Source: an optimization exercise on an open RTL-to-GDS flow (aim: small area and a short achievable clock period). Production flows keep margins and buffers that such runs may drop.
At most, simulation tests tie the RTL to the original design; equivalence was not proved.
The series may have gaps, and a smaller design here may also do less where the tests do not look.
No functional check of the RTL was part of runs 6, 8 and 9.

### design/flow/run.sh
#!/bin/bash
# synth_recipe.tcl (not shown) runs the flow's synth.tcl, then flattens the netlist and writes it again
# the make line also repeats each setting of config.mk as NAME=value (left out here)
make -C /OpenROAD-flow-scripts/flow DESIGN_CONFIG=/design/flow/config.mk WORK_HOME=/design/flow/orfs CLKGATE_MAP_FILE= SYNTH_SCRIPT=/design/flow/synth_recipe.tcl finish
### design/flow/config.mk
export PLATFORM = sky130hd
export DESIGN_NAME = Parameterized_ALU
export DESIGN_NICKNAME = Parameterized_ALU
export VERILOG_FILES = /design/flow/design.v
export SDC_FILE = /design/flow/constraint.sdc
export NUM_CORES = 4
export LEC_CHECK = 0
export CAP_MARGIN = 20
export CORE_MARGIN = 2
export CORE_UTILIZATION = 40
export SLEW_MARGIN = 20
### design/flow/constraint.sdc
create_clock -name core_clock -period 35.0 [get_ports {clk}]
set_input_delay 7.0000 -clock core_clock [delete_from_list [all_inputs] [get_ports {clk}]]
set_output_delay 7.0000 -clock core_clock [all_outputs]
set_load 0.01 [all_outputs]
### design/flow/design.v
`timescale 1ns / 1ps
module Parameterized_ALU#(parameter N = 16)(
    input clk,  
    input [N-1:0] A, 
    input [N-1:0] B,  
    input [3:0] ALU_Func,  
    output reg [N-1:0] ALU_out, 
    output reg Carry,  
    output  Arith, 
    output  Shift, 
    output  CMP, 
    output  Logic  
    );
    localparam [N-1:0] one = 1, two = 2,three = 3;  
    always@(posedge clk)
        begin
            Carry <= 1'b0;
            case(ALU_Func)
                4'b0000: {Carry,ALU_out} <= A + B;
                4'b0001: {Carry,ALU_out} <= A - B;
                4'b0010: ALU_out <= A * B;
                4'b0011: ALU_out <= (B == 0) ? {N{1'b1}} : A / B;  
                4'b0100: ALU_out <= A & B;
                4'b0101: ALU_out <= A | B;
                4'b0110: ALU_out <= ~(A & B);
                4'b0111: ALU_out <= ~(A | B);
                4'b1000: ALU_out <= A ^ B;
                4'b1001: ALU_out <= ~(A ^ B);
                4'b1010: begin
                            if (A == B) ALU_out <= one;
                            else ALU_out <= 'b0;
                         end
                4'b1011:  begin
                            if (A > B) ALU_out <= two;
                            else ALU_out <= 'b0;
                          end
                 4'b1100: begin
                            if (A < B) ALU_out <= three;
                            else ALU_out <= 'b0;
                          end
                 4'b1101: ALU_out <= A >> 1'b1;
                 4'b1110: ALU_out <= A << 1'b1;                               
                default: ALU_out <= 'b0;
            endcase
        end
    assign Arith = ({ALU_Func[3],ALU_Func[2]} == 2'b00 ); 
    assign Logic = ({ALU_Func[3],ALU_Func[2]} == 2'b01) || (ALU_Func == 4'b1000) || (ALU_Func == 4'b1001);
    assign CMP = (ALU_Func == 4'b1010) || (ALU_Func == 4'b1011) || (ALU_Func == 4'b1100);
    assign Shift = (ALU_Func == 4'b1101) || (ALU_Func == 4'b1110);
endmodule
run_1/met4.png
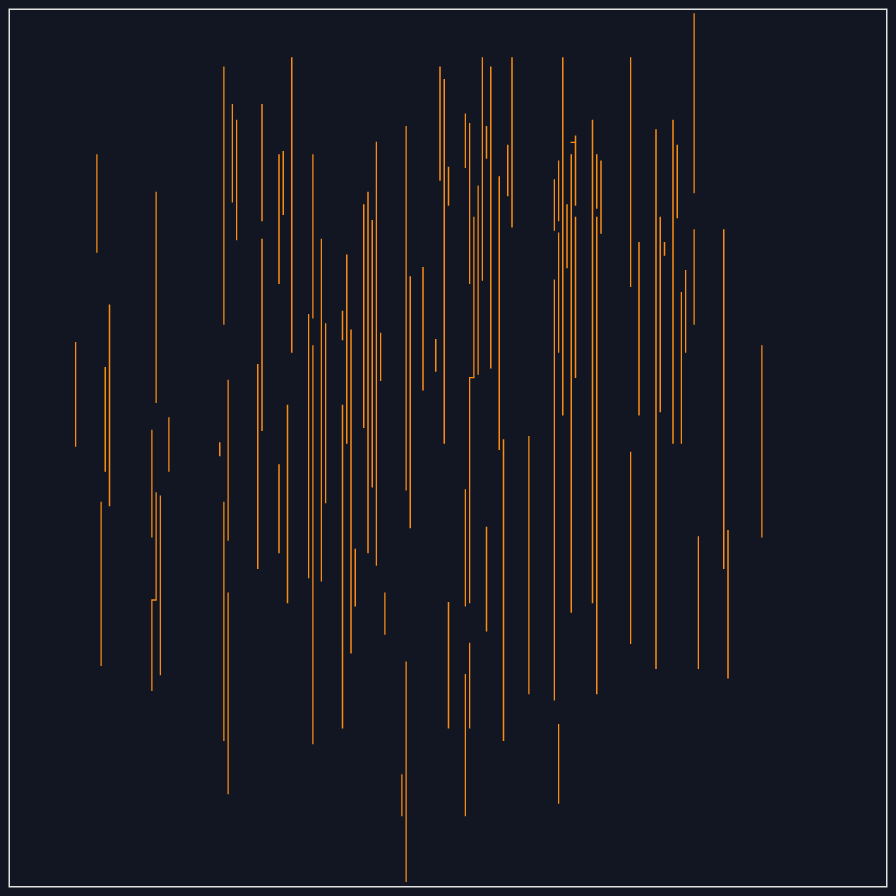
wire length on this layer = 3880 um
main direction = vertical
share of all routed wire = 6.8%
longest straight run = 117 um

run_1/met2.png
Cells faint in the background.
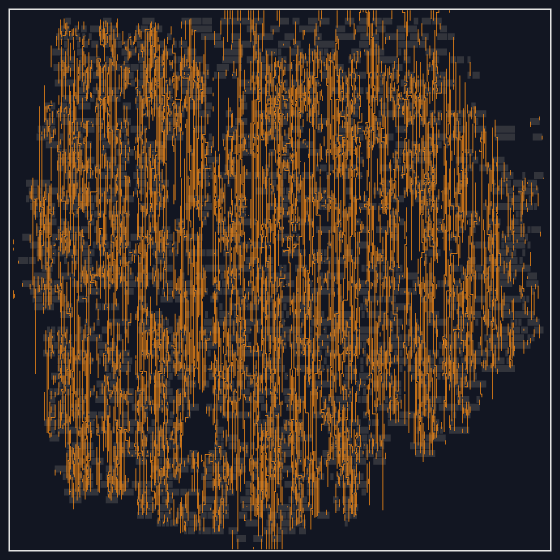
main direction = vertical
wire length on this layer = 25.2 mm
nets with wire on the layer = 1897
share of all routed wire = 44%

run_1/met1.png
Bar = 50 um. Cells faint in the background.
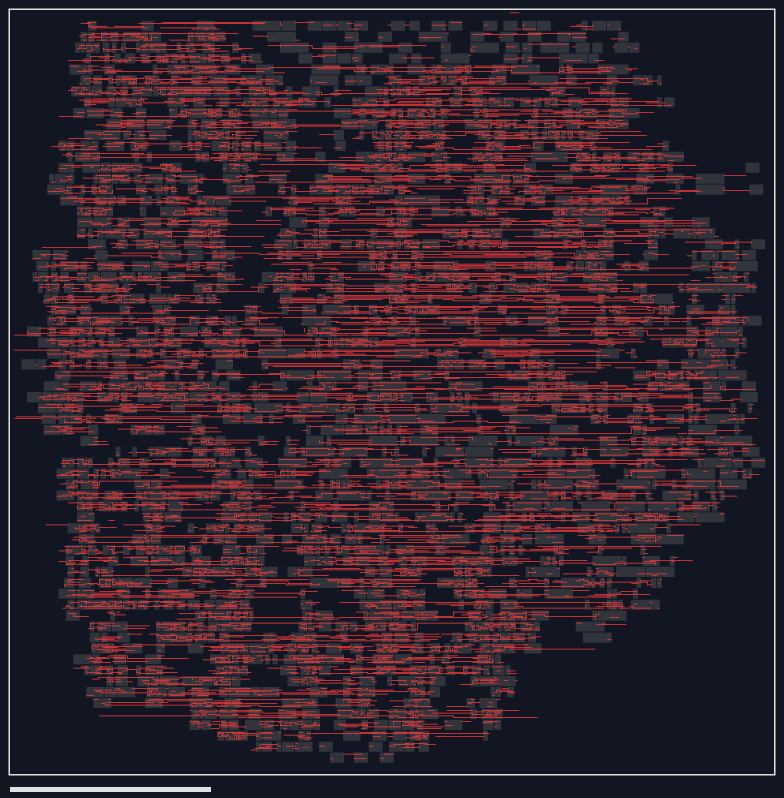
nets with wire on the layer = 2164
wire length on this layer = 23.5 mm
longest straight run = 69.9 um

==> flow_metrics.env, run 1 <==
export IMPL_status="timing/DRC/antenna clean"
export IMPL_post_route_period_util_pct=95.46
export IMPL_syn_nets=2277
export IMPL_required_ns=35.13
export IMPL_grt_total_usage_pct=31.45
export IMPL_cp_start_kind="input port"
export IMPL_hp_start="ALU_Func[0]"
export IMPL_core_sq_um=34370
export IMPL_dp_hpwl_um=43380
export IMPL_antenna_found_initial=1
export IMPL_die_h_um=190.3
export IMPL_io_buffer_count=57
export IMPL_worstSetupPathType="in2reg"
export IMPL_nNetsFinal=2321
export IMPL_clock_fmax_ghz=0.02993
export IMPL_final_util_pct=44.96
export IMPL_grt_overflow=0
export IMPL_setup_ws_ns=1.589
export IMPL_yosys_register_bits=17
export IMPL_grt_start_max_net_pins=55
export IMPL_gp_congestion=1.019
export IMPL_cts_made_buffers=3
export IMPL_rows=68
export IMPL_wl_um=57510
export IMPL_pre_cts_ws_ns=-0.3866
export IMPL_syn_cell_area_sq_um=13880
export IMPL_instances_no_fill=2420
export IMPL_cts_sinks=17
export IMPL_synth_cells=1922
==> run 1: synth_stat cells (24+ instances only) <==
cell type	count	area (sq um)
ha_1	236	2953
nor2_1	198	743.2
nand2_1	192	720.7
inv_1	182	683.2
a21oi_1	140	700.7
o21ai_0	93	465.5
xnor2_1	84	735.7
fa_1	82	1642
clkbuf_1	77	289.0
nor3_1	50	250.2
a21o_1	40	300.3
nand3_1	33	165.2
xor2_1	33	289.0
mux2_2	29	326.6
a31oi_1	27	168.9
o21a_1	24	180.2
==> run 1: how the worst max path moves through the flow <==
stage	start	endpoint	slack, ns	cells past startpoint
global route	B[11]	ALU_out[0]	-0.05	117
detailed placement	B[13]	ALU_out[0]	-0.39	112
CTS	B[13]	ALU_out[0]	0.004	114
finish	B[11]	ALU_out[0]	1.59	117
global placement	B[13]	ALU_out[0]	0.35	115
floorplan	B[0]	ALU_out[0]	1.64	126
==> run 1: flip-flops by register name (all words and copies together), names as in the netlist <==
name,cells
Carry,1
ALU_out,16
==> run 1: metal layers <==
| metal | wire length [um] | vias to the layer above | global-route usage, % | share of wire, % |
|---|---|---|---|---|
| li1 | - | 6947 | - | - |
| met1 | 23450 | 7047 | 39.77 | 41 |
| met2 | 25200 | 718 | 50.73 | 44 |
| met3 | 4956 | 206 | 5.318 | 8.6 |
| met4 | 3880 | 2 | 17.74 | 6.7 |
| met5 | 16 | - | 0 | 0.028 |
==> run 1: cell type report <==
class | count | area [sq um] | share of cell area, %
clock buffers | 3 | 75.07 | 0.4858
clock inverters | 1 | 5.005 | 0.03239
inverters | 189 | 711.9 | 4.607
multi-input cells | 1626 | 12640 | 81.79
flip-flops and latches | 17 | 340.3 | 2.202
well taps | 455 | 569.3 | 3.684
repair buffers | 129 | 1112 | 7.198
==> run 1: stage by stage <==
step | hold WS, ns | setup TNS [ns]
global route | 7.574 | -0.05479
finish | 7.574 | 0
detailed placement | 7.738 | -0.3866
global placement | 7.739 | 0
floorplan | 7.145 | 0
CTS | 7.530 | 0
==> run 1: repair_timing <==
action	CTS	global route
resized for setup	1	33
pin swaps	0	4
setup buffers	0	7
setup endpoints to repair	1	2
==> run 1: kinds of logic after synthesis <==
kind of cell               Yosys count  synth area share, %
AOI/OAI and AO/OA                  547                26.10
muxes                               40                3.192
DFF                                 17                2.453
xor gates and xnor gates           117                7.385
adders and majority gates          318                33.11
and+or+nand+nor                    604                20.13
buffers and inverters              279                7.629
==> run 1: placed cells by master, fill, tap and decap left out, types with 17 or more instances in the layout <==
| cell type | Yosys | routed |
|---|---|---|
| ha_1 | 236 | 236 |
| nand2_1 | 192 | 192 |
| a31oi_1 | 27 | 25 |
| nand3_1 | 33 | 33 |
| nor3_1 | 50 | 48 |
| fa_1 | 82 | 82 |
| o211ai_1 | 23 | 23 |
| nor2_1 | 198 | 195 |
| nand2b_1 | 20 | 20 |
| inv_1 | 182 | 182 |
| o21ai_0 | 93 | 93 |
| o21a_1 | 24 | 24 |
| o21bai_1 | 19 | 18 |
| mux2_2 | 29 | 29 |
| a21oi_1 | 140 | 138 |
| buf_4 | 0 | 71 |
| dfxtp_1 | 17 | 17 |
| a21o_1 | 40 | 38 |
| xor2_1 | 33 | 33 |
| clkdlybuf4s50_1 | 0 | 55 |
| xnor2_1 | 84 | 84 |
==> run 1: critical path, delay by kind of cell <==
kind            cells  cell delay [ns]
compound gates     57            11.42
fa+ha+maj          15             4.68
buf+inv            12             2.23
mux                 5             1.94
simple gates       28             6.17
run_1/final_placement.png
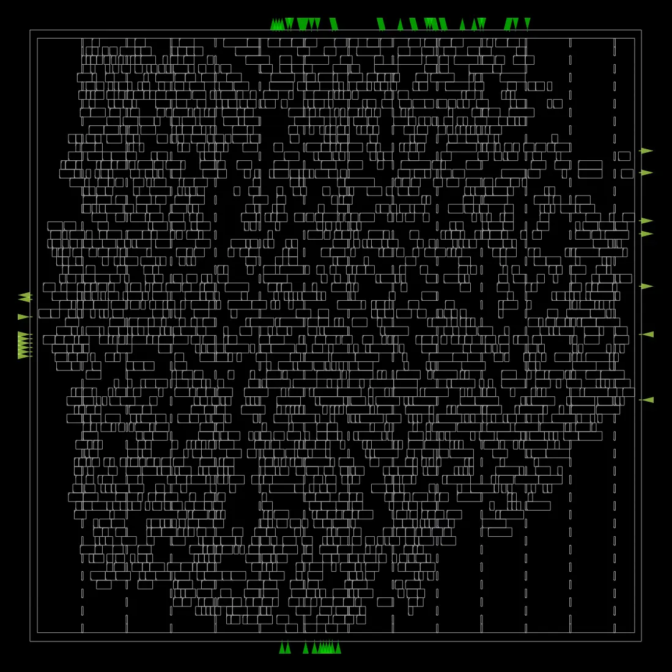

==> run 2: a larger rewrite; changed files in full <==
==> design/flow/design.v <==
`timescale 1ns / 1ps
module Parameterized_ALU#(parameter N = 16)(
    input clk,
    input [N-1:0] A,
    input [N-1:0] B,
    input [3:0] ALU_Func,
    output reg [N-1:0] ALU_out,
    output reg Carry,
    output  Arith,
    output  Shift,
    output  CMP,
    output  Logic
    );
    wire sub = ALU_Func[0] | ALU_Func[3];
    wire [15:0] bx = B ^ {16{sub}};
    wire [16:0] c;
    wire [15:0] s;
    assign c[0] = sub;
    genvar i;
    generate for (i = 0; i < 16; i = i + 1) begin : add
      assign s[i] = A[i] ^ bx[i] ^ c[i];
      assign c[i+1] = (A[i] & bx[i]) | (c[i] & (A[i] ^ bx[i]));
    end endgenerate
    wire lt = ~c[16];             
    wire eq = ~|(A ^ B);
    wire gt = ~lt & ~eq;
    wire [15:0] md;
    alu_muldiv u_md(.A(A), .B(B), .div(ALU_Func[0]), .Y(md));
    always @(posedge clk) begin
        Carry <= 1'b0;
        case (ALU_Func)
            4'b0000: {Carry, ALU_out} <= {c[16], s};
            4'b0001: {Carry, ALU_out} <= {lt, s};
            4'b0010: ALU_out <= md;
            4'b0011: ALU_out <= md;
            4'b0100: ALU_out <= A & B;
            4'b0101: ALU_out <= A | B;
            4'b0110: ALU_out <= ~(A & B);
            4'b0111: ALU_out <= ~(A | B);
            4'b1000: ALU_out <= A ^ B;
            4'b1001: ALU_out <= ~(A ^ B);
            4'b1010: ALU_out <= {15'b0, eq};
            4'b1011: ALU_out <= {14'b0, gt, 1'b0};
            4'b1100: ALU_out <= {14'b0, lt, lt};
            4'b1101: ALU_out <= {1'b0, A[15:1]};
            4'b1110: ALU_out <= {A[14:0], 1'b0};
            default: ALU_out <= 16'b0;
        endcase
    end
    assign Arith = (ALU_Func[3:2] == 2'b00);
    assign Logic = (ALU_Func[3:2] == 2'b01) || (ALU_Func == 4'b1000) || (ALU_Func == 4'b1001);
    assign CMP   = (ALU_Func == 4'b1010) || (ALU_Func == 4'b1011) || (ALU_Func == 4'b1100);
    assign Shift = (ALU_Func == 4'b1101) || (ALU_Func == 4'b1110);
endmodule
module alu_muldiv(input [15:0] A, input [15:0] B, input div, output [15:0] Y);
  wire [15:0] y = div ? ~B : A;
  wire [15:0] q;
  wire [16:0] hiz;
  assign hiz[16] = 1'b1;
  genvar w;
  generate for (w = 15; w >= 1; w = w - 1) begin : hz
    assign hiz[w] = hiz[w+1] & ~B[w];
  end endgenerate
  wire [0:0] s1_t, s1_r;
  wire [1:0] s1_c;
  assign s1_c[0] = div;
  assign s1_t = div & A[15];
  generate for (w = 0; w < 1; w = w + 1) begin : c1
    assign s1_c[w+1] = (s1_t[w] & y[w]) | ((s1_t[w] | y[w]) & s1_c[w]);
  end endgenerate
  assign q[15] = hiz[1] & s1_c[1];
  wire ctl1 = div ? q[15] : B[15];
  assign s1_r = s1_t ^ ({1{ctl1}} & (y[0:0] ^ s1_c[0:0]));
  wire [1:0] s2_t, s2_r;
  wire [2:0] s2_c;
  assign s2_c[0] = div;
  assign s2_t = {s1_r, div & A[14]};
  generate for (w = 0; w < 2; w = w + 1) begin : c2
    assign s2_c[w+1] = (s2_t[w] & y[w]) | ((s2_t[w] | y[w]) & s2_c[w]);
  end endgenerate
  assign q[14] = hiz[2] & s2_c[2];
  wire ctl2 = div ? q[14] : B[14];
  assign s2_r = s2_t ^ ({2{ctl2}} & (y[1:0] ^ s2_c[1:0]));
  wire [2:0] s3_t, s3_r;
  wire [3:0] s3_c;
  assign s3_c[0] = div;
  assign s3_t = {s2_r, div & A[13]};
  generate for (w = 0; w < 3; w = w + 1) begin : c3
    assign s3_c[w+1] = (s3_t[w] & y[w]) | ((s3_t[w] | y[w]) & s3_c[w]);
  end endgenerate
  assign q[13] = hiz[3] & s3_c[3];
  wire ctl3 = div ? q[13] : B[13];
  assign s3_r = s3_t ^ ({3{ctl3}} & (y[2:0] ^ s3_c[2:0]));
  wire [3:0] s4_t, s4_r;
  wire [4:0] s4_c;
  assign s4_c[0] = div;
  assign s4_t = {s3_r, div & A[12]};
  generate for (w = 0; w < 4; w = w + 1) begin : c4
    assign s4_c[w+1] = (s4_t[w] & y[w]) | ((s4_t[w] | y[w]) & s4_c[w]);
  end endgenerate
  assign q[12] = hiz[4] & s4_c[4];
  wire ctl4 = div ? q[12] : B[12];
  assign s4_r = s4_t ^ ({4{ctl4}} & (y[3:0] ^ s4_c[3:0]));
  wire [4:0] s5_t, s5_r;
  wire [5:0] s5_c;
  assign s5_c[0] = div;
  assign s5_t = {s4_r, div & A[11]};
  generate for (w = 0; w < 5; w = w + 1) begin : c5
    assign s5_c[w+1] = (s5_t[w] & y[w]) | ((s5_t[w] | y[w]) & s5_c[w]);
  end endgenerate
  assign q[11] = hiz[5] & s5_c[5];
  wire ctl5 = div ? q[11] : B[11];
  assign s5_r = s5_t ^ ({5{ctl5}} & (y[4:0] ^ s5_c[4:0]));
  wire [5:0] s6_t, s6_r;
  wire [6:0] s6_c;
  assign s6_c[0] = div;
  assign s6_t = {s5_r, div & A[10]};
  generate for (w = 0; w < 6; w = w + 1) begin : c6
    assign s6_c[w+1] = (s6_t[w] & y[w]) | ((s6_t[w] | y[w]) & s6_c[w]);
  end endgenerate
  assign q[10] = hiz[6] & s6_c[6];
  wire ctl6 = div ? q[10] : B[10];
  assign s6_r = s6_t ^ ({6{ctl6}} & (y[5:0] ^ s6_c[5:0]));
  wire [6:0] s7_t, s7_r;
  wire [7:0] s7_c;
  assign s7_c[0] = div;
  assign s7_t = {s6_r, div & A[9]};
  generate for (w = 0; w < 7; w = w + 1) begin : c7
    assign s7_c[w+1] = (s7_t[w] & y[w]) | ((s7_t[w] | y[w]) & s7_c[w]);
  end endgenerate
  assign q[9] = hiz[7] & s7_c[7];
  wire ctl7 = div ? q[9] : B[9];
  assign s7_r = s7_t ^ ({7{ctl7}} & (y[6:0] ^ s7_c[6:0]));
  wire [7:0] s8_t, s8_r;
  wire [8:0] s8_c;
  assign s8_c[0] = div;
  assign s8_t = {s7_r, div & A[8]};
  generate for (w = 0; w < 8; w = w + 1) begin : c8
    assign s8_c[w+1] = (s8_t[w] & y[w]) | ((s8_t[w] | y[w]) & s8_c[w]);
  end endgenerate
  assign q[8] = hiz[8] & s8_c[8];
  wire ctl8 = div ? q[8] : B[8];
  assign s8_r = s8_t ^ ({8{ctl8}} & (y[7:0] ^ s8_c[7:0]));
  wire [8:0] s9_t, s9_r;
  wire [9:0] s9_c;
  assign s9_c[0] = div;
  assign s9_t = {s8_r, div & A[7]};
  generate for (w = 0; w < 9; w = w + 1) begin : c9
    assign s9_c[w+1] = (s9_t[w] & y[w]) | ((s9_t[w] | y[w]) & s9_c[w]);
  end endgenerate
  assign q[7] = hiz[9] & s9_c[9];
  wire ctl9 = div ? q[7] : B[7];
  assign s9_r = s9_t ^ ({9{ctl9}} & (y[8:0] ^ s9_c[8:0]));
  wire [9:0] s10_t, s10_r;
  wire [10:0] s10_c;
  assign s10_c[0] = div;
  assign s10_t = {s9_r, div & A[6]};
  generate for (w = 0; w < 10; w = w + 1) begin : c10
    assign s10_c[w+1] = (s10_t[w] & y[w]) | ((s10_t[w] | y[w]) & s10_c[w]);
  end endgenerate
  assign q[6] = hiz[10] & s10_c[10];
  wire ctl10 = div ? q[6] : B[6];
  assign s10_r = s10_t ^ ({10{ctl10}} & (y[9:0] ^ s10_c[9:0]));
  wire [10:0] s11_t, s11_r;
  wire [11:0] s11_c;
  assign s11_c[0] = div;
  assign s11_t = {s10_r, div & A[5]};
  generate for (w = 0; w < 11; w = w + 1) begin : c11
    assign s11_c[w+1] = (s11_t[w] & y[w]) | ((s11_t[w] | y[w]) & s11_c[w]);
  end endgenerate
  assign q[5] = hiz[11] & s11_c[11];
  wire ctl11 = div ? q[5] : B[5];
  assign s11_r = s11_t ^ ({11{ctl11}} & (y[10:0] ^ s11_c[10:0]));
  wire [11:0] s12_t, s12_r;
  wire [12:0] s12_c;
  assign s12_c[0] = div;
  assign s12_t = {s11_r, div & A[4]};
  generate for (w = 0; w < 12; w = w + 1) begin : c12
    assign s12_c[w+1] = (s12_t[w] & y[w]) | ((s12_t[w] | y[w]) & s12_c[w]);
  end endgenerate
  assign q[4] = hiz[12] & s12_c[12];
  wire ctl12 = div ? q[4] : B[4];
  assign s12_r = s12_t ^ ({12{ctl12}} & (y[11:0] ^ s12_c[11:0]));
  wire [12:0] s13_t, s13_r;
  wire [13:0] s13_c;
  assign s13_c[0] = div;
  assign s13_t = {s12_r, div & A[3]};
  generate for (w = 0; w < 13; w = w + 1) begin : c13
    assign s13_c[w+1] = (s13_t[w] & y[w]) | ((s13_t[w] | y[w]) & s13_c[w]);
  end endgenerate
  assign q[3] = hiz[13] & s13_c[13];
  wire ctl13 = div ? q[3] : B[3];
  assign s13_r = s13_t ^ ({13{ctl13}} & (y[12:0] ^ s13_c[12:0]));
  wire [13:0] s14_t, s14_r;
  wire [14:0] s14_c;
  assign s14_c[0] = div;
  assign s14_t = {s13_r, div & A[2]};
  generate for (w = 0; w < 14; w = w + 1) begin : c14
    assign s14_c[w+1] = (s14_t[w] & y[w]) | ((s14_t[w] | y[w]) & s14_c[w]);
  end endgenerate
  assign q[2] = hiz[14] & s14_c[14];
  wire ctl14 = div ? q[2] : B[2];
  assign s14_r = s14_t ^ ({14{ctl14}} & (y[13:0] ^ s14_c[13:0]));
  wire [14:0] s15_t, s15_r;
  wire [15:0] s15_c;
  assign s15_c[0] = div;
  assign s15_t = {s14_r, div & A[1]};
  generate for (w = 0; w < 15; w = w + 1) begin : c15
    assign s15_c[w+1] = (s15_t[w] & y[w]) | ((s15_t[w] | y[w]) & s15_c[w]);
  end endgenerate
  assign q[1] = hiz[15] & s15_c[15];
  wire ctl15 = div ? q[1] : B[1];
  assign s15_r = s15_t ^ ({15{ctl15}} & (y[14:0] ^ s15_c[14:0]));
  wire [15:0] s16_t, s16_r;
  wire [16:0] s16_c;
  assign s16_c[0] = div;
  assign s16_t = {s15_r, div & A[0]};
  generate for (w = 0; w < 16; w = w + 1) begin : c16
    assign s16_c[w+1] = (s16_t[w] & y[w]) | ((s16_t[w] | y[w]) & s16_c[w]);
  end endgenerate
  assign q[0] = hiz[16] & s16_c[16];
  wire ctl16 = div ? q[0] : B[0];
  assign s16_r = s16_t ^ ({16{ctl16}} & (y[15:0] ^ s16_c[15:0]));
  assign Y = div ? q : s16_r;
endmodule
==> design/flow/config.mk <==
export PLATFORM = sky130hd
export DESIGN_NAME = Parameterized_ALU
export DESIGN_NICKNAME = Parameterized_ALU
export VERILOG_FILES = /design/flow/design.v
export SDC_FILE = /design/flow/constraint.sdc
export NUM_CORES = 4
export LEC_CHECK = 0
export ABC_AREA = 1
export CAP_MARGIN = 20
export CORE_MARGIN = 2
export CORE_UTILIZATION = 40
export GPL_TIMING_DRIVEN = 0
export SLEW_MARGIN = 20
run_2/final_placement.png
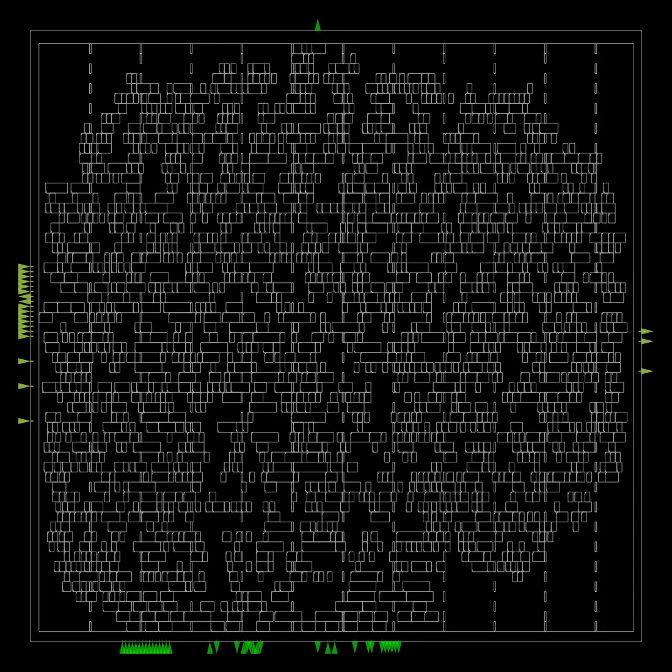
well tap count: 335
post-layout util: 44.75%

run_2/met3.png
Cells faint in the background.
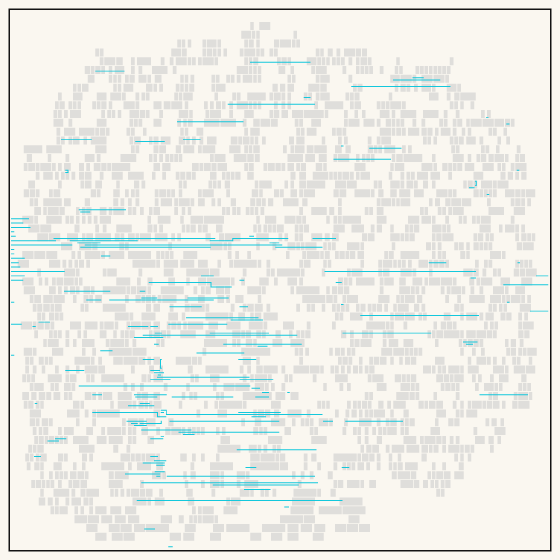
longest straight run = 63.3 um
share of all routed wire = 4.8%

run_2/met2.png
Cells faint in the background.
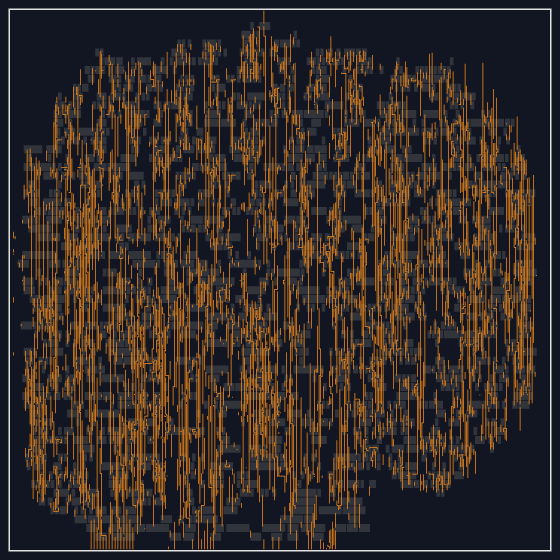
nets with wire on the layer = 1565
wire length on this layer = 15600 um

==> run 2 against run 1 <==
  * Worst setup slack improved by 5.8 ns
  * Still clean
  * Core utilization fell by 0.21 points
  * Die area fell by 23%
  * Count of clock-buffer cells in the layout is the same
  * Non-clock buffer count shrank 15
  * Maximum frequency grew 21%
  * Cell area fell by 25%
  * Synthesized cell count decreased by 2.8%
==> flow_metrics.env, run 2 <==
export IMPL_post_cts_resized=0
export IMPL_synth_area_leader_cell="nand2_1"
export IMPL_syn_cell_area_sq_um=10600
export IMPL_cts_sinks=17
export IMPL_setup_tns_final_ns=0
export IMPL_largest_register="ALU_out"
export IMPL_rows=59
export IMPL_synth_most_common_cell="nand2_1"
export IMPL_final_common_cell="nand2_1"
export IMPL_syn_nets=1953
export IMPL_post_route_period_util_pct=79.01
export IMPL_top_regs="ALU_out x16, Carry x1"
export IMPL_synth_common_cells="nand2_1 (596), inv_1 (274), nor2_1 (188), nand3_1 (161), xor2_1 (103)"
export IMPL_grt_start_max_net_pins=12
export IMPL_antenna_found_initial=0
export IMPL_cts_made_buffers=3
export IMPL_dp_hpwl_um=28770
export IMPL_worstSetupPathType="in2reg"
export IMPL_grt_overflow=0
export IMPL_multi_input_area_sq_um=8412
export IMPL_synth_compound_area_share_pct=7.284
export IMPL_synthAdderAreaFrac_pct=6.611
export IMPL_synth_mux_area_fraction_pct=0
export IMPL_crit_buf_inv=14
export IMPL_pre_cts_ws_ns=7.121
export IMPL_yosys_register_bits=17
export IMPL_status="timing/DRC/antenna clean"
export IMPL_nNetsFinal=2014
export IMPL_wl_um=33790
export IMPL_synth_xor_xnor_area_share_pct=10.86
export IMPL_synth_top_area_share_pct=21.11
export IMPL_crit_family="simple AND/OR/NAND/NOR gates"
export IMPL_required_ns=35.13
export IMPL_synthSimpleGateAreaFrac_pct=54.61
export IMPL_die_h_um=166.8
export IMPL_cp_start_kind="input port"
run 2: changes by cell type in the layout (fill, tap and decap cells not counted), sizes merged, moves of 40 or more:
cell	change
nand3	+223
inv	+108
buf	-58
a21oi	-128
clkbuf	+43
nand2	+510
xor2	+81
ha	-204
xnor2	-76
nor3	-42
fa	-67
o21ai	-41
a21o	-40
run 2: layer usage:
layer / vias up / part of all wire [%] / global-route usage (%)
li1: 5918 / - / -
met1: 5189 / 47 / 32.54
met2: 255 / 46 / 41.05
met3: 45 / 4.8 / 2.115
met4: 0 / 1.8 / 4.685
met5: - / 0 / 0
run 2: stage by stage:
step,hold WS (ns),std cells,area (sq um)
6_report,7.396,2264,11660
3_3_place_gp,7.653,2260,11580
4_1_cts,7.376,2264,11660
3_5_place_dp,7.647,2260,11580
5_1_grt,7.389,2264,11660
2_1_floorplan,7.237,1869,10600
run 2: final timing paths:
check,from,to,slack [ns],depth (start not counted)
worst max-delay path,B[10],ALU_out[7],7.35,206
worst min-delay path,ALU_Func[0],ALU_out[15],7.40,7
run 2: worst min-delay path, cell delays in order:
cell and delay [ns]:
buf_6 0.13, nand2_4 0.07, a21oi_1 0.06, nand3_1 0.19, nand2_1 0.08, nand2_1 0.05
nand2_1 0.04
run 2: layout make-up:
cell class                      instances  area share (%)
Multi-Input combinational cell       1490           72.14
Inverter                              304           10.09
Buffer                                 58           5.751
Timing Repair Buffer                   56           4.807
Tap cell                              335           3.594
Sequential cell                        17           2.918
Clock buffer                            3          0.6438
Clock inverter                          1         0.06438
run 2: kinds of logic after synthesis:
| family | after synthesis |
|---|---|
| AOI/OAI and AO/OA | 123 |
| xor gates and xnor gates | 122 |
| adders and majority gates | 47 |
| buffers and inverters | 362 |
| DFF | 17 |
| and+or+nand+nor | 1198 |
run_2/met1.png
Bar = 50 um. Cells faint in the background.
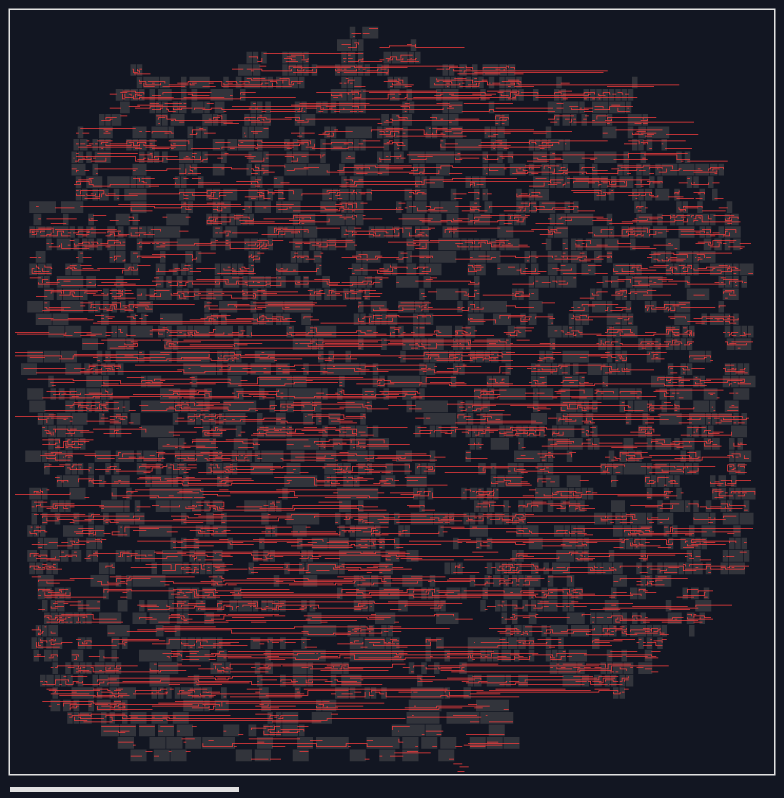

==> run 3, diff against run 2 <==
--- a/design/flow/config.mk
+++ b/design/flow/config.mk
@@ -9,5 +9,4 @@
 export CAP_MARGIN = 20
 export CORE_MARGIN = 2
 export CORE_UTILIZATION = 40
-export GPL_TIMING_DRIVEN = 0
 export SLEW_MARGIN = 20
run_3/met1.png
Bar = 50 um. Cells faint in the background.
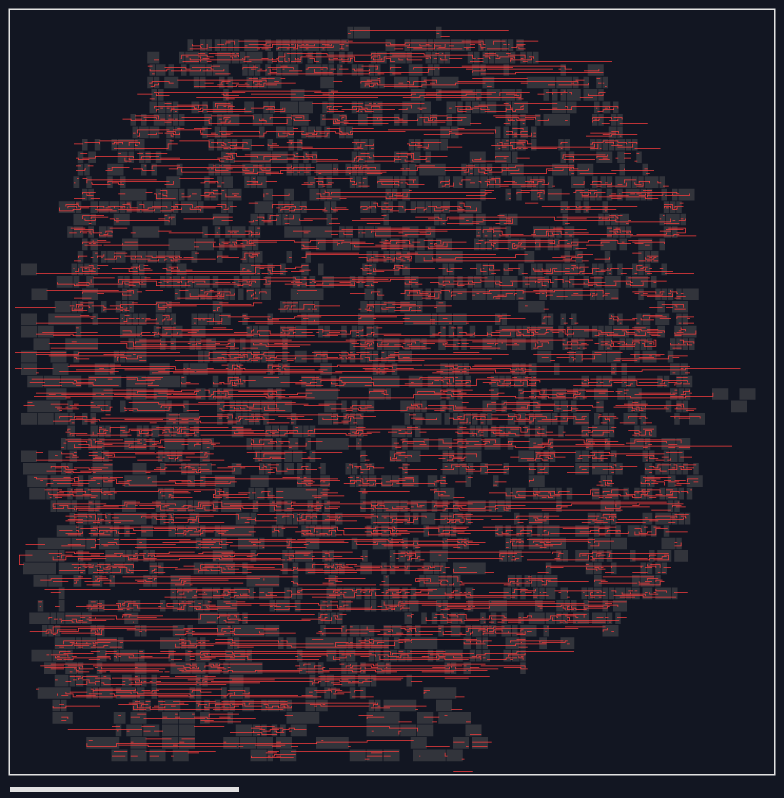
wire length on this layer = 15700 um
main direction = horizontal
longest straight run = 66.2 um
share of all routed wire = 47%

run_3/final_placement.png
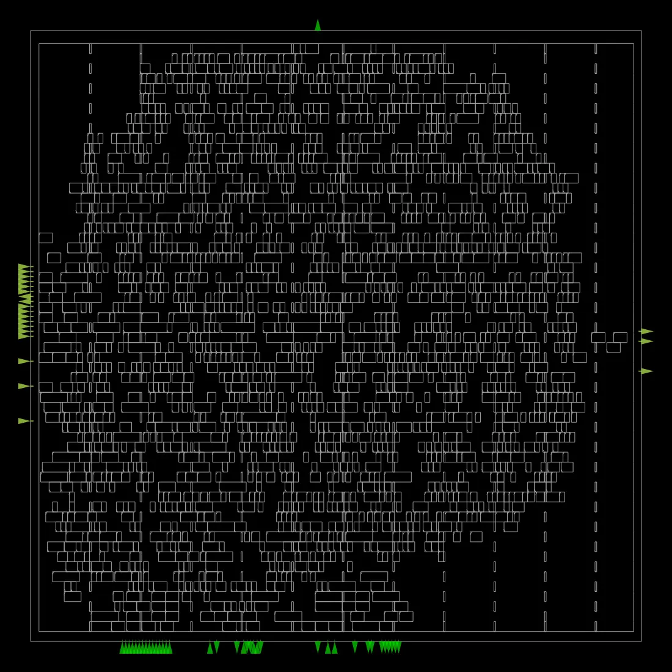
Core Area: 26060 sq um
num sequential: 17
sequential cell area share: 3.050%
post-layout util: 42.82%

==> run 3 against run 2 <==
  * Critical path depth increased by 6
  * Synthesized cell count unchanged
  * Sequential share of layout area increased by 0.13 points
  * Via count about the same
  * Final cell count decreased by 1.7%
  * Cell area decreased by 4.3%
  * Critical endpoint unchanged
==> flow_metrics.env, run 3 <==
export IMPL_grt_start_max_net_pins=59
export IMPL_post_route_period_util_pct=79.97
export IMPL_antenna_found_initial=0
export IMPL_hold_buffers=0
export IMPL_syn_cell_area_sq_um=10600
export IMPL_syn_nets=1953
export IMPL_die_h_um=166.8
export IMPL_clock_fmax_ghz=0.03573
export IMPL_pre_cts_ws_ns=6.831
export IMPL_status="timing/DRC/antenna clean"
export IMPL_synth_most_common_cell="nand2_1"
export IMPL_grt_overflow=0
export IMPL_cts_made_buffers=3
export IMPL_final_common_cell="nand2_1"
export IMPL_cp_start_kind="input port"
export IMPL_synthTopCellsByArea="nand2_1 (21%), inv_1 (9.7%), nand3_2 (9.0%)"
export IMPL_post_cts_buffers=0
export IMPL_gp_congestion=0.9616
export IMPL_crit_start="ALU_Func[0]"
export IMPL_critPathCapture="ALU_out[7]"
export IMPL_largest_register="ALU_out"
export IMPL_dp_cells=2222
export IMPL_yosys_register_bits=17
export IMPL_synth_top_area_share_pct=21.11
export IMPL_synth_common_cells="nand2_1 (596), inv_1 (274), nor2_1 (188), nand3_1 (161), xor2_1 (103)"
export IMPL_required_ns=35.14
export IMPL_min_period_ns=27.99
export IMPL_top_regs="ALU_out x16, Carry x1"
export IMPL_synth_area_leader_cell="nand2_1"
export IMPL_io_buffer_count=57
export IMPL_wl_per_cell_um=15.17
export IMPL_instances_no_fill=2226
export IMPL_largest_reg_flops=16
export IMPL_dp_hpwl_um=26630
export IMPL_final_cell_mix="nand2_1 (596), inv_1 (274), nor2_1 (187), nand3_1 (161), xor2_1 (103)"
export IMPL_cts_sinks=17
export IMPL_max_stage_delay_ns=0.53
export IMPL_multi_input_area_sq_um=8427
export IMPL_worstSetupPathType="in2reg"
export IMPL_post_cts_resized=0
export IMPL_synth_cells=1869
export IMPL_setup_tns_final_ns=0
export IMPL_final_seq_area_sq_um=340.3
export IMPL_area_delta_synth_final_pct=5.277
export IMPL_rows=59
export IMPL_setup_ws_ns=7.012
run_3/met2.png
Cells faint in the background.
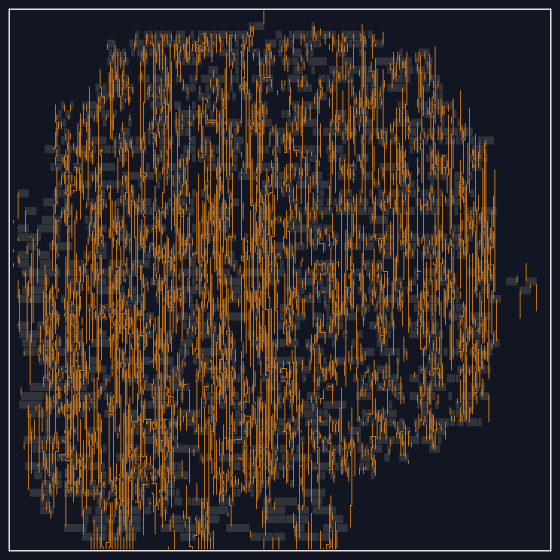
longest straight run = 61.0 um
wire length on this layer = 15300 um
share of all routed wire = 45%

[run 3: per-layer routing]
layer / wire, um / track usage [%]
met5: 0 / 0
met4: 650 / 5.135
met3: 2113 / 1.663
met2: 15280 / 40.41
met1: 15720 / 33.13
[run 3: cell type report]
cell class,count,area share [%]
clock inverters,1,0.06728
inverters,304,10.54
clock buffers,3,0.6728
well taps,335,3.756
flip-flops and latches,17,3.050
repair buffers,76,6.392
multi-input cells,1490,75.52
[run 3: how the worst min path moves through the flow]
stage	from	to	slack, ns	depth (start not counted)
final	A[0]	ALU_out[0]	7.67	4
after global routing	ALU_Func[0]	Carry	7.73	4
after CTS	A[0]	ALU_out[0]	7.69	4
after detailed placement	ALU_out[4]	ALU_out[4]	7.73	1
after global placement	ALU_out[4]	ALU_out[4]	7.74	1
after floorplan	ALU_Func[1]	Carry	7.24	3
[run 3: metrics by stage]
stage	util, %	hold slack [ns]	cell area [sq um]
2_1_floorplan	-	7.237	10600
3_3_place_gp	42.50	7.737	11070
3_5_place_dp	42.50	7.734	11070
4_1_cts	42.81	7.685	11160
5_1_grt	42.82	7.728	11160
6_report	42.82	7.673	11160
[run 3: kinds of logic (layout without fill, tap and decap cells)]
logic type,count (synthesis),count (layout),share of synthesized area [%]
simple gates,1198,1198,54.61
buf+inv,362,384,17.42
compound gates,123,123,7.284
xor+xnor,122,122,10.86
fa+ha+maj,47,47,6.611
flops,17,17,3.211
[run 3: worst max-delay path: cells and delay by family]
kind / cells / cell delay (ns)
AND/OR/NAND/NOR: 192 / 16.92
AO/OA/AOI/OAI: 1 / 0.12
buffers and inverters: 13 / 2.36
XOR/XNOR: 6 / 1.67
run_3/met3.png
Cells faint in the background.
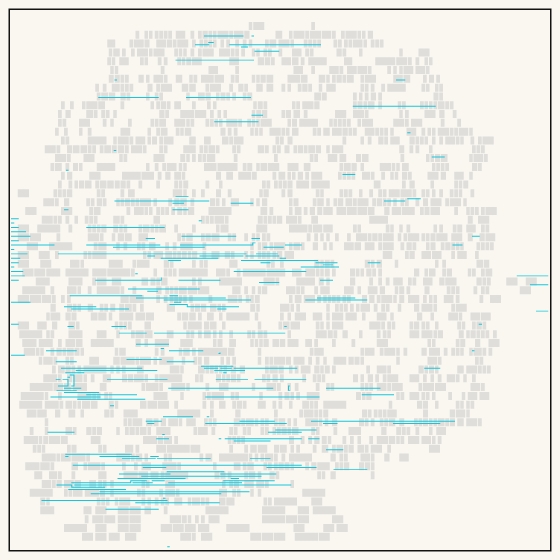

--- run 4 (changed files replaced; the others as in run 3) ---
==> design/flow/design.v <==
`timescale 1ns / 1ps
module Parameterized_ALU#(parameter N = 16)(
    input clk,
    input [N-1:0] A,
    input [N-1:0] B,
    input [3:0] ALU_Func,
    output reg [N-1:0] ALU_out,
    output reg Carry,
    output  Arith,
    output  Shift,
    output  CMP,
    output  Logic
    );
    wire sub = ALU_Func[0] | ALU_Func[3];
    wire [15:0] bx = B ^ {16{sub}};
    wire [16:0] c;
    wire [15:0] s;
    assign c[0] = sub;
    genvar i;
    generate for (i = 0; i < 16; i = i + 1) begin : add
      assign s[i] = A[i] ^ bx[i] ^ c[i];
      assign c[i+1] = (A[i] & bx[i]) | (c[i] & (A[i] ^ bx[i]));
    end endgenerate
    wire lt = ~c[16];             
    wire eq = ~|(A ^ B);
    wire gt = ~lt & ~eq;
    wire [15:0] md;
    alu_muldiv u_md(.A(A), .B(B), .div(ALU_Func[0]), .Y(md));
    always @(posedge clk) begin
        Carry <= 1'b0;
        case (ALU_Func)
            4'b0000: {Carry, ALU_out} <= {c[16], s};
            4'b0001: {Carry, ALU_out} <= {lt, s};
            4'b0010: ALU_out <= md;
            4'b0011: ALU_out <= md;
            4'b0100: ALU_out <= A & B;
            4'b0101: ALU_out <= A | B;
            4'b0110: ALU_out <= ~(A & B);
            4'b0111: ALU_out <= ~(A | B);
            4'b1000: ALU_out <= A ^ B;
            4'b1001: ALU_out <= ~(A ^ B);
            4'b1010: ALU_out <= {15'b0, eq};
            4'b1011: ALU_out <= {14'b0, gt, 1'b0};
            4'b1100: ALU_out <= {14'b0, lt, lt};
            4'b1101: ALU_out <= {1'b0, A[15:1]};
            4'b1110: ALU_out <= {A[14:0], 1'b0};
            default: ALU_out <= 16'b0;
        endcase
    end
    assign Arith = (ALU_Func[3:2] == 2'b00);
    assign Logic = (ALU_Func[3:2] == 2'b01) || (ALU_Func == 4'b1000) || (ALU_Func == 4'b1001);
    assign CMP   = (ALU_Func == 4'b1010) || (ALU_Func == 4'b1011) || (ALU_Func == 4'b1100);
    assign Shift = (ALU_Func == 4'b1101) || (ALU_Func == 4'b1110);
endmodule
module alu_muldiv(input [15:0] A, input [15:0] B, input div, output [15:0] Y);
  wire [15:0] y = ~B;
  wire [15:0] q;
  wire [16:0] hiz;
  assign hiz[16] = 1'b1;
  genvar w;
  generate for (w = 15; w >= 1; w = w - 1) begin : hz
    assign hiz[w] = hiz[w+1] & ~B[w];
  end endgenerate
  wire [0:0] s1_t, s1_r;
  wire [1:0] s1_c;
  assign s1_c[0] = 1'b1;
  assign s1_t = A[15] | ~div;
  generate for (w = 0; w < 1; w = w + 1) begin : c1
    assign s1_c[w+1] = (s1_t[w] & y[w]) | ((s1_t[w] | y[w]) & s1_c[w]);
  end endgenerate
  assign q[15] = hiz[1] & s1_c[1];
  wire ctl1 = div ? q[15] : A[15];
  assign s1_r = s1_t ^ ({1{ctl1}} & (y[0:0] ^ s1_c[0:0]));
  wire [1:0] s2_t, s2_r;
  wire [2:0] s2_c;
  assign s2_c[0] = 1'b1;
  assign s2_t = {s1_r, A[14] | ~div};
  generate for (w = 0; w < 2; w = w + 1) begin : c2
    assign s2_c[w+1] = (s2_t[w] & y[w]) | ((s2_t[w] | y[w]) & s2_c[w]);
  end endgenerate
  assign q[14] = hiz[2] & s2_c[2];
  wire ctl2 = div ? q[14] : A[14];
  assign s2_r = s2_t ^ ({2{ctl2}} & (y[1:0] ^ s2_c[1:0]));
  wire [2:0] s3_t, s3_r;
  wire [3:0] s3_c;
  assign s3_c[0] = 1'b1;
  assign s3_t = {s2_r, A[13] | ~div};
  generate for (w = 0; w < 3; w = w + 1) begin : c3
    assign s3_c[w+1] = (s3_t[w] & y[w]) | ((s3_t[w] | y[w]) & s3_c[w]);
  end endgenerate
  assign q[13] = hiz[3] & s3_c[3];
  wire ctl3 = div ? q[13] : A[13];
  assign s3_r = s3_t ^ ({3{ctl3}} & (y[2:0] ^ s3_c[2:0]));
  wire [3:0] s4_t, s4_r;
  wire [4:0] s4_c;
  assign s4_c[0] = 1'b1;
  assign s4_t = {s3_r, A[12] | ~div};
  generate for (w = 0; w < 4; w = w + 1) begin : c4
    assign s4_c[w+1] = (s4_t[w] & y[w]) | ((s4_t[w] | y[w]) & s4_c[w]);
  end endgenerate
  assign q[12] = hiz[4] & s4_c[4];
  wire ctl4 = div ? q[12] : A[12];
  assign s4_r = s4_t ^ ({4{ctl4}} & (y[3:0] ^ s4_c[3:0]));
  wire [4:0] s5_t, s5_r;
  wire [5:0] s5_c;
  assign s5_c[0] = 1'b1;
  assign s5_t = {s4_r, A[11] | ~div};
  generate for (w = 0; w < 5; w = w + 1) begin : c5
    assign s5_c[w+1] = (s5_t[w] & y[w]) | ((s5_t[w] | y[w]) & s5_c[w]);
  end endgenerate
  assign q[11] = hiz[5] & s5_c[5];
  wire ctl5 = div ? q[11] : A[11];
  assign s5_r = s5_t ^ ({5{ctl5}} & (y[4:0] ^ s5_c[4:0]));
  wire [5:0] s6_t, s6_r;
  wire [6:0] s6_c;
  assign s6_c[0] = 1'b1;
  assign s6_t = {s5_r, A[10] | ~div};
  generate for (w = 0; w < 6; w = w + 1) begin : c6
    assign s6_c[w+1] = (s6_t[w] & y[w]) | ((s6_t[w] | y[w]) & s6_c[w]);
  end endgenerate
  assign q[10] = hiz[6] & s6_c[6];
  wire ctl6 = div ? q[10] : A[10];
  assign s6_r = s6_t ^ ({6{ctl6}} & (y[5:0] ^ s6_c[5:0]));
  wire [6:0] s7_t, s7_r;
  wire [7:0] s7_c;
  assign s7_c[0] = 1'b1;
  assign s7_t = {s6_r, A[9] | ~div};
  generate for (w = 0; w < 7; w = w + 1) begin : c7
    assign s7_c[w+1] = (s7_t[w] & y[w]) | ((s7_t[w] | y[w]) & s7_c[w]);
  end endgenerate
  assign q[9] = hiz[7] & s7_c[7];
  wire ctl7 = div ? q[9] : A[9];
  assign s7_r = s7_t ^ ({7{ctl7}} & (y[6:0] ^ s7_c[6:0]));
  wire [7:0] s8_t, s8_r;
  wire [8:0] s8_c;
  assign s8_c[0] = 1'b1;
  assign s8_t = {s7_r, A[8] | ~div};
  generate for (w = 0; w < 8; w = w + 1) begin : c8
    assign s8_c[w+1] = (s8_t[w] & y[w]) | ((s8_t[w] | y[w]) & s8_c[w]);
  end endgenerate
  assign q[8] = hiz[8] & s8_c[8];
  wire ctl8 = div ? q[8] : A[8];
  assign s8_r = s8_t ^ ({8{ctl8}} & (y[7:0] ^ s8_c[7:0]));
  wire [8:0] s9_t, s9_r;
  wire [9:0] s9_c;
  assign s9_c[0] = 1'b1;
  assign s9_t = {s8_r, A[7] | ~div};
  generate for (w = 0; w < 9; w = w + 1) begin : c9
    assign s9_c[w+1] = (s9_t[w] & y[w]) | ((s9_t[w] | y[w]) & s9_c[w]);
  end endgenerate
  assign q[7] = hiz[9] & s9_c[9];
  wire ctl9 = div ? q[7] : A[7];
  assign s9_r = s9_t ^ ({9{ctl9}} & (y[8:0] ^ s9_c[8:0]));
  wire [9:0] s10_t, s10_r;
  wire [10:0] s10_c;
  assign s10_c[0] = 1'b1;
  assign s10_t = {s9_r, A[6] | ~div};
  generate for (w = 0; w < 10; w = w + 1) begin : c10
    assign s10_c[w+1] = (s10_t[w] & y[w]) | ((s10_t[w] | y[w]) & s10_c[w]);
  end endgenerate
  assign q[6] = hiz[10] & s10_c[10];
  wire ctl10 = div ? q[6] : A[6];
  assign s10_r = s10_t ^ ({10{ctl10}} & (y[9:0] ^ s10_c[9:0]));
  wire [10:0] s11_t, s11_r;
  wire [11:0] s11_c;
  assign s11_c[0] = 1'b1;
  assign s11_t = {s10_r, A[5] | ~div};
  generate for (w = 0; w < 11; w = w + 1) begin : c11
    assign s11_c[w+1] = (s11_t[w] & y[w]) | ((s11_t[w] | y[w]) & s11_c[w]);
  end endgenerate
  assign q[5] = hiz[11] & s11_c[11];
  wire ctl11 = div ? q[5] : A[5];
  assign s11_r = s11_t ^ ({11{ctl11}} & (y[10:0] ^ s11_c[10:0]));
  wire [11:0] s12_t, s12_r;
  wire [12:0] s12_c;
  assign s12_c[0] = 1'b1;
  assign s12_t = {s11_r, A[4] | ~div};
  generate for (w = 0; w < 12; w = w + 1) begin : c12
    assign s12_c[w+1] = (s12_t[w] & y[w]) | ((s12_t[w] | y[w]) & s12_c[w]);
  end endgenerate
  assign q[4] = hiz[12] & s12_c[12];
  wire ctl12 = div ? q[4] : A[4];
  assign s12_r = s12_t ^ ({12{ctl12}} & (y[11:0] ^ s12_c[11:0]));
  wire [12:0] s13_t, s13_r;
  wire [13:0] s13_c;
  assign s13_c[0] = 1'b1;
  assign s13_t = {s12_r, A[3] | ~div};
  generate for (w = 0; w < 13; w = w + 1) begin : c13
    assign s13_c[w+1] = (s13_t[w] & y[w]) | ((s13_t[w] | y[w]) & s13_c[w]);
  end endgenerate
  assign q[3] = hiz[13] & s13_c[13];
  wire ctl13 = div ? q[3] : A[3];
  assign s13_r = s13_t ^ ({13{ctl13}} & (y[12:0] ^ s13_c[12:0]));
  wire [13:0] s14_t, s14_r;
  wire [14:0] s14_c;
  assign s14_c[0] = 1'b1;
  assign s14_t = {s13_r, A[2] | ~div};
  generate for (w = 0; w < 14; w = w + 1) begin : c14
    assign s14_c[w+1] = (s14_t[w] & y[w]) | ((s14_t[w] | y[w]) & s14_c[w]);
  end endgenerate
  assign q[2] = hiz[14] & s14_c[14];
  wire ctl14 = div ? q[2] : A[2];
  assign s14_r = s14_t ^ ({14{ctl14}} & (y[13:0] ^ s14_c[13:0]));
  wire [14:0] s15_t, s15_r;
  wire [15:0] s15_c;
  assign s15_c[0] = 1'b1;
  assign s15_t = {s14_r, A[1] | ~div};
  generate for (w = 0; w < 15; w = w + 1) begin : c15
    assign s15_c[w+1] = (s15_t[w] & y[w]) | ((s15_t[w] | y[w]) & s15_c[w]);
  end endgenerate
  assign q[1] = hiz[15] & s15_c[15];
  wire ctl15 = div ? q[1] : A[1];
  assign s15_r = s15_t ^ ({15{ctl15}} & (y[14:0] ^ s15_c[14:0]));
  wire [15:0] s16_t, s16_r;
  wire [16:0] s16_c;
  assign s16_c[0] = 1'b1;
  assign s16_t = {s15_r, A[0] | ~div};
  generate for (w = 0; w < 16; w = w + 1) begin : c16
    assign s16_c[w+1] = (s16_t[w] & y[w]) | ((s16_t[w] | y[w]) & s16_c[w]);
  end endgenerate
  assign q[0] = hiz[16] & s16_c[16];
  wire ctl16 = div ? q[0] : A[0];
  assign s16_r = s16_t ^ ({16{ctl16}} & (y[15:0] ^ s16_c[15:0]));
  assign Y = div ? q : ~s16_r;
endmodule
==> design/flow/config.mk <==
export PLATFORM = sky130hd
export DESIGN_NAME = Parameterized_ALU
export DESIGN_NICKNAME = Parameterized_ALU
export VERILOG_FILES = /design/flow/design.v
export SDC_FILE = /design/flow/constraint.sdc
export NUM_CORES = 4
export LEC_CHECK = 0
export ABC_AREA = 1
export CAP_MARGIN = 20
export CORE_MARGIN = 2
export CORE_UTILIZATION = 40
export GPL_TIMING_DRIVEN = 0
export SLEW_MARGIN = 20
run_4/met3.png
Cells faint in the background.
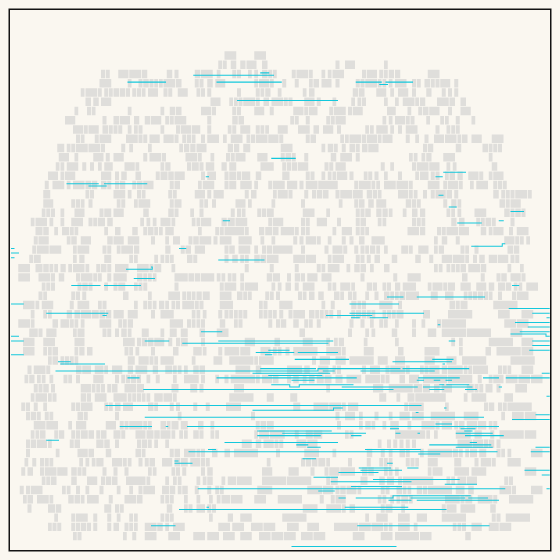
share of all routed wire = 6.7%
wire length on this layer = 2150 um
nets with wire on the layer = 127

run_4/final_placement.png
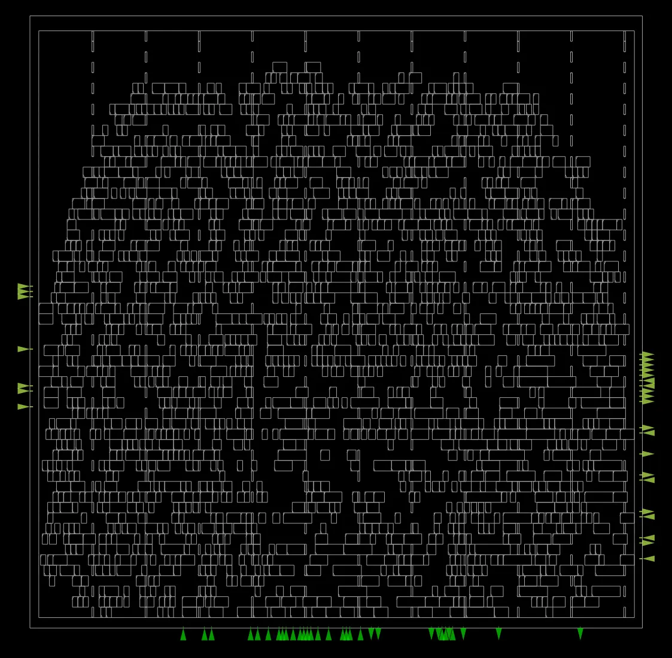
Final Non-Filler Cells: 2094
Core Area: 23540 sq um

run_4/met1.png
Bar = 50 um. Cells faint in the background.
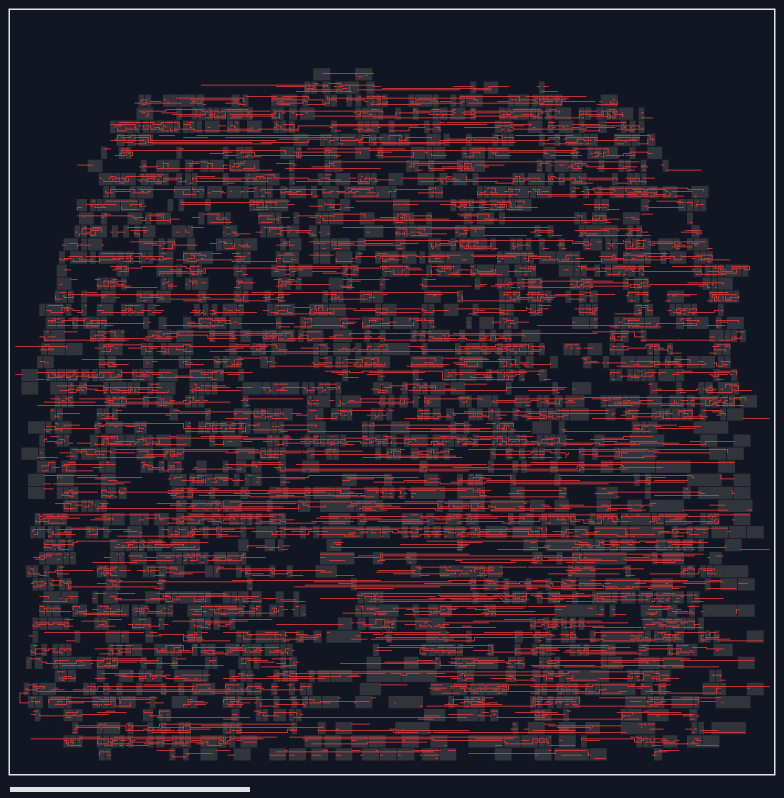
nets with wire on the layer = 1711
share of all routed wire = 46%
wire length on this layer = 14800 um

==> run 4 against run 3 <==
  * Hold slack got worse by 0.043 ns
  * Synthesized cell count fell by 8.3%
  * Still clean on timing, DRC and antenna
  * Critical path type unchanged
  * Via count fell by 5.0%
  * Final cell count fell by 5.9%
  * Sequential cell count did not move
==> flow_metrics.env, run 4 <==
export IMPL_hp_start="ALU_Func[2]"
export IMPL_final_util_pct=45.24
export IMPL_whs_endpoint="ALU_out[0]"
export IMPL_post_route_period_util_pct=80.53
export IMPL_synth_cells=1714
export IMPL_worstSetupPathType="in2reg"
export IMPL_cp_start_kind="input port"
export IMPL_area_delta_synth_final_pct=10.93
export IMPL_required_ns=35.12
export IMPL_grt_start_max_net_pins=11
export IMPL_grt_overflow=0
export IMPL_syn_cell_area_sq_um=9600
export IMPL_nNetsFinal=1860
export IMPL_hold_depth=4
export IMPL_setup_tns_final_ns=0
export IMPL_synth_common_cells="nand2_1 (582), inv_1 (240), nand3_1 (208), nor2_1 (118), xor2_1 (115)"
export IMPL_yosys_register_bits=17
export IMPL_crit_buf_inv=15
export IMPL_design_area_sq_um=10650
export IMPL_rows=56
export IMPL_dp_hpwl_um=26430
export IMPL_placed_area_sq_um=10570
export IMPL_crit_family="simple AND/OR/NAND/NOR gates"
export IMPL_synth_top_area_share_pct=22.76
export IMPL_wl_per_cell_um=15.43
export IMPL_hold_buffers=0
export IMPL_min_period_ns=28.19
export IMPL_synth_area_leader_cell="nand2_1"
export IMPL_dp_cells=2090
export IMPL_wl_um=32320
export IMPL_cts_made_buffers=3
export IMPL_post_cts_resized=0
export IMPL_status="timing/DRC/antenna clean"
export IMPL_post_cts_buffers=0
export IMPL_top_regs="ALU_out x16, Carry x1"
export IMPL_final_common_cell="nand2_1"
export IMPL_io_buffer_count=57
export IMPL_clock_fmax_ghz=0.03548
export IMPL_largest_register="ALU_out"
[run 4: cell type report]
| cell class | instances | area [sq um] | area share (%) |
|---|---|---|---|
| clock inverters | 1 | 5.005 | 0.04699 |
| repair buffers | 57 | 570.5 | 5.357 |
| well taps | 319 | 399.1 | 3.748 |
| clock buffers | 3 | 75.07 | 0.7049 |
| multi-input cells | 1367 | 7823 | 73.45 |
| inverters | 258 | 970.9 | 9.117 |
| plain buffers | 72 | 466.7 | 4.382 |
| flip-flops and latches | 17 | 340.3 | 3.195 |
[run 4: kinds of logic (layout without fill, tap and decap cells)]
| kind of cell | after synthesis | in the layout | synth area share [%] |
|---|---|---|---|
| xor+xnor | 138 | 138 | 12.90 |
| mux | 1 | 1 | 0.1043 |
| simple gates | 1091 | 1091 | 54.84 |
| fa+ha+maj | 47 | 47 | 7.298 |
| flops | 17 | 17 | 3.545 |
| buf+inv | 330 | 391 | 14.97 |
| compound gates | 90 | 90 | 6.334 |
[run 4: worst max-delay path by stage]
stage	startpoint	to
after floorplan	B[12]	ALU_out[8]
after global placement	B[14]	ALU_out[6]
after detailed placement	B[14]	ALU_out[6]
after CTS	B[14]	ALU_out[6]
after global routing	B[14]	ALU_out[6]
final	B[14]	ALU_out[6]
[run 4: metal layers]
metal	part of all wire [%]	vias to the layer above	GRT usage, %
met3	6.7	36	4.363
met5	0	-	0
met4	1.4	0	3.884
met1	46	5002	33.72
met2	46	289	43.25
li1	-	5497	-
[run 4: worst min-delay path, stage by stage]
cell             delay, ns
clkdlybuf4s50_1       0.54
nor2_1                0.08
nand3_1               0.08
nand4_1               0.11
[run 4: through the flow]
step           hold WS (ns)  setup slack (ns)
2_1_floorplan         7.235             11.71
3_3_place_gp          7.736             6.788
3_5_place_dp          7.736             6.630
4_1_cts               7.617             6.847
5_1_grt               7.680             4.259
6_report              7.630             6.815
run_4/met2.png
Cells faint in the background.
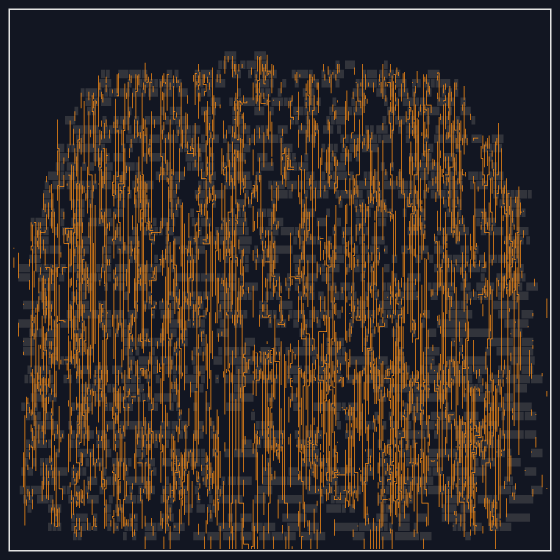

==> run 5, diff against run 4 <==
--- a/design/flow/config.mk
+++ b/design/flow/config.mk
@@ -9,5 +9,4 @@
 export CAP_MARGIN = 20
 export CORE_MARGIN = 2
 export CORE_UTILIZATION = 40
-export GPL_TIMING_DRIVEN = 0
 export SLEW_MARGIN = 20
run_5/met2.png
Cells faint in the background.
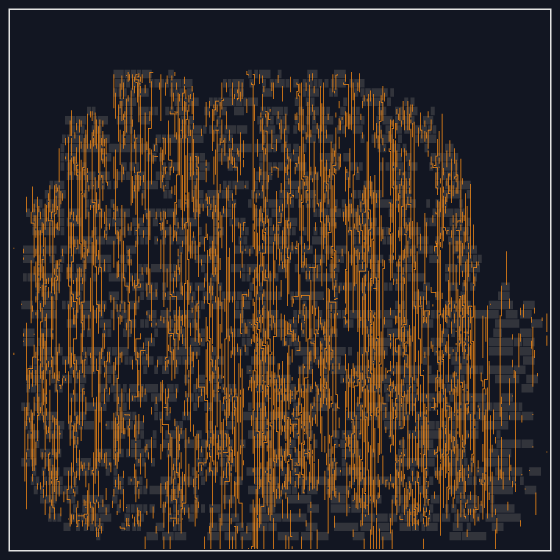
main direction = vertical
share of all routed wire = 46%
longest straight run = 87.4 um
wire length on this layer = 14300 um

run_5/met3.png
Cells faint in the background.
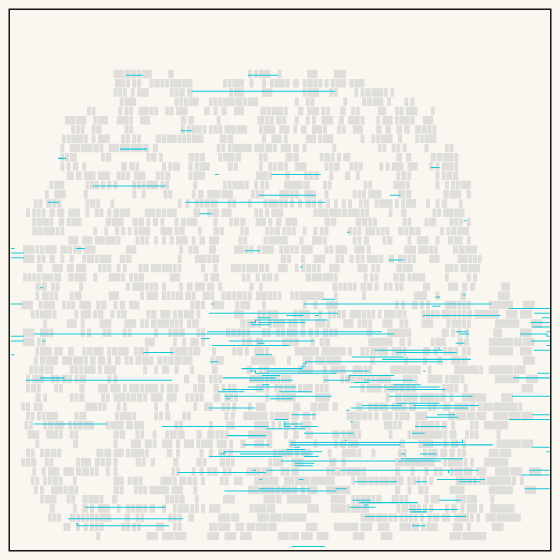
nets with wire on the layer = 123
share of all routed wire = 6.6%
longest straight run = 106 um
wire length on this layer = 2060 um

run_5/met4.png
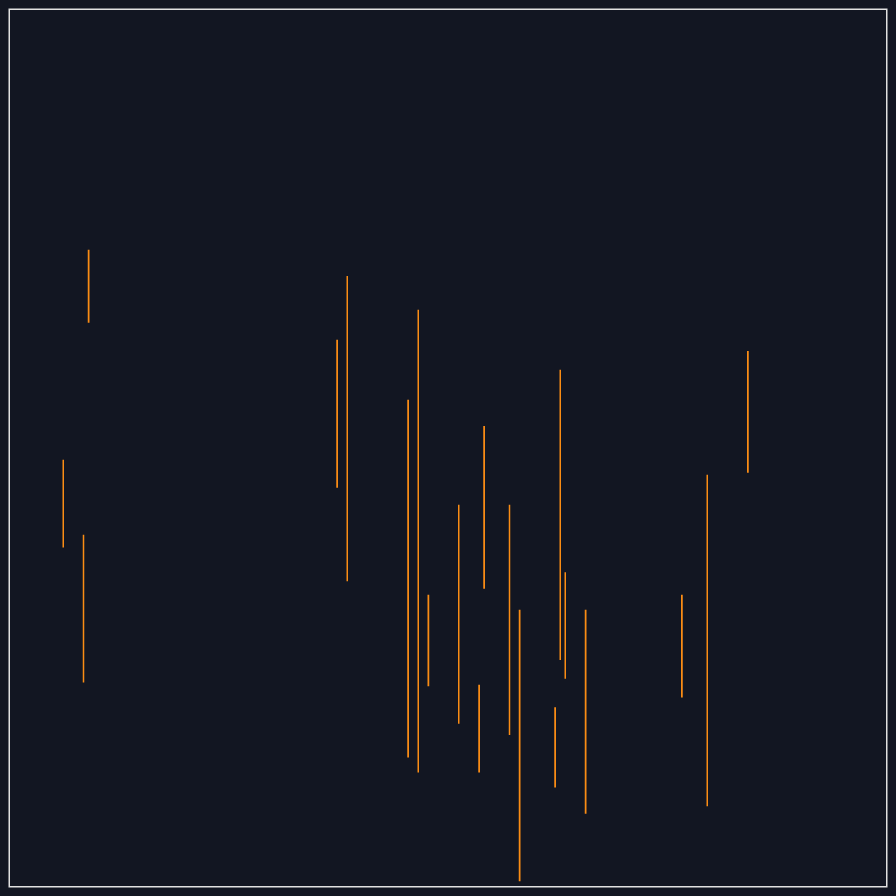
wire length on this layer = 698 um
longest straight run = 83.6 um
main direction = vertical
nets with wire on the layer = 19

==> run 5 against run 4 <==
  * Largest cell class unchanged
  * Synthesized area unchanged
  * Cell area is 2.9% lower
  * Critical path type unchanged
  * Critical endpoint is now ALU_out[9]
  * Global-route usage fell by 0.95 points
  * Sequential cell count stayed put
  * Still clean on timing, DRC and antenna
  * Die area stayed put
  * Synthesized cell count unchanged
==> flow_metrics.env, run 5 <==
export IMPL_grt_total_usage_pct=24.25
export IMPL_final_cell_mix="nand2_1 (582), inv_1 (240), nand3_1 (208), nor2_1 (116), xor2_1 (115)"
export IMPL_synth_top_area_share_pct=22.76
export IMPL_grt_overflow=0
export IMPL_max_stage_delay_ns=0.63
export IMPL_whs_endpoint="Carry"
export IMPL_area_delta_synth_final_pct=7.768
export IMPL_status="timing/DRC/antenna clean"
export IMPL_core_sq_um=23540
export IMPL_synth_cells=1714
export IMPL_largest_register="ALU_out"
export IMPL_syn_cell_area_sq_um=9600
export IMPL_cts_made_buffers=3
export IMPL_hold_depth=4
export IMPL_cts_sinks=17
export IMPL_hold_ws_ns=7.609
export IMPL_rows=56
export IMPL_synth_most_common_cell="nand2_1"
export IMPL_dp_cells=2039
export IMPL_top_regs="ALU_out x16, Carry x1"
export IMPL_nNetsFinal=1809
export IMPL_post_cts_resized=0
export IMPL_setup_tns_final_ns=0
export IMPL_wl_per_cell_um=15.29
export IMPL_die_h_um=158.9
run 5: cell counts after synthesis:
No cell type changed its count.
run 5: worst max-delay path: cells and delay by family:
| family | cells | cell delay [ns] |
|---|---|---|
| buf+inv | 9 | 1.75 |
| xor+xnor | 5 | 1.31 |
| simple gates | 193 | 18.41 |
run 5: stage by stage:
step / setup slack, ns / cell area, sq um
after floorplan: 11.71 / 9600
after global placement: 6.933 / 10260
after detailed placement: 6.557 / 10270
after CTS: 6.788 / 10350
after global routing: 3.887 / 10350
final: 6.605 / 10350
run 5: kinds of logic (layout without fill, tap and decap cells):
kind of cell    Yosys count  after routing  synth area share, %
compound gates           90             90                6.334
mux                       1              1               0.1043
flops                    17             17                3.545
simple gates           1091           1091                54.84
fa+ha+maj                47             47                7.298
xor+xnor                138            138                12.90
buf+inv                 330            340                14.97
run 5: area by class of cell:
type,count,area (sq um)
clock buffers,3,75.07
clock inverters,1,5.005
fillers,2595,13200
inverters,258,970.9
multi-input cells,1367,7828
flip-flops and latches,17,340.3
well taps,319,399.1
repair buffers,78,728.2
run 5: routing by layer:
layer	wire length [um]	GRT usage [%]
met2	14350	42.16
met5	0	0
met4	698	5.785
met3	2064	1.698
met1	14140	32.75
run 5: worst max path at each step:
stage / start / to / cells past startpoint
after floorplan: B[12] / ALU_out[8] / 200
after global placement: B[0] / ALU_out[3] / 204
after detailed placement: B[0] / ALU_out[4] / 207
after CTS: B[0] / ALU_out[4] / 209
after global routing: B[0] / ALU_out[9] / 213
final: B[0] / ALU_out[9] / 207
run_5/final_placement.png
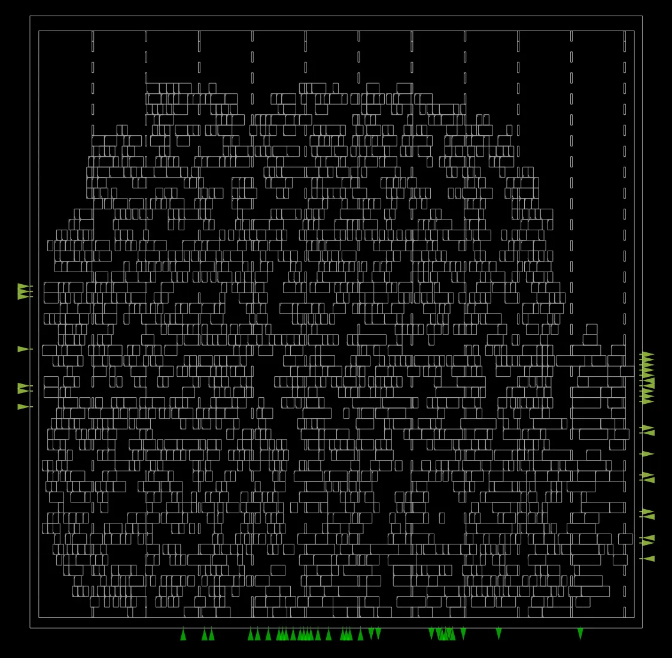

==> run 6, diff against run 5 <==
--- a/design/flow/design.v
+++ b/design/flow/design.v
@@ -219,7 +219,7 @@
     assign s16_c[w+1] = (s16_t[w] & y[w]) | ((s16_t[w] | y[w]) & s16_c[w]);
   end endgenerate
   assign q[0] = hiz[16] & s16_c[16];
-  wire ctl16 = div ? q[0] : A[0];
+  wire ctl16 = A[0];
   assign s16_r = s16_t ^ ({16{ctl16}} & (y[15:0] ^ s16_c[15:0]));
   assign Y = div ? q : ~s16_r;
 endmodule
run_6/final_placement.png
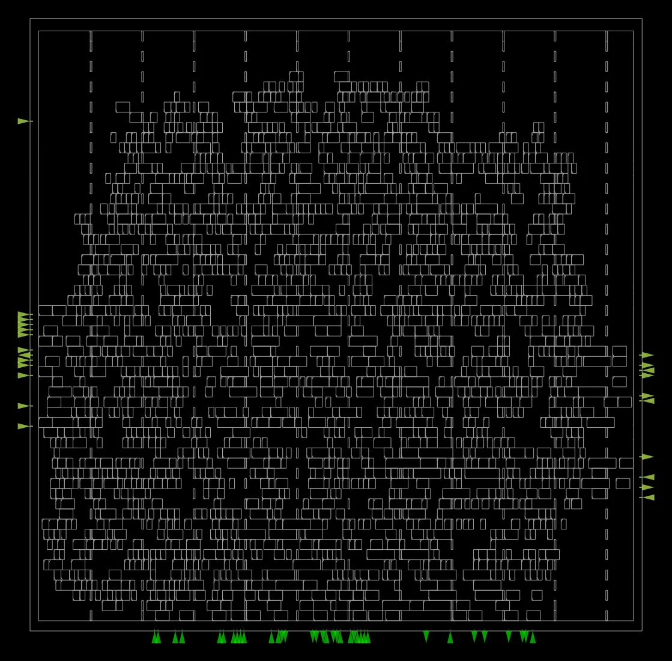
Core Area: 25110 sq um
well tap count: 330
sequential cell area share: 3.165%
post-layout util: 42.82%
Core Rows: 58

run_6/met4.png
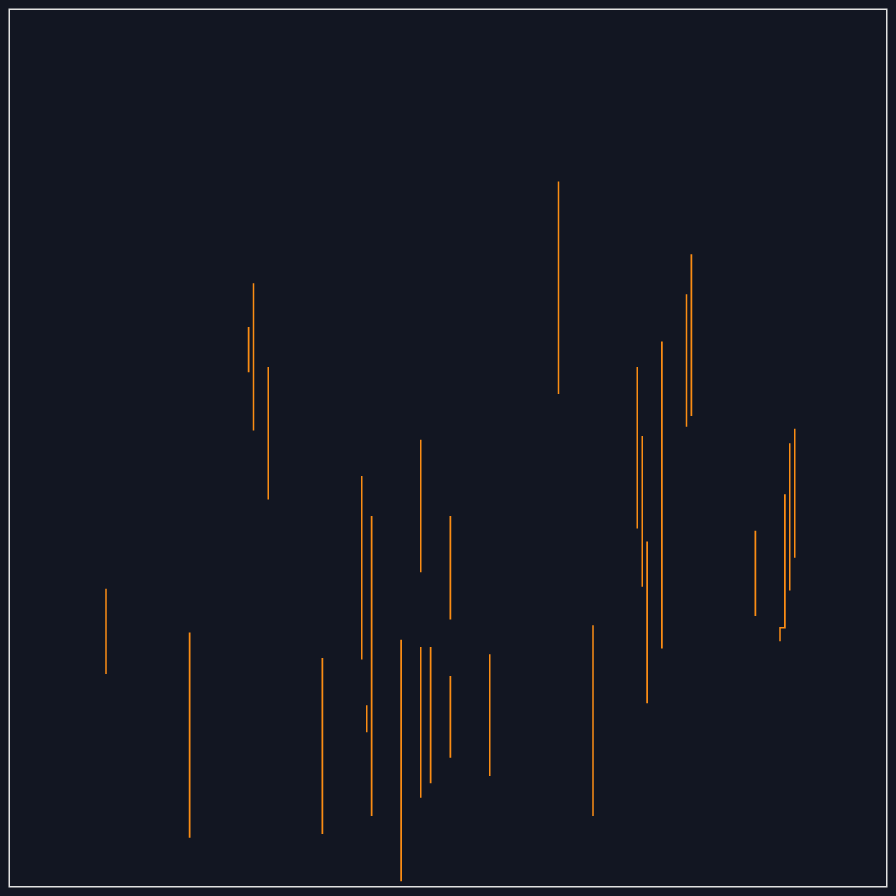
nets with wire on the layer = 24
longest straight run = 57.1 um
main direction = vertical
wire length on this layer = 788 um
share of all routed wire = 2.3%

==> run 6 against run 5 <==
  * Critical path depth decreased by 16
  * Worst setup slack improved by 1.3 ns
  * Final cell count increased by 2.8%
  * Synthesized area grew 6.4%
  * Sequential cell count did not move
  * Via count grew 4.7%
  * Maximum frequency grew 4.8%
  * Hold slack better by 0.055 ns
==> flow_metrics.env, run 6 <==
export IMPL_synth_cells=1752
export IMPL_grt_start_max_net_pins=41
export IMPL_topRoutingLayerUsed="met4"
export IMPL_synth_compound_area_share_pct=9.492
export IMPL_post_cts_buffers=0
export IMPL_largest_register="ALU_out"
export IMPL_placed_area_sq_um=10670
export IMPL_setup_ws_ns=7.900
export IMPL_synth_most_common_cell="nand2_1"
export IMPL_synthSimpleGateAreaFrac_pct=52.50
export IMPL_die_h_um=163.8
export IMPL_post_cts_resized=0
export IMPL_hold_buffers=0
export IMPL_max_stage_delay_ns=1.17
export IMPL_synth_top_family_by_area="simple AND/OR/NAND/NOR gates"
export IMPL_top_regs="ALU_out x16, Carry x1"
export IMPL_grt_total_usage_pct=25.45
export IMPL_whs_endpoint="ALU_out[0]"
export IMPL_dr_wl_met3_um=2669
export IMPL_wl_per_cell_um=16.14
export IMPL_io_buffer_count=57
export IMPL_antenna_found_initial=0
export IMPL_crit_start="B[1]"
export IMPL_status="timing/DRC/antenna clean"
export IMPL_synth_mux_area_fraction_pct=0
export IMPL_wl_um=33910
export IMPL_synth_area_leader_cell="nand2_1"
export IMPL_area_delta_synth_final_pct=5.254
run_6/met1.png
Bar = 50 um. Cells faint in the background.
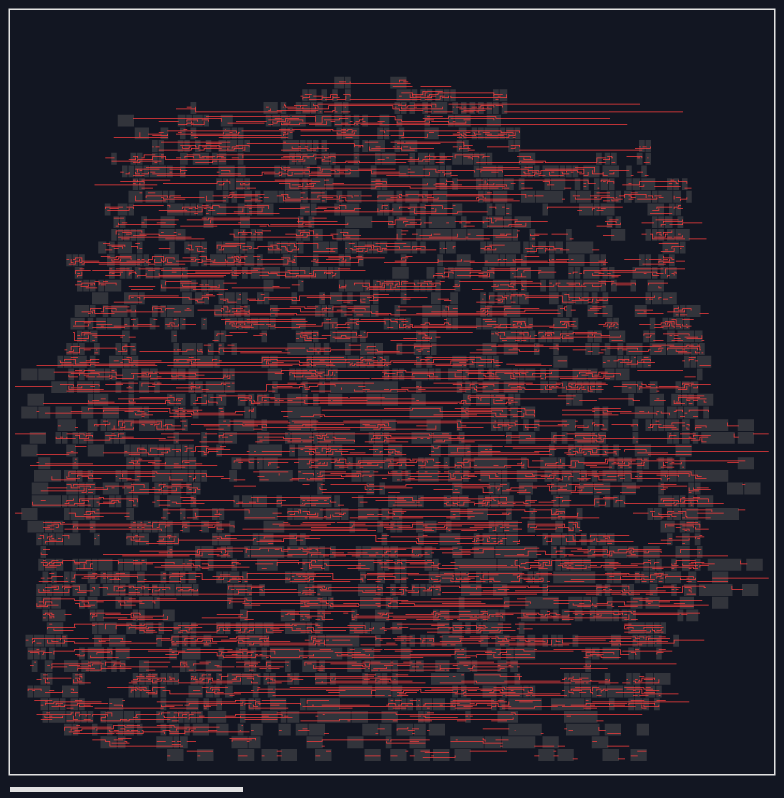
nets with wire on the layer = 1702
longest straight run = 65.8 um

run 6: worst max path at each step:
stage             endpoint  slack (ns)  depth (start not counted)
2_1_floorplan  ALU_out[15]       12.51                        180
3_3_place_gp   ALU_out[10]        8.47                        189
3_5_place_dp   ALU_out[10]        8.02                        191
4_1_cts        ALU_out[10]        8.23                        191
5_1_grt        ALU_out[10]        5.61                        188
6_report       ALU_out[11]        7.90                        191
run 6: worst min-delay path: cells and delay by family:
| kind | cells | cell delay [ns] |
|---|---|---|
| buf+inv | 2 | 0.65 |
| compound gates | 1 | 0.06 |
| simple gates | 2 | 0.18 |
run 6: through the flow:
step	hold slack, ns	utilization [%]	instances
2_1_floorplan	7.143	-	1752
3_3_place_gp	7.734	42.50	2097
3_5_place_dp	7.735	42.50	2097
4_1_cts	7.661	42.81	2101
5_1_grt	7.697	42.82	2101
6_report	7.664	42.82	2101
run 6: logic make-up after synthesis:
family,after synthesis
buf+inv,341
fa+ha+maj,47
simple gates,1071
xor+xnor,117
flops,17
compound gates,159
run 6: routing by layer:
layer / global-route usage, % / vias to the layer above
met4: 6.021 / 0
li1: - / 5545
met1: 34.51 / 4971
met5: 0 / -
met2: 41.44 / 346
met3: 5.051 / 59
run 6: layout make-up:
cell class	instances	area, sq um	area share (%)
sequential	17	340.3	3.165
timing repair buffer	81	750.7	6.982
inverter	275	1056	9.821
clock buffer	4	78.83	0.7331
multi-input combinational	1394	8114	75.46
tap	330	412.9	3.840
run_6/met2.png
Cells faint in the background.
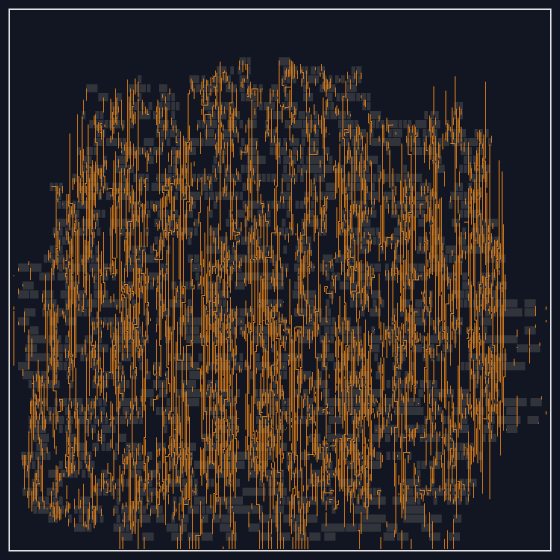

==> run 7, diff against run 6 <==
--- a/design/flow/design.v
+++ b/design/flow/design.v
@@ -219,7 +219,7 @@
     assign s16_c[w+1] = (s16_t[w] & y[w]) | ((s16_t[w] | y[w]) & s16_c[w]);
   end endgenerate
   assign q[0] = hiz[16] & s16_c[16];
-  wire ctl16 = A[0];
+  wire ctl16 = div ? q[0] : A[0];
   assign s16_r = s16_t ^ ({16{ctl16}} & (y[15:0] ^ s16_c[15:0]));
   assign Y = div ? q : ~s16_r;
 endmodule
==> design/flow/flow/run.sh (new file) <==
#!/bin/bash
set -euo pipefail
export SETUP_SLACK_MARGIN=8
bash standard.sh > standard.log 2>&1
==> design/flow/standard.sh (new file) <==
#!/bin/bash
# synth_recipe.tcl (not shown) runs the flow's synth.tcl, then flattens the netlist and writes it again
# the make line also repeats each setting of config.mk as NAME=value (left out here)
make -C /OpenROAD-flow-scripts/flow DESIGN_CONFIG=/design/flow/config.mk WORK_HOME=/design/flow/orfs CLKGATE_MAP_FILE= SYNTH_SCRIPT=/design/flow/synth_recipe.tcl "${@:-finish}"
removed: design/flow/run.sh
run_7/met2.png
Cells faint in the background.
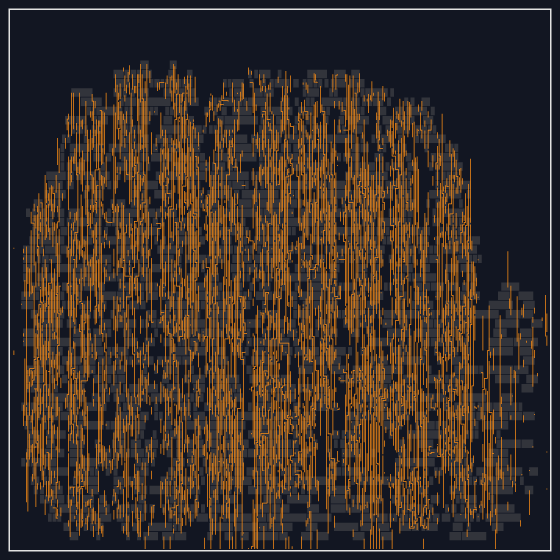
nets with wire on the layer = 1557
longest straight run = 59.8 um
share of all routed wire = 47%
main direction = vertical

run_7/met3.png
Cells faint in the background.
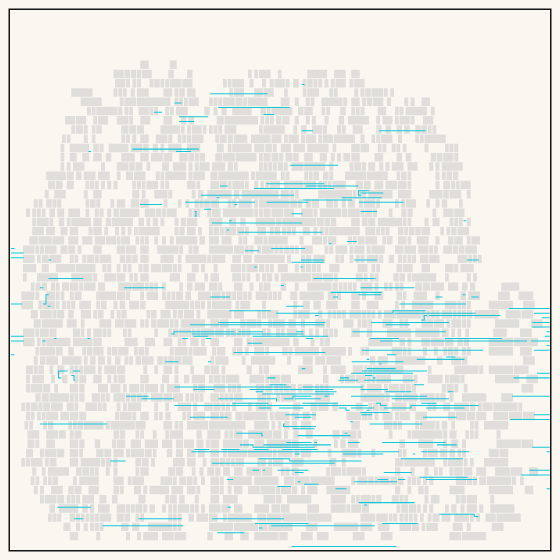
main direction = horizontal
share of all routed wire = 6.2%
longest straight run = 60.7 um
wire length on this layer = 2230 um

==> run 7 against run 6 <==
  * Non-clock buffer count increased by 130
  * Highest routed layer unchanged
  * Critical path depth increased by 20
  * Worst setup slack improved by 1.1 ns
  * Via count increased by 5.4%
  * Critical endpoint is now ALU_out[4]
  * Cell area increased by 21%
==> flow_metrics.env, run 7 <==
export IMPL_hold_buffers=0
export IMPL_post_route_period_util_pct=74.29
export IMPL_synthSimpleGateAreaFrac_pct=54.84
export IMPL_grt_overflow=0
export IMPL_grt_start_max_net_pins=47
export IMPL_syn_nets=1798
export IMPL_synthAdderAreaFrac_pct=7.298
export IMPL_max_stage_delay_ns=0.24
export IMPL_final_cell_mix="nand2_1 (485), inv_1 (230), nand3_1 (179), buf_4 (137), nand2_2 (115)"
export IMPL_required_ns=35.09
export IMPL_synth_most_common_cell="nand2_1"
export IMPL_top_regs="ALU_out x16, Carry x1"
export IMPL_synthTopCellsByArea="nand2_1 (23%), nand3_2 (11%), nand3_1 (11%)"
export IMPL_synth_xor_xnor_area_share_pct=12.90
export IMPL_crit_start="B[5]"
export IMPL_nNetsFinal=1955
export IMPL_cts_sinks=17
export IMPL_synth_mux_area_fraction_pct=0.1043
export IMPL_synth_common_cells="nand2_1 (582), inv_1 (240), nand3_1 (208), nor2_1 (118), xor2_1 (115)"
export IMPL_largest_register="ALU_out"
export IMPL_clock_fmax_ghz=0.03846
export IMPL_dp_hpwl_um=23110
export IMPL_io_buffer_count=57
export IMPL_status="timing/DRC/antenna clean"
export IMPL_synth_area_leader_cell="nand2_1"
export IMPL_cp_start_kind="input port"
export IMPL_final_common_cell="nand2_1"
export IMPL_synth_compound_area_share_pct=6.334
export IMPL_setup_tns_final_ns=0
export IMPL_core_sq_um=23540
export IMPL_synth_cells=1714
export IMPL_wl_per_cell_um=16.58
export IMPL_rows=56
export IMPL_gp_congestion=0.9700
export IMPL_die_h_um=158.9
export IMPL_min_period_ns=26.00
export IMPL_area_delta_synth_final_pct=35.41
export IMPL_worstSetupPathType="in2reg"
export IMPL_wl_um=36300
export IMPL_cts_made_buffers=3
export IMPL_fillers=2335
run_7/met1.png
Bar = 50 um. Cells faint in the background.
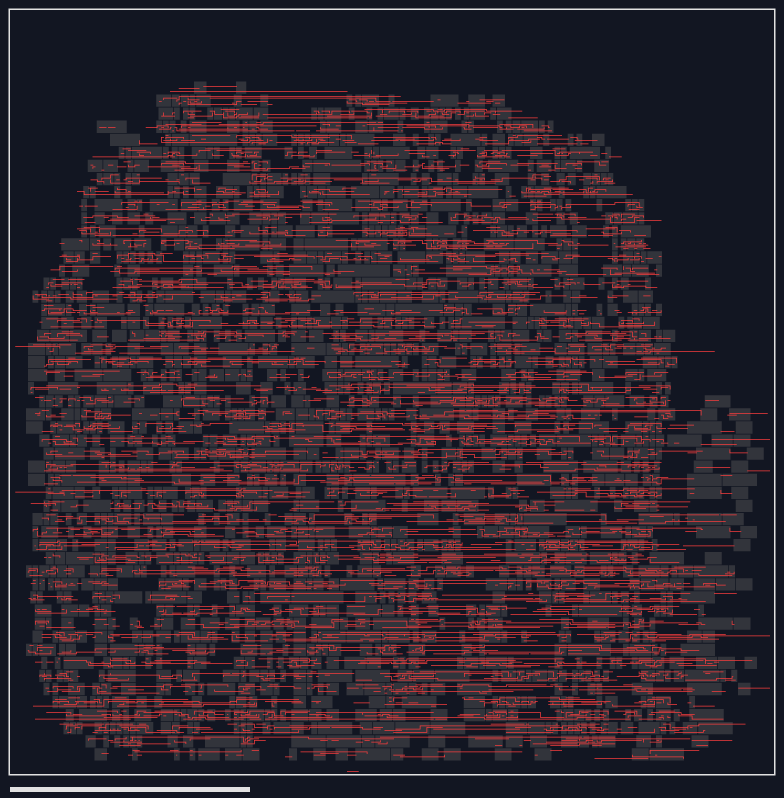
wire length on this layer = 15500 um
share of all routed wire = 43%
main direction = horizontal
longest straight run = 67.6 um

run 7: final cells by class:
cell class                      count  share of cell area, %
Clock buffer                        3                 0.5775
Clock inverter                      1                0.03850
Inverter                          258                  8.277
Multi-Input combinational cell   1377                  69.77
Sequential cell                    17                  2.618
Tap cell                          319                  3.070
Timing Repair Buffer              211                  15.41
Timing Repair inverter              3                 0.2406
run 7: through the flow:
stage / hold slack [ns] / utilization (%) / instances / setup WS [ns]
floorplan: 7.235 / - / 1714 / 11.71
global placement: 7.736 / 43.60 / 2039 / 6.933
detailed placement: 7.736 / 43.61 / 2039 / 6.557
CTS: 7.542 / 44.33 / 2043 / 8.065
global route: 7.273 / 55.22 / 2189 / 7.422
finish: 7.249 / 55.22 / 2189 / 8.997
run 7: cell families (layout without fill, tap and decap cells):
kind of cell | count (synthesis) | in the layout
XOR/XNOR | 138 | 138
AND/OR/NAND/NOR | 1091 | 1101
adder cells (fa/ha/maj) | 47 | 47
flip-flops | 17 | 17
AO/OA/AOI/OAI | 90 | 90
buffers and inverters | 330 | 476
multiplexers | 1 | 1
run 7: how the worst min path moves through the flow:
| stage | start | end | slack (ns) | depth (start not counted) |
|---|---|---|---|---|
| after floorplan | ALU_Func[1] | Carry | 7.24 | 3 |
| after global placement | ALU_out[13] | ALU_out[13] | 7.74 | 1 |
| after detailed placement | ALU_out[13] | ALU_out[13] | 7.74 | 1 |
| after CTS | B[15] | ALU_out[15] | 7.54 | 4 |
| after global routing | B[15] | ALU_out[15] | 7.27 | 4 |
| final | B[15] | ALU_out[15] | 7.25 | 4 |
run 7: timing repair:
action                     4_1_cts  5_1_grt
buffers inserted                 0      126
resized for setup               28      352
setup endpoints to repair       16       16
cloned                           0       20
pin swaps                        0      125
run 7: critical path, delay by kind of cell:
family / cells / cell delay [ns]
buffers and inverters: 11 / 1.17
AND/OR/NAND/NOR: 194 / 16.62
XOR/XNOR: 6 / 1.18
run 7: routing by layer:
metal	up-vias	GRT usage [%]	wire length [um]
met5	-	0	0
met4	0	5.992	1583
met3	80	1.097	2233
met2	414	42.10	16980
met1	5322	33.08	15500
li1	5696	-	-
run_7/final_placement.png
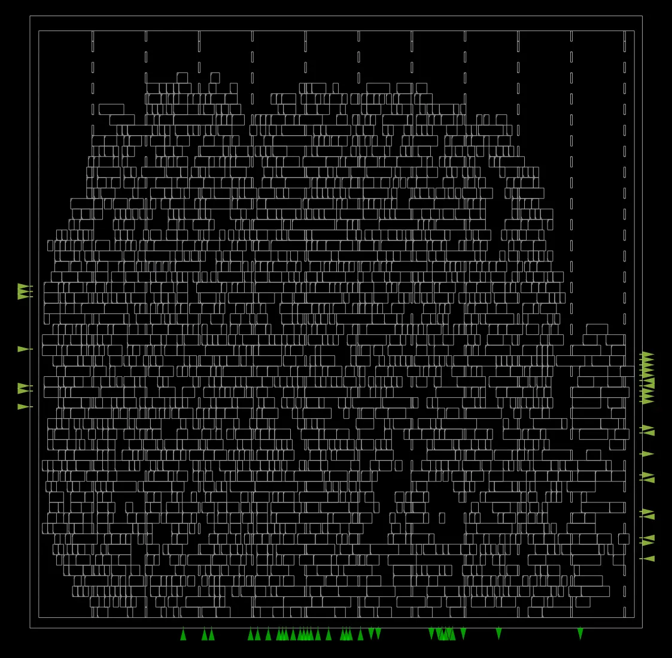

==> run 8, diff against run 7 <==
--- a/design/flow/design.v
+++ b/design/flow/design.v
@@ -11,28 +11,22 @@
     output  CMP,
     output  Logic
     );
-    wire sub = ALU_Func[0] | ALU_Func[3];
-    wire [15:0] bx = B ^ {16{sub}};
-    wire [16:0] c;
-    wire [15:0] s;
-    assign c[0] = sub;
-    genvar i;
-    generate for (i = 0; i < 16; i = i + 1) begin : add
-      assign s[i] = A[i] ^ bx[i] ^ c[i];
-      assign c[i+1] = (A[i] & bx[i]) | (c[i] & (A[i] ^ bx[i]));
-    end endgenerate
-    wire lt = ~c[16];             
+    wire div  = ALU_Func[0];
+    wire arr  = (ALU_Func[3:1] == 3'b001);
+    wire addm = (ALU_Func == 4'b0000);
+    wire [15:0] q, r;
+    wire c;
+    alu_muldiv u_md(.A(A), .B(B), .div(div), .arr(arr), .addm(addm), .Q(q), .R(r), .C(c));
+    wire lt = ~c;
     wire eq = ~|(A ^ B);
     wire gt = ~lt & ~eq;
-    wire [15:0] md;
-    alu_muldiv u_md(.A(A), .B(B), .div(ALU_Func[0]), .Y(md));
     always @(posedge clk) begin
         Carry <= 1'b0;
         case (ALU_Func)
-            4'b0000: {Carry, ALU_out} <= {c[16], s};
-            4'b0001: {Carry, ALU_out} <= {lt, s};
-            4'b0010: ALU_out <= md;
-            4'b0011: ALU_out <= md;
+            4'b0000: {Carry, ALU_out} <= {~c, ~r};
+            4'b0001: {Carry, ALU_out} <= {~c, r};
+            4'b0010: ALU_out <= ~r;
+            4'b0011: ALU_out <= q;
             4'b0100: ALU_out <= A & B;
             4'b0101: ALU_out <= A | B;
             4'b0110: ALU_out <= ~(A & B);
@@ -52,7 +46,7 @@
     assign CMP   = (ALU_Func == 4'b1010) || (ALU_Func == 4'b1011) || (ALU_Func == 4'b1100);
     assign Shift = (ALU_Func == 4'b1101) || (ALU_Func == 4'b1110);
 endmodule
-module alu_muldiv(input [15:0] A, input [15:0] B, input div, output [15:0] Y);
+module alu_muldiv(input [15:0] A, input [15:0] B, input div, input arr, input addm, output [15:0] Q, output [15:0] R, output C);
   wire [15:0] y = ~B;
   wire [15:0] q;
   wire [16:0] hiz;
@@ -214,12 +208,14 @@
   wire [15:0] s16_t, s16_r;
   wire [16:0] s16_c;
   assign s16_c[0] = 1'b1;
-  assign s16_t = {s15_r, A[0] | ~div};
+  assign s16_t = arr ? {s15_r, A[0] | ~div} : (A ^ {16{addm}});
   generate for (w = 0; w < 16; w = w + 1) begin : c16
     assign s16_c[w+1] = (s16_t[w] & y[w]) | ((s16_t[w] | y[w]) & s16_c[w]);
   end endgenerate
   assign q[0] = hiz[16] & s16_c[16];
-  wire ctl16 = div ? q[0] : A[0];
+  wire ctl16 = (div & arr) ? q[0] : (A[0] | ~arr);
   assign s16_r = s16_t ^ ({16{ctl16}} & (y[15:0] ^ s16_c[15:0]));
-  assign Y = div ? q : ~s16_r;
+  assign Q = q;
+  assign R = s16_r;
+  assign C = s16_c[16];
 endmodule
==> design/flow/run.sh (new file) <==
#!/bin/bash
# synth_recipe.tcl (not shown) runs the flow's synth.tcl, then flattens the netlist and writes it again
# the make line also repeats each setting of config.mk as NAME=value (left out here)
make -C /OpenROAD-flow-scripts/flow DESIGN_CONFIG=/design/flow/config.mk WORK_HOME=/design/flow/orfs CLKGATE_MAP_FILE= SYNTH_SCRIPT=/design/flow/synth_recipe.tcl finish
removed: design/flow/flow/run.sh
removed: design/flow/standard.sh
run_8/final_placement.png
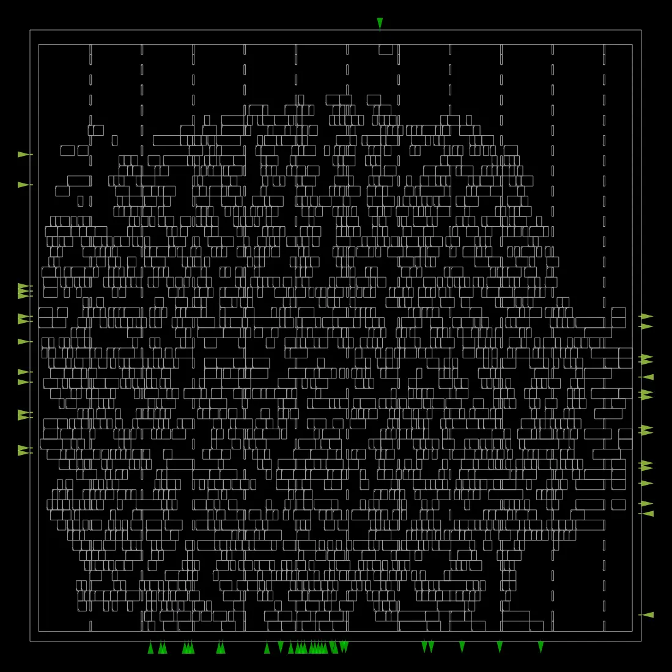
sequential cell area share: 3.213%
Final Non-Filler Cells: 2145
Core Area: 25180 sq um
post-layout util: 42.06%

run_8/met1.png
Bar = 50 um. Cells faint in the background.
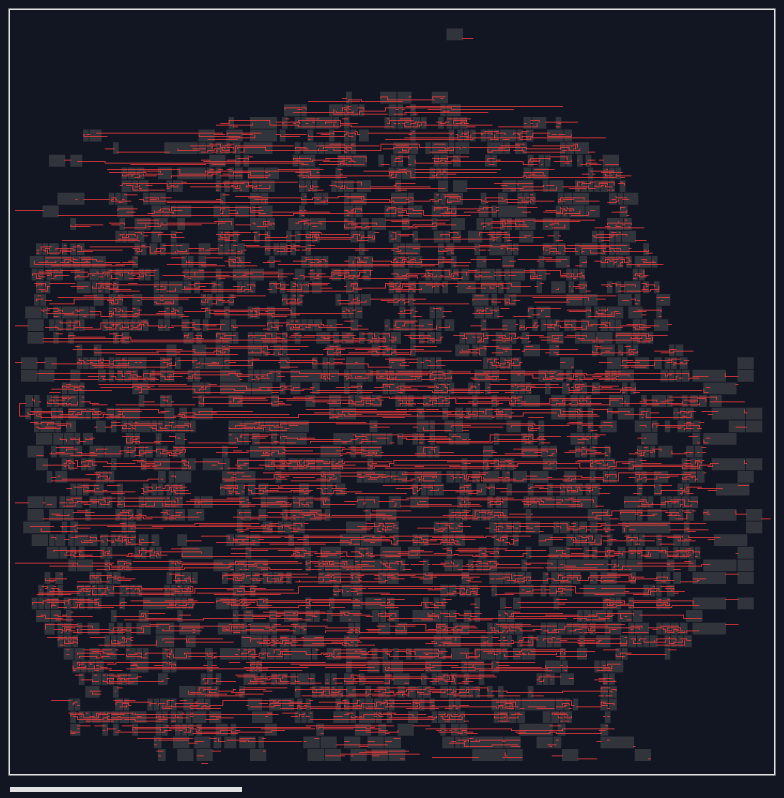
longest straight run = 59.6 um
main direction = horizontal

run_8/met3.png
Cells faint in the background.
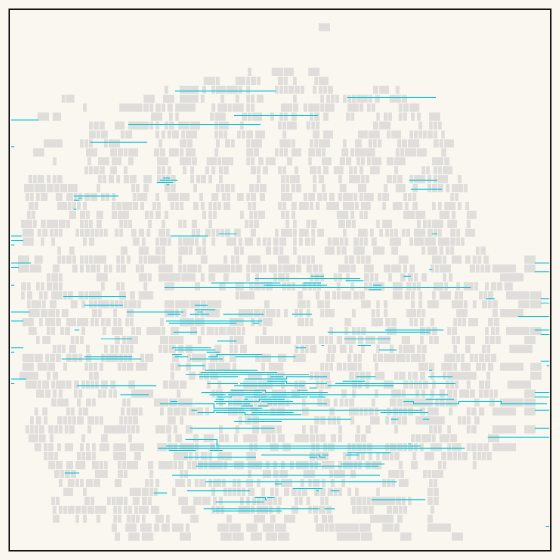
main direction = horizontal
longest straight run = 92.9 um
nets with wire on the layer = 128
share of all routed wire = 7.1%
wire length on this layer = 2260 um

==> run 8 against run 7 <==
  * Via count down 2.0%
  * Final cell count decreased by 2.0%
  * Global-route usage is 0.63 points lower
  * Synthesized area up 7.1%
  * Critical path type unchanged
  * Highest routed layer unchanged
==> flow_metrics.env, run 8 <==
export IMPL_status="timing/DRC/antenna clean"
export IMPL_synth_top_area_share_pct=20.58
export IMPL_syn_cell_area_sq_um=10290
export IMPL_synthTopCellsByArea="nand2_1 (21%), nand3_1 (12%), inv_1 (8.6%)"
export IMPL_synth_most_common_cell="nand2_1"
export IMPL_largest_register="ALU_out"
export IMPL_hold_ws_ns=7.555
export IMPL_design_area_sq_um=10590
export IMPL_synth_cells=1807
export IMPL_final_cell_mix="nand2_1 (564), nand3_1 (241), inv_1 (236), nor2_1 (127), xor2_1 (89)"
export IMPL_cp_start_kind="input port"
export IMPL_dp_hpwl_um=24250
export IMPL_yosys_register_bits=17
export IMPL_synth_common_cells="nand2_1 (564), nand3_1 (241), inv_1 (236), nor2_1 (128), xor2_1 (89)"
export IMPL_wl_um=32060
export IMPL_worstSetupPathType="in2reg"
export IMPL_min_period_ns=29.91
export IMPL_largest_reg_flops=16
export IMPL_wl_per_cell_um=14.95
export IMPL_setup_tns_final_ns=0
export IMPL_post_cts_resized=0
export IMPL_hold_depth=4
export IMPL_gp_congestion=0.9221
export IMPL_topRoutingLayerUsed="met4"
export IMPL_required_ns=35.18
export IMPL_syn_nets=1876
export IMPL_met1Wirelength_um=14810
## run 8: cell families after synthesis
| kind of cell | count (synthesis) | share of synthesized area (%) |
|---|---|---|
| compound gates | 160 | 10.28 |
| xor+xnor | 103 | 9.062 |
| fa+ha+maj | 32 | 3.892 |
| buf+inv | 340 | 18.83 |
| flops | 17 | 3.309 |
| simple gates | 1155 | 54.63 |
## run 8: worst max-delay path, delay by kind of cell
kind	cells	cell delay (ns)
AO/OA/AOI/OAI	5	1.10
AND/OR/NAND/NOR	209	19.30
buffers and inverters	7	2.06
XOR/XNOR	2	0.53
## run 8: layout make-up
type                    instances  area, sq um  area share (%)
well taps                     330        412.9           3.898
flip-flops and latches         17        340.3           3.213
clock buffers                   3        75.07          0.7088
clock inverters                 1        5.005         0.04725
repair buffers                 76        703.2           6.639
multi-input cells            1450         8011           75.64
inverters                     268         1044           9.852
## run 8: metal layers
layer / GRT usage (%) / vias to the layer above
li1: - / 5768
met1: 31.97 / 5164
met2: 40.64 / 322
met3: 3.030 / 26
met4: 3.509 / 0
met5: 0 / -
## run 8: through the flow
| step | setup WS [ns] | cells |
|---|---|---|
| floorplan | 10.50 | 1807 |
| global placement | 5.374 | 2141 |
| detailed placement | 4.951 | 2141 |
| CTS | 5.132 | 2145 |
| global route | 2.242 | 2145 |
| finish | 5.093 | 2145 |
## run 8: how the worst max path moves through the flow
stage	from	endpoint	slack (ns)	cells after the start
global placement	B[9]	ALU_out[2]	5.37	222
CTS	B[9]	ALU_out[2]	5.13	223
detailed placement	B[9]	ALU_out[2]	4.95	223
finish	B[9]	ALU_out[2]	5.09	223
global route	B[9]	ALU_out[6]	2.24	228
floorplan	B[12]	ALU_out[11]	10.50	220
run_8/met2.png
Cells faint in the background.
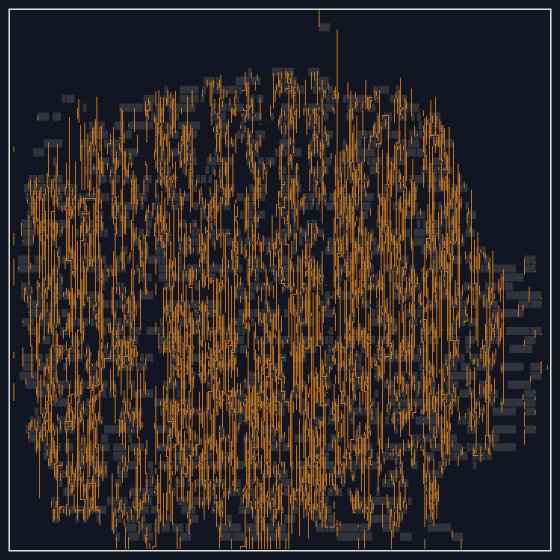

==> run 9, diff against run 8 <==
--- a/design/flow/design.v
+++ b/design/flow/design.v
@@ -11,22 +11,28 @@
     output  CMP,
     output  Logic
     );
-    wire div  = ALU_Func[0];
-    wire arr  = (ALU_Func[3:1] == 3'b001);
-    wire addm = (ALU_Func == 4'b0000);
-    wire [15:0] q, r;
-    wire c;
-    alu_muldiv u_md(.A(A), .B(B), .div(div), .arr(arr), .addm(addm), .Q(q), .R(r), .C(c));
-    wire lt = ~c;
+    wire sub = ALU_Func[0] | ALU_Func[3];
+    wire [15:0] bx = B ^ {16{sub}};
+    wire [16:0] c;
+    wire [15:0] s;
+    assign c[0] = sub;
+    genvar i;
+    generate for (i = 0; i < 16; i = i + 1) begin : add
+      assign s[i] = A[i] ^ bx[i] ^ c[i];
+      assign c[i+1] = (A[i] & bx[i]) | (c[i] & (A[i] ^ bx[i]));
+    end endgenerate
+    wire lt = ~c[16];             
     wire eq = ~|(A ^ B);
     wire gt = ~lt & ~eq;
+    wire [15:0] md;
+    alu_muldiv u_md(.A(A), .B(B), .div(ALU_Func[0]), .Y(md));
     always @(posedge clk) begin
         Carry <= 1'b0;
         case (ALU_Func)
-            4'b0000: {Carry, ALU_out} <= {~c, ~r};
-            4'b0001: {Carry, ALU_out} <= {~c, r};
-            4'b0010: ALU_out <= ~r;
-            4'b0011: ALU_out <= q;
+            4'b0000: {Carry, ALU_out} <= {c[16], s};
+            4'b0001: {Carry, ALU_out} <= {lt, s};
+            4'b0010: ALU_out <= md;
+            4'b0011: ALU_out <= md;
             4'b0100: ALU_out <= A & B;
             4'b0101: ALU_out <= A | B;
             4'b0110: ALU_out <= ~(A & B);
@@ -46,7 +52,7 @@
     assign CMP   = (ALU_Func == 4'b1010) || (ALU_Func == 4'b1011) || (ALU_Func == 4'b1100);
     assign Shift = (ALU_Func == 4'b1101) || (ALU_Func == 4'b1110);
 endmodule
-module alu_muldiv(input [15:0] A, input [15:0] B, input div, input arr, input addm, output [15:0] Q, output [15:0] R, output C);
+module alu_muldiv(input [15:0] A, input [15:0] B, input div, output [15:0] Y);
   wire [15:0] y = ~B;
   wire [15:0] q;
   wire [16:0] hiz;
@@ -199,23 +205,117 @@
   wire [15:0] s15_c;
   assign s15_c[0] = 1'b1;
   assign s15_t = {s14_r, A[1] | ~div};
-  generate for (w = 0; w < 15; w = w + 1) begin : c15
-    assign s15_c[w+1] = (s15_t[w] & y[w]) | ((s15_t[w] | y[w]) & s15_c[w]);
-  end endgenerate
+  wire [14:0] s15_g = s15_t & y[14:0];
+  wire [14:0] s15_p = s15_t | y[14:0];
+  wire s15_n1_g = s15_g[1] | (s15_p[1] & s15_p[0]);
+  wire s15_n2_g = s15_g[3] | (s15_p[3] & s15_g[2]);
+  wire s15_n2_p = s15_p[3] & s15_p[2];
+  wire s15_n3_g = s15_g[5] | (s15_p[5] & s15_g[4]);
+  wire s15_n3_p = s15_p[5] & s15_p[4];
+  wire s15_n4_g = s15_g[7] | (s15_p[7] & s15_g[6]);
+  wire s15_n4_p = s15_p[7] & s15_p[6];
+  wire s15_n5_g = s15_g[9] | (s15_p[9] & s15_g[8]);
+  wire s15_n5_p = s15_p[9] & s15_p[8];
+  wire s15_n6_g = s15_g[11] | (s15_p[11] & s15_g[10]);
+  wire s15_n6_p = s15_p[11] & s15_p[10];
+  wire s15_n7_g = s15_g[13] | (s15_p[13] & s15_g[12]);
+  wire s15_n7_p = s15_p[13] & s15_p[12];
+  wire s15_n8_g = s15_n2_g | (s15_n2_p & s15_n1_g);
+  wire s15_n9_g = s15_n4_g | (s15_n4_p & s15_n3_g);
+  wire s15_n9_p = s15_n4_p & s15_n3_p;
+  wire s15_n10_g = s15_n6_g | (s15_n6_p & s15_n5_g);
+  wire s15_n10_p = s15_n6_p & s15_n5_p;
+  wire s15_n11_g = s15_n9_g | (s15_n9_p & s15_n8_g);
+  wire s15_n12_g = s15_n10_g | (s15_n10_p & s15_n11_g);
+  wire s15_n13_g = s15_n3_g | (s15_n3_p & s15_n8_g);
+  wire s15_n14_g = s15_n5_g | (s15_n5_p & s15_n11_g);
+  wire s15_n15_g = s15_n7_g | (s15_n7_p & s15_n12_g);
+  wire s15_n16_g = s15_g[2] | (s15_p[2] & s15_n1_g);
+  wire s15_n17_g = s15_g[4] | (s15_p[4] & s15_n8_g);
+  wire s15_n18_g = s15_g[6] | (s15_p[6] & s15_n13_g);
+  wire s15_n19_g = s15_g[8] | (s15_p[8] & s15_n11_g);
+  wire s15_n20_g = s15_g[10] | (s15_p[10] & s15_n14_g);
+  wire s15_n21_g = s15_g[12] | (s15_p[12] & s15_n12_g);
+  wire s15_n22_g = s15_g[14] | (s15_p[14] & s15_n15_g);
+  assign s15_c[1] = s15_p[0];
+  assign s15_c[2] = s15_n1_g;
+  assign s15_c[3] = s15_n16_g;
+  assign s15_c[4] = s15_n8_g;
+  assign s15_c[5] = s15_n17_g;
+  assign s15_c[6] = s15_n13_g;
+  assign s15_c[7] = s15_n18_g;
+  assign s15_c[8] = s15_n11_g;
+  assign s15_c[9] = s15_n19_g;
+  assign s15_c[10] = s15_n14_g;
+  assign s15_c[11] = s15_n20_g;
+  assign s15_c[12] = s15_n12_g;
+  assign s15_c[13] = s15_n21_g;
+  assign s15_c[14] = s15_n15_g;
+  assign s15_c[15] = s15_n22_g;
   assign q[1] = hiz[15] & s15_c[15];
   wire ctl15 = div ? q[1] : A[1];
   assign s15_r = s15_t ^ ({15{ctl15}} & (y[14:0] ^ s15_c[14:0]));
   wire [15:0] s16_t, s16_r;
   wire [16:0] s16_c;
   assign s16_c[0] = 1'b1;
-  assign s16_t = arr ? {s15_r, A[0] | ~div} : (A ^ {16{addm}});
-  generate for (w = 0; w < 16; w = w + 1) begin : c16
-    assign s16_c[w+1] = (s16_t[w] & y[w]) | ((s16_t[w] | y[w]) & s16_c[w]);
-  end endgenerate
+  assign s16_t = {s15_r, A[0] | ~div};
+  wire [15:0] s16_g = s16_t & y[15:0];
+  wire [15:0] s16_p = s16_t | y[15:0];
+  wire s16_n1_g = s16_g[1] | (s16_p[1] & s16_p[0]);
+  wire s16_n2_g = s16_g[3] | (s16_p[3] & s16_g[2]);
+  wire s16_n2_p = s16_p[3] & s16_p[2];
+  wire s16_n3_g = s16_g[5] | (s16_p[5] & s16_g[4]);
+  wire s16_n3_p = s16_p[5] & s16_p[4];
+  wire s16_n4_g = s16_g[7] | (s16_p[7] & s16_g[6]);
+  wire s16_n4_p = s16_p[7] & s16_p[6];
+  wire s16_n5_g = s16_g[9] | (s16_p[9] & s16_g[8]);
+  wire s16_n5_p = s16_p[9] & s16_p[8];
+  wire s16_n6_g = s16_g[11] | (s16_p[11] & s16_g[10]);
+  wire s16_n6_p = s16_p[11] & s16_p[10];
+  wire s16_n7_g = s16_g[13] | (s16_p[13] & s16_g[12]);
+  wire s16_n7_p = s16_p[13] & s16_p[12];
+  wire s16_n8_g = s16_g[15] | (s16_p[15] & s16_g[14]);
+  wire s16_n8_p = s16_p[15] & s16_p[14];
+  wire s16_n9_g = s16_n2_g | (s16_n2_p & s16_n1_g);
+  wire s16_n10_g = s16_n4_g | (s16_n4_p & s16_n3_g);
+  wire s16_n10_p = s16_n4_p & s16_n3_p;
+  wire s16_n11_g = s16_n6_g | (s16_n6_p & s16_n5_g);
+  wire s16_n11_p = s16_n6_p & s16_n5_p;
+  wire s16_n12_g = s16_n8_g | (s16_n8_p & s16_n7_g);
+  wire s16_n12_p = s16_n8_p & s16_n7_p;
+  wire s16_n13_g = s16_n10_g | (s16_n10_p & s16_n9_g);
+  wire s16_n14_g = s16_n12_g | (s16_n12_p & s16_n11_g);
+  wire s16_n14_p = s16_n12_p & s16_n11_p;
+  wire s16_n15_g = s16_n14_g | (s16_n14_p & s16_n13_g);
+  wire s16_n16_g = s16_n11_g | (s16_n11_p & s16_n13_g);
+  wire s16_n17_g = s16_n3_g | (s16_n3_p & s16_n9_g);
+  wire s16_n18_g = s16_n5_g | (s16_n5_p & s16_n13_g);
+  wire s16_n19_g = s16_n7_g | (s16_n7_p & s16_n16_g);
+  wire s16_n20_g = s16_g[2] | (s16_p[2] & s16_n1_g);
+  wire s16_n21_g = s16_g[4] | (s16_p[4] & s16_n9_g);
+  wire s16_n22_g = s16_g[6] | (s16_p[6] & s16_n17_g);
+  wire s16_n23_g = s16_g[8] | (s16_p[8] & s16_n13_g);
+  wire s16_n24_g = s16_g[10] | (s16_p[10] & s16_n18_g);
+  wire s16_n25_g = s16_g[12] | (s16_p[12] & s16_n16_g);
+  wire s16_n26_g = s16_g[14] | (s16_p[14] & s16_n19_g);
+  assign s16_c[1] = s16_p[0];
+  assign s16_c[2] = s16_n1_g;
+  assign s16_c[3] = s16_n20_g;
+  assign s16_c[4] = s16_n9_g;
+  assign s16_c[5] = s16_n21_g;
+  assign s16_c[6] = s16_n17_g;
+  assign s16_c[7] = s16_n22_g;
+  assign s16_c[8] = s16_n13_g;
+  assign s16_c[9] = s16_n23_g;
+  assign s16_c[10] = s16_n18_g;
+  assign s16_c[11] = s16_n24_g;
+  assign s16_c[12] = s16_n16_g;
+  assign s16_c[13] = s16_n25_g;
+  assign s16_c[14] = s16_n19_g;
+  assign s16_c[15] = s16_n26_g;
+  assign s16_c[16] = s16_n15_g;
   assign q[0] = hiz[16] & s16_c[16];
-  wire ctl16 = (div & arr) ? q[0] : (A[0] | ~arr);
+  wire ctl16 = A[0];
   assign s16_r = s16_t ^ ({16{ctl16}} & (y[15:0] ^ s16_c[15:0]));
-  assign Q = q;
-  assign R = s16_r;
-  assign C = s16_c[16];
+  assign Y = div ? q : ~s16_r;
 endmodule
run_9/met2.png
Cells faint in the background.
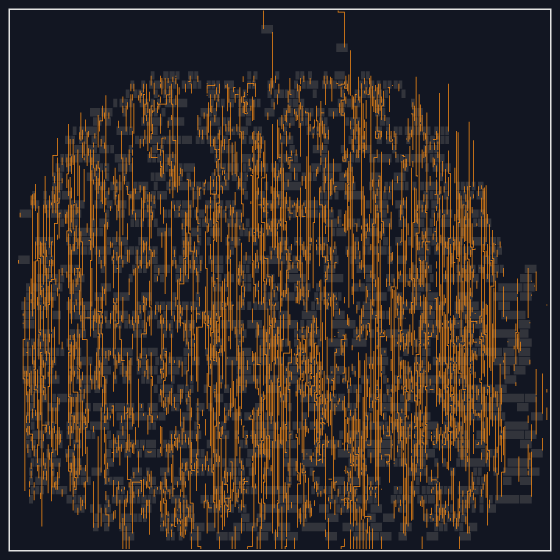
nets with wire on the layer = 1388
wire length on this layer = 14300 um
main direction = vertical
longest straight run = 56.4 um

run_9/met1.png
Bar = 50 um. Cells faint in the background.
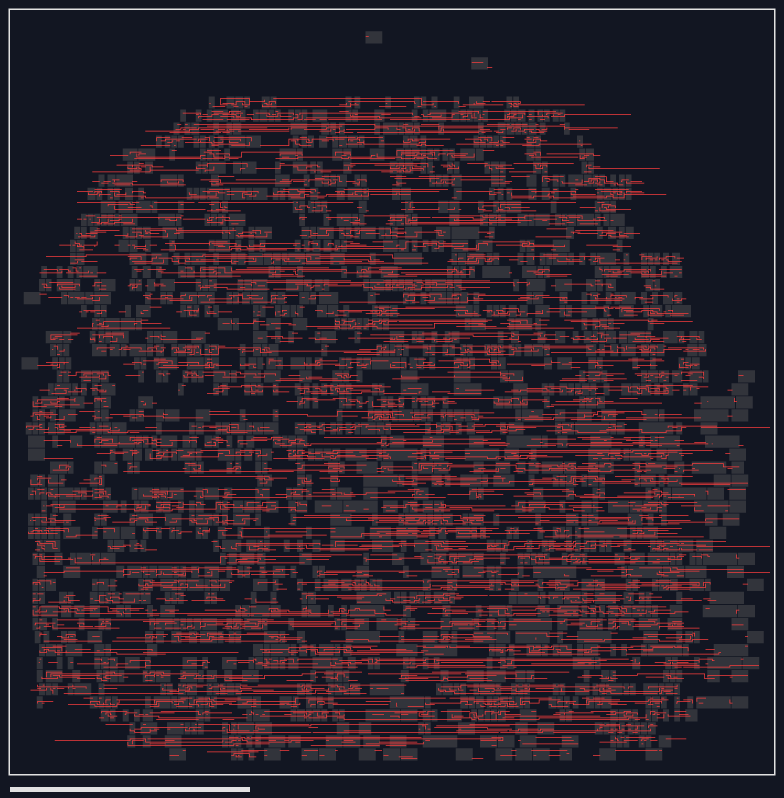
longest straight run = 62.1 um
share of all routed wire = 46%
nets with wire on the layer = 1666
main direction = horizontal

run_9/met3.png
Cells faint in the background.
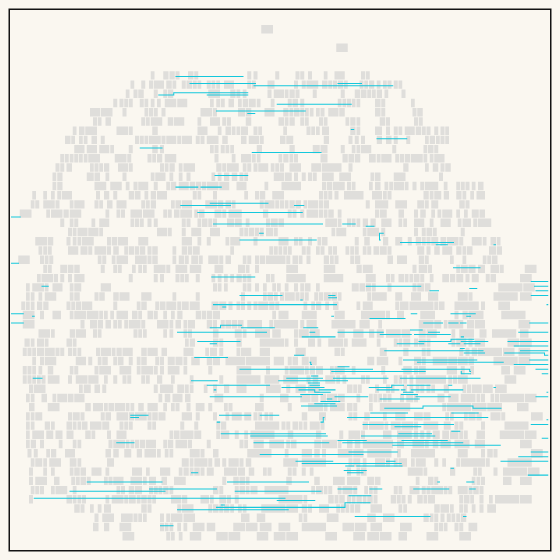
share of all routed wire = 6.6%
wire length on this layer = 2090 um
main direction = horizontal
longest straight run = 74.1 um
nets with wire on the layer = 124

==> run 9 against run 8 <==
  * Highest routed layer unchanged
  * Count of clock-buffer cells in the layout unchanged
  * Cell area down 1.7%
  * Hold slack better by 0.063 ns
  * Wire length down 0.96%
  * Non-clock buffer count unchanged
  * Synthesized area is 6.1% lower
  * Sequential cell count is the same
  * Maximum frequency is 10% higher
  * Worst setup slack improved by 2.7 ns
  * Sequential share of layout area is 0.054 points higher
==> flow_metrics.env, run 9 <==
export IMPL_gp_congestion=0.9050
export IMPL_dp_cells=2069
export IMPL_hold_buffers=0
export IMPL_cp_start_kind="input port"
export IMPL_grt_total_usage_pct=24.40
export IMPL_min_period_ns=27.19
export IMPL_post_cts_resized=0
export IMPL_required_ns=35.19
export IMPL_synth_area_leader_cell="nand2_1"
export IMPL_instances_no_fill=2073
export IMPL_synthAdderAreaFrac_pct=7.256
export IMPL_antenna_found_initial=0
export IMPL_io_buffer_count=57
export IMPL_cts_sinks=17
export IMPL_synth_cells=1751
export IMPL_core_sq_um=23610
export IMPL_synth_compound_area_share_pct=8.733
export IMPL_syn_cell_area_sq_um=9657
export IMPL_final_cell_mix="nand2_1 (590), inv_1 (221), nand3_1 (220), nor2_1 (119), xor2_1 (100)"
export IMPL_status="timing/DRC/antenna clean"
export IMPL_crit_buf_inv=5
export IMPL_rows=56
export IMPL_final_common_cell="nand2_1"
export IMPL_nNetsFinal=1839
export IMPL_synth_top_area_share_pct=22.93
export IMPL_synthSimpleGateAreaFrac_pct=55.33
export IMPL_wl_per_cell_um=15.32
export IMPL_synth_most_common_cell="nand2_1"
export IMPL_synth_mux_area_fraction_pct=0
export IMPL_synthTopCellsByArea="nand2_1 (23%), nand3_1 (11%), xor2_1 (9.1%)"
export IMPL_grt_start_max_net_pins=45
-- run 9: final cells by class --
cell class                 count  area, sq um
clock buffer                   3        75.07
multi-input combinational   1420         7994
sequential                    17        340.3
inverter                     237        889.6
timing repair buffer          76        713.2
clock inverter                 1        5.005
fill                        2556        13200
tap                          319        399.1
-- run 9: worst max path at each step --
stage	from	end	slack [ns]
after global placement	B[7]	ALU_out[11]	8.15
after CTS	B[7]	ALU_out[11]	7.95
after detailed placement	B[7]	ALU_out[11]	7.72
after floorplan	B[13]	ALU_out[15]	12.57
final	B[7]	ALU_out[11]	7.81
after global routing	B[7]	ALU_out[11]	5.14
-- run 9: stage by stage --
stage | util (%) | setup WS, ns | instance area [sq um] | hold slack, ns
2_1_floorplan | - | 12.57 | 9657 | 7.157
6_report | 44.11 | 7.805 | 10420 | 7.619
3_3_place_gp | 43.76 | 8.154 | 10330 | 7.736
4_1_cts | 44.10 | 7.945 | 10410 | 7.621
3_5_place_dp | 43.76 | 7.722 | 10330 | 7.735
5_1_grt | 44.11 | 5.135 | 10420 | 7.694
-- run 9: cells by family (layout without fill, tap and decap cells) --
kind of cell	Yosys count	count (layout)
xor+xnor	121	121
buf+inv	314	317
fa+ha+maj	47	47
flops	17	17
simple gates	1123	1123
compound gates	129	129
-- run 9: worst min-delay path: stages --
cell             delay [ns]
clkdlybuf4s50_1        0.40
buf_4                  0.21
xor2_1                 0.17
nor2_1                 0.05
-- run 9: routing by layer --
layer	wire length [um]	up-vias	track usage (%)
met4	746	0	6.033
met1	14580	4884	33.68
met2	14330	357	41.21
met3	2092	47	1.849
met5	0	-	0
li1	-	5581	-

==> layout pictures side by side <==
M4 wires.
panel A
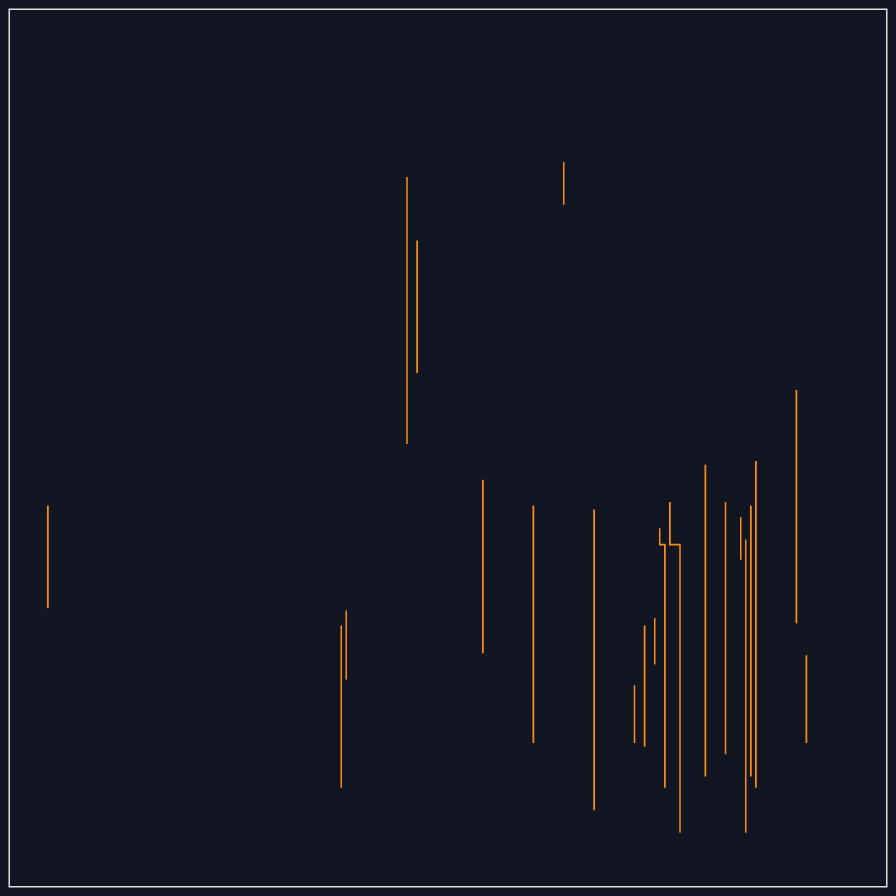
panel B
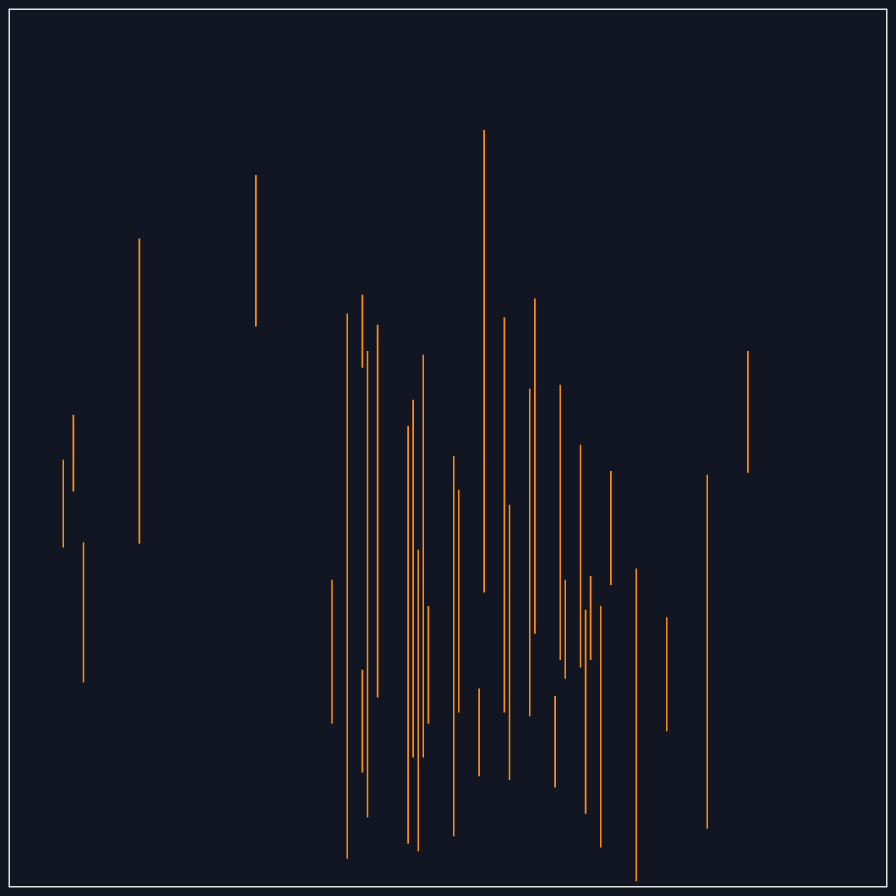
panel C
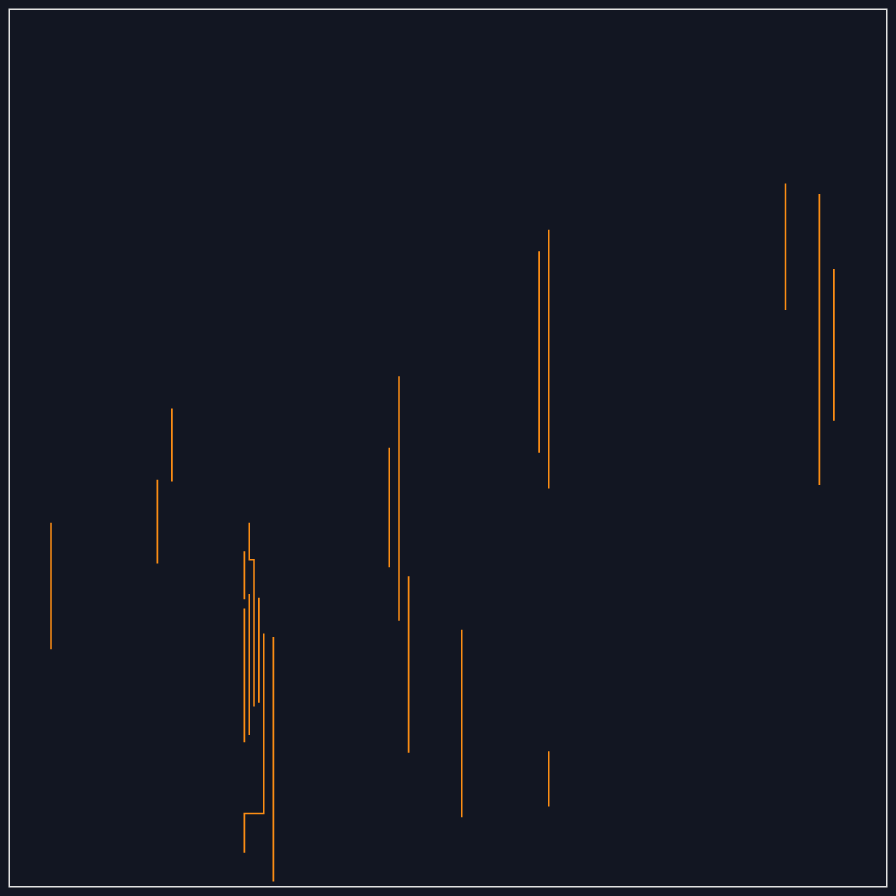
Run 2 is panel C.
Run 7 is panel B.
Run 9 is panel A.

Key to panel C:
longest straight run = 55.1 um
nets with wire on the layer = 19
main direction = vertical
wire length on this layer = 602 um
share of all routed wire = 1.8%

[separate check: timing with driven ports]
In the flow no input, the clock included, has a driving cell. The finished layouts below were timed again as built, in two steps.
Step 1, drivers: a clkbuf_16 drives clk and a buf_2 each remaining input, both assumed.
Step 2 also shifts input and output timing later by t, the mid clock arrival at the registers, as if the neighbouring blocks saw the same clock.
Three values: no drivers, after step 1, after step 2; two values: the first two.
run	shift t [ns]	slack for setup (ns)	worst hold slack (ns)	worst setup path at the end	cell pins on the clock port's net
run 1	0.296	1.589 / 1.596 / 1.300	7.574 / 7.556 / 7.752	input to register	1
run 2	0.290	7.345 / 7.348 / 7.058	7.396 / 7.397 / 7.687	input to register	1
run 3	0.301	7.012 / 7.025 / 6.724	7.673 / 7.663 / 7.760	input to register	1
run 4	0.283	6.815 / 6.825 / 6.541	7.630 / 7.621 / 7.752	input to register	1
run 5	0.291	6.605 / 6.619 / 6.328	7.609 / 7.596 / 7.755	input to register	1
run 6	0.295	7.900 / 7.907 / 7.612	7.664 / 7.646 / 7.750	input to register	1
run 7	0.296	8.997 / 9.016 / 8.720	7.249 / 7.237 / 7.533	input to register	1
run 8	0.282	5.093 / 5.104 / 4.822	7.555 / 7.538 / 7.748	input to register	1
run 9	0.292	7.805 / 7.819 / 7.527	7.619 / 7.604 / 7.749	input to register	1
After both steps every run listed still meets setup and hold. For run 1, which loses most, drivers alone change the setup slack by +0.007 ns; drivers and shift together by -0.289 ns.
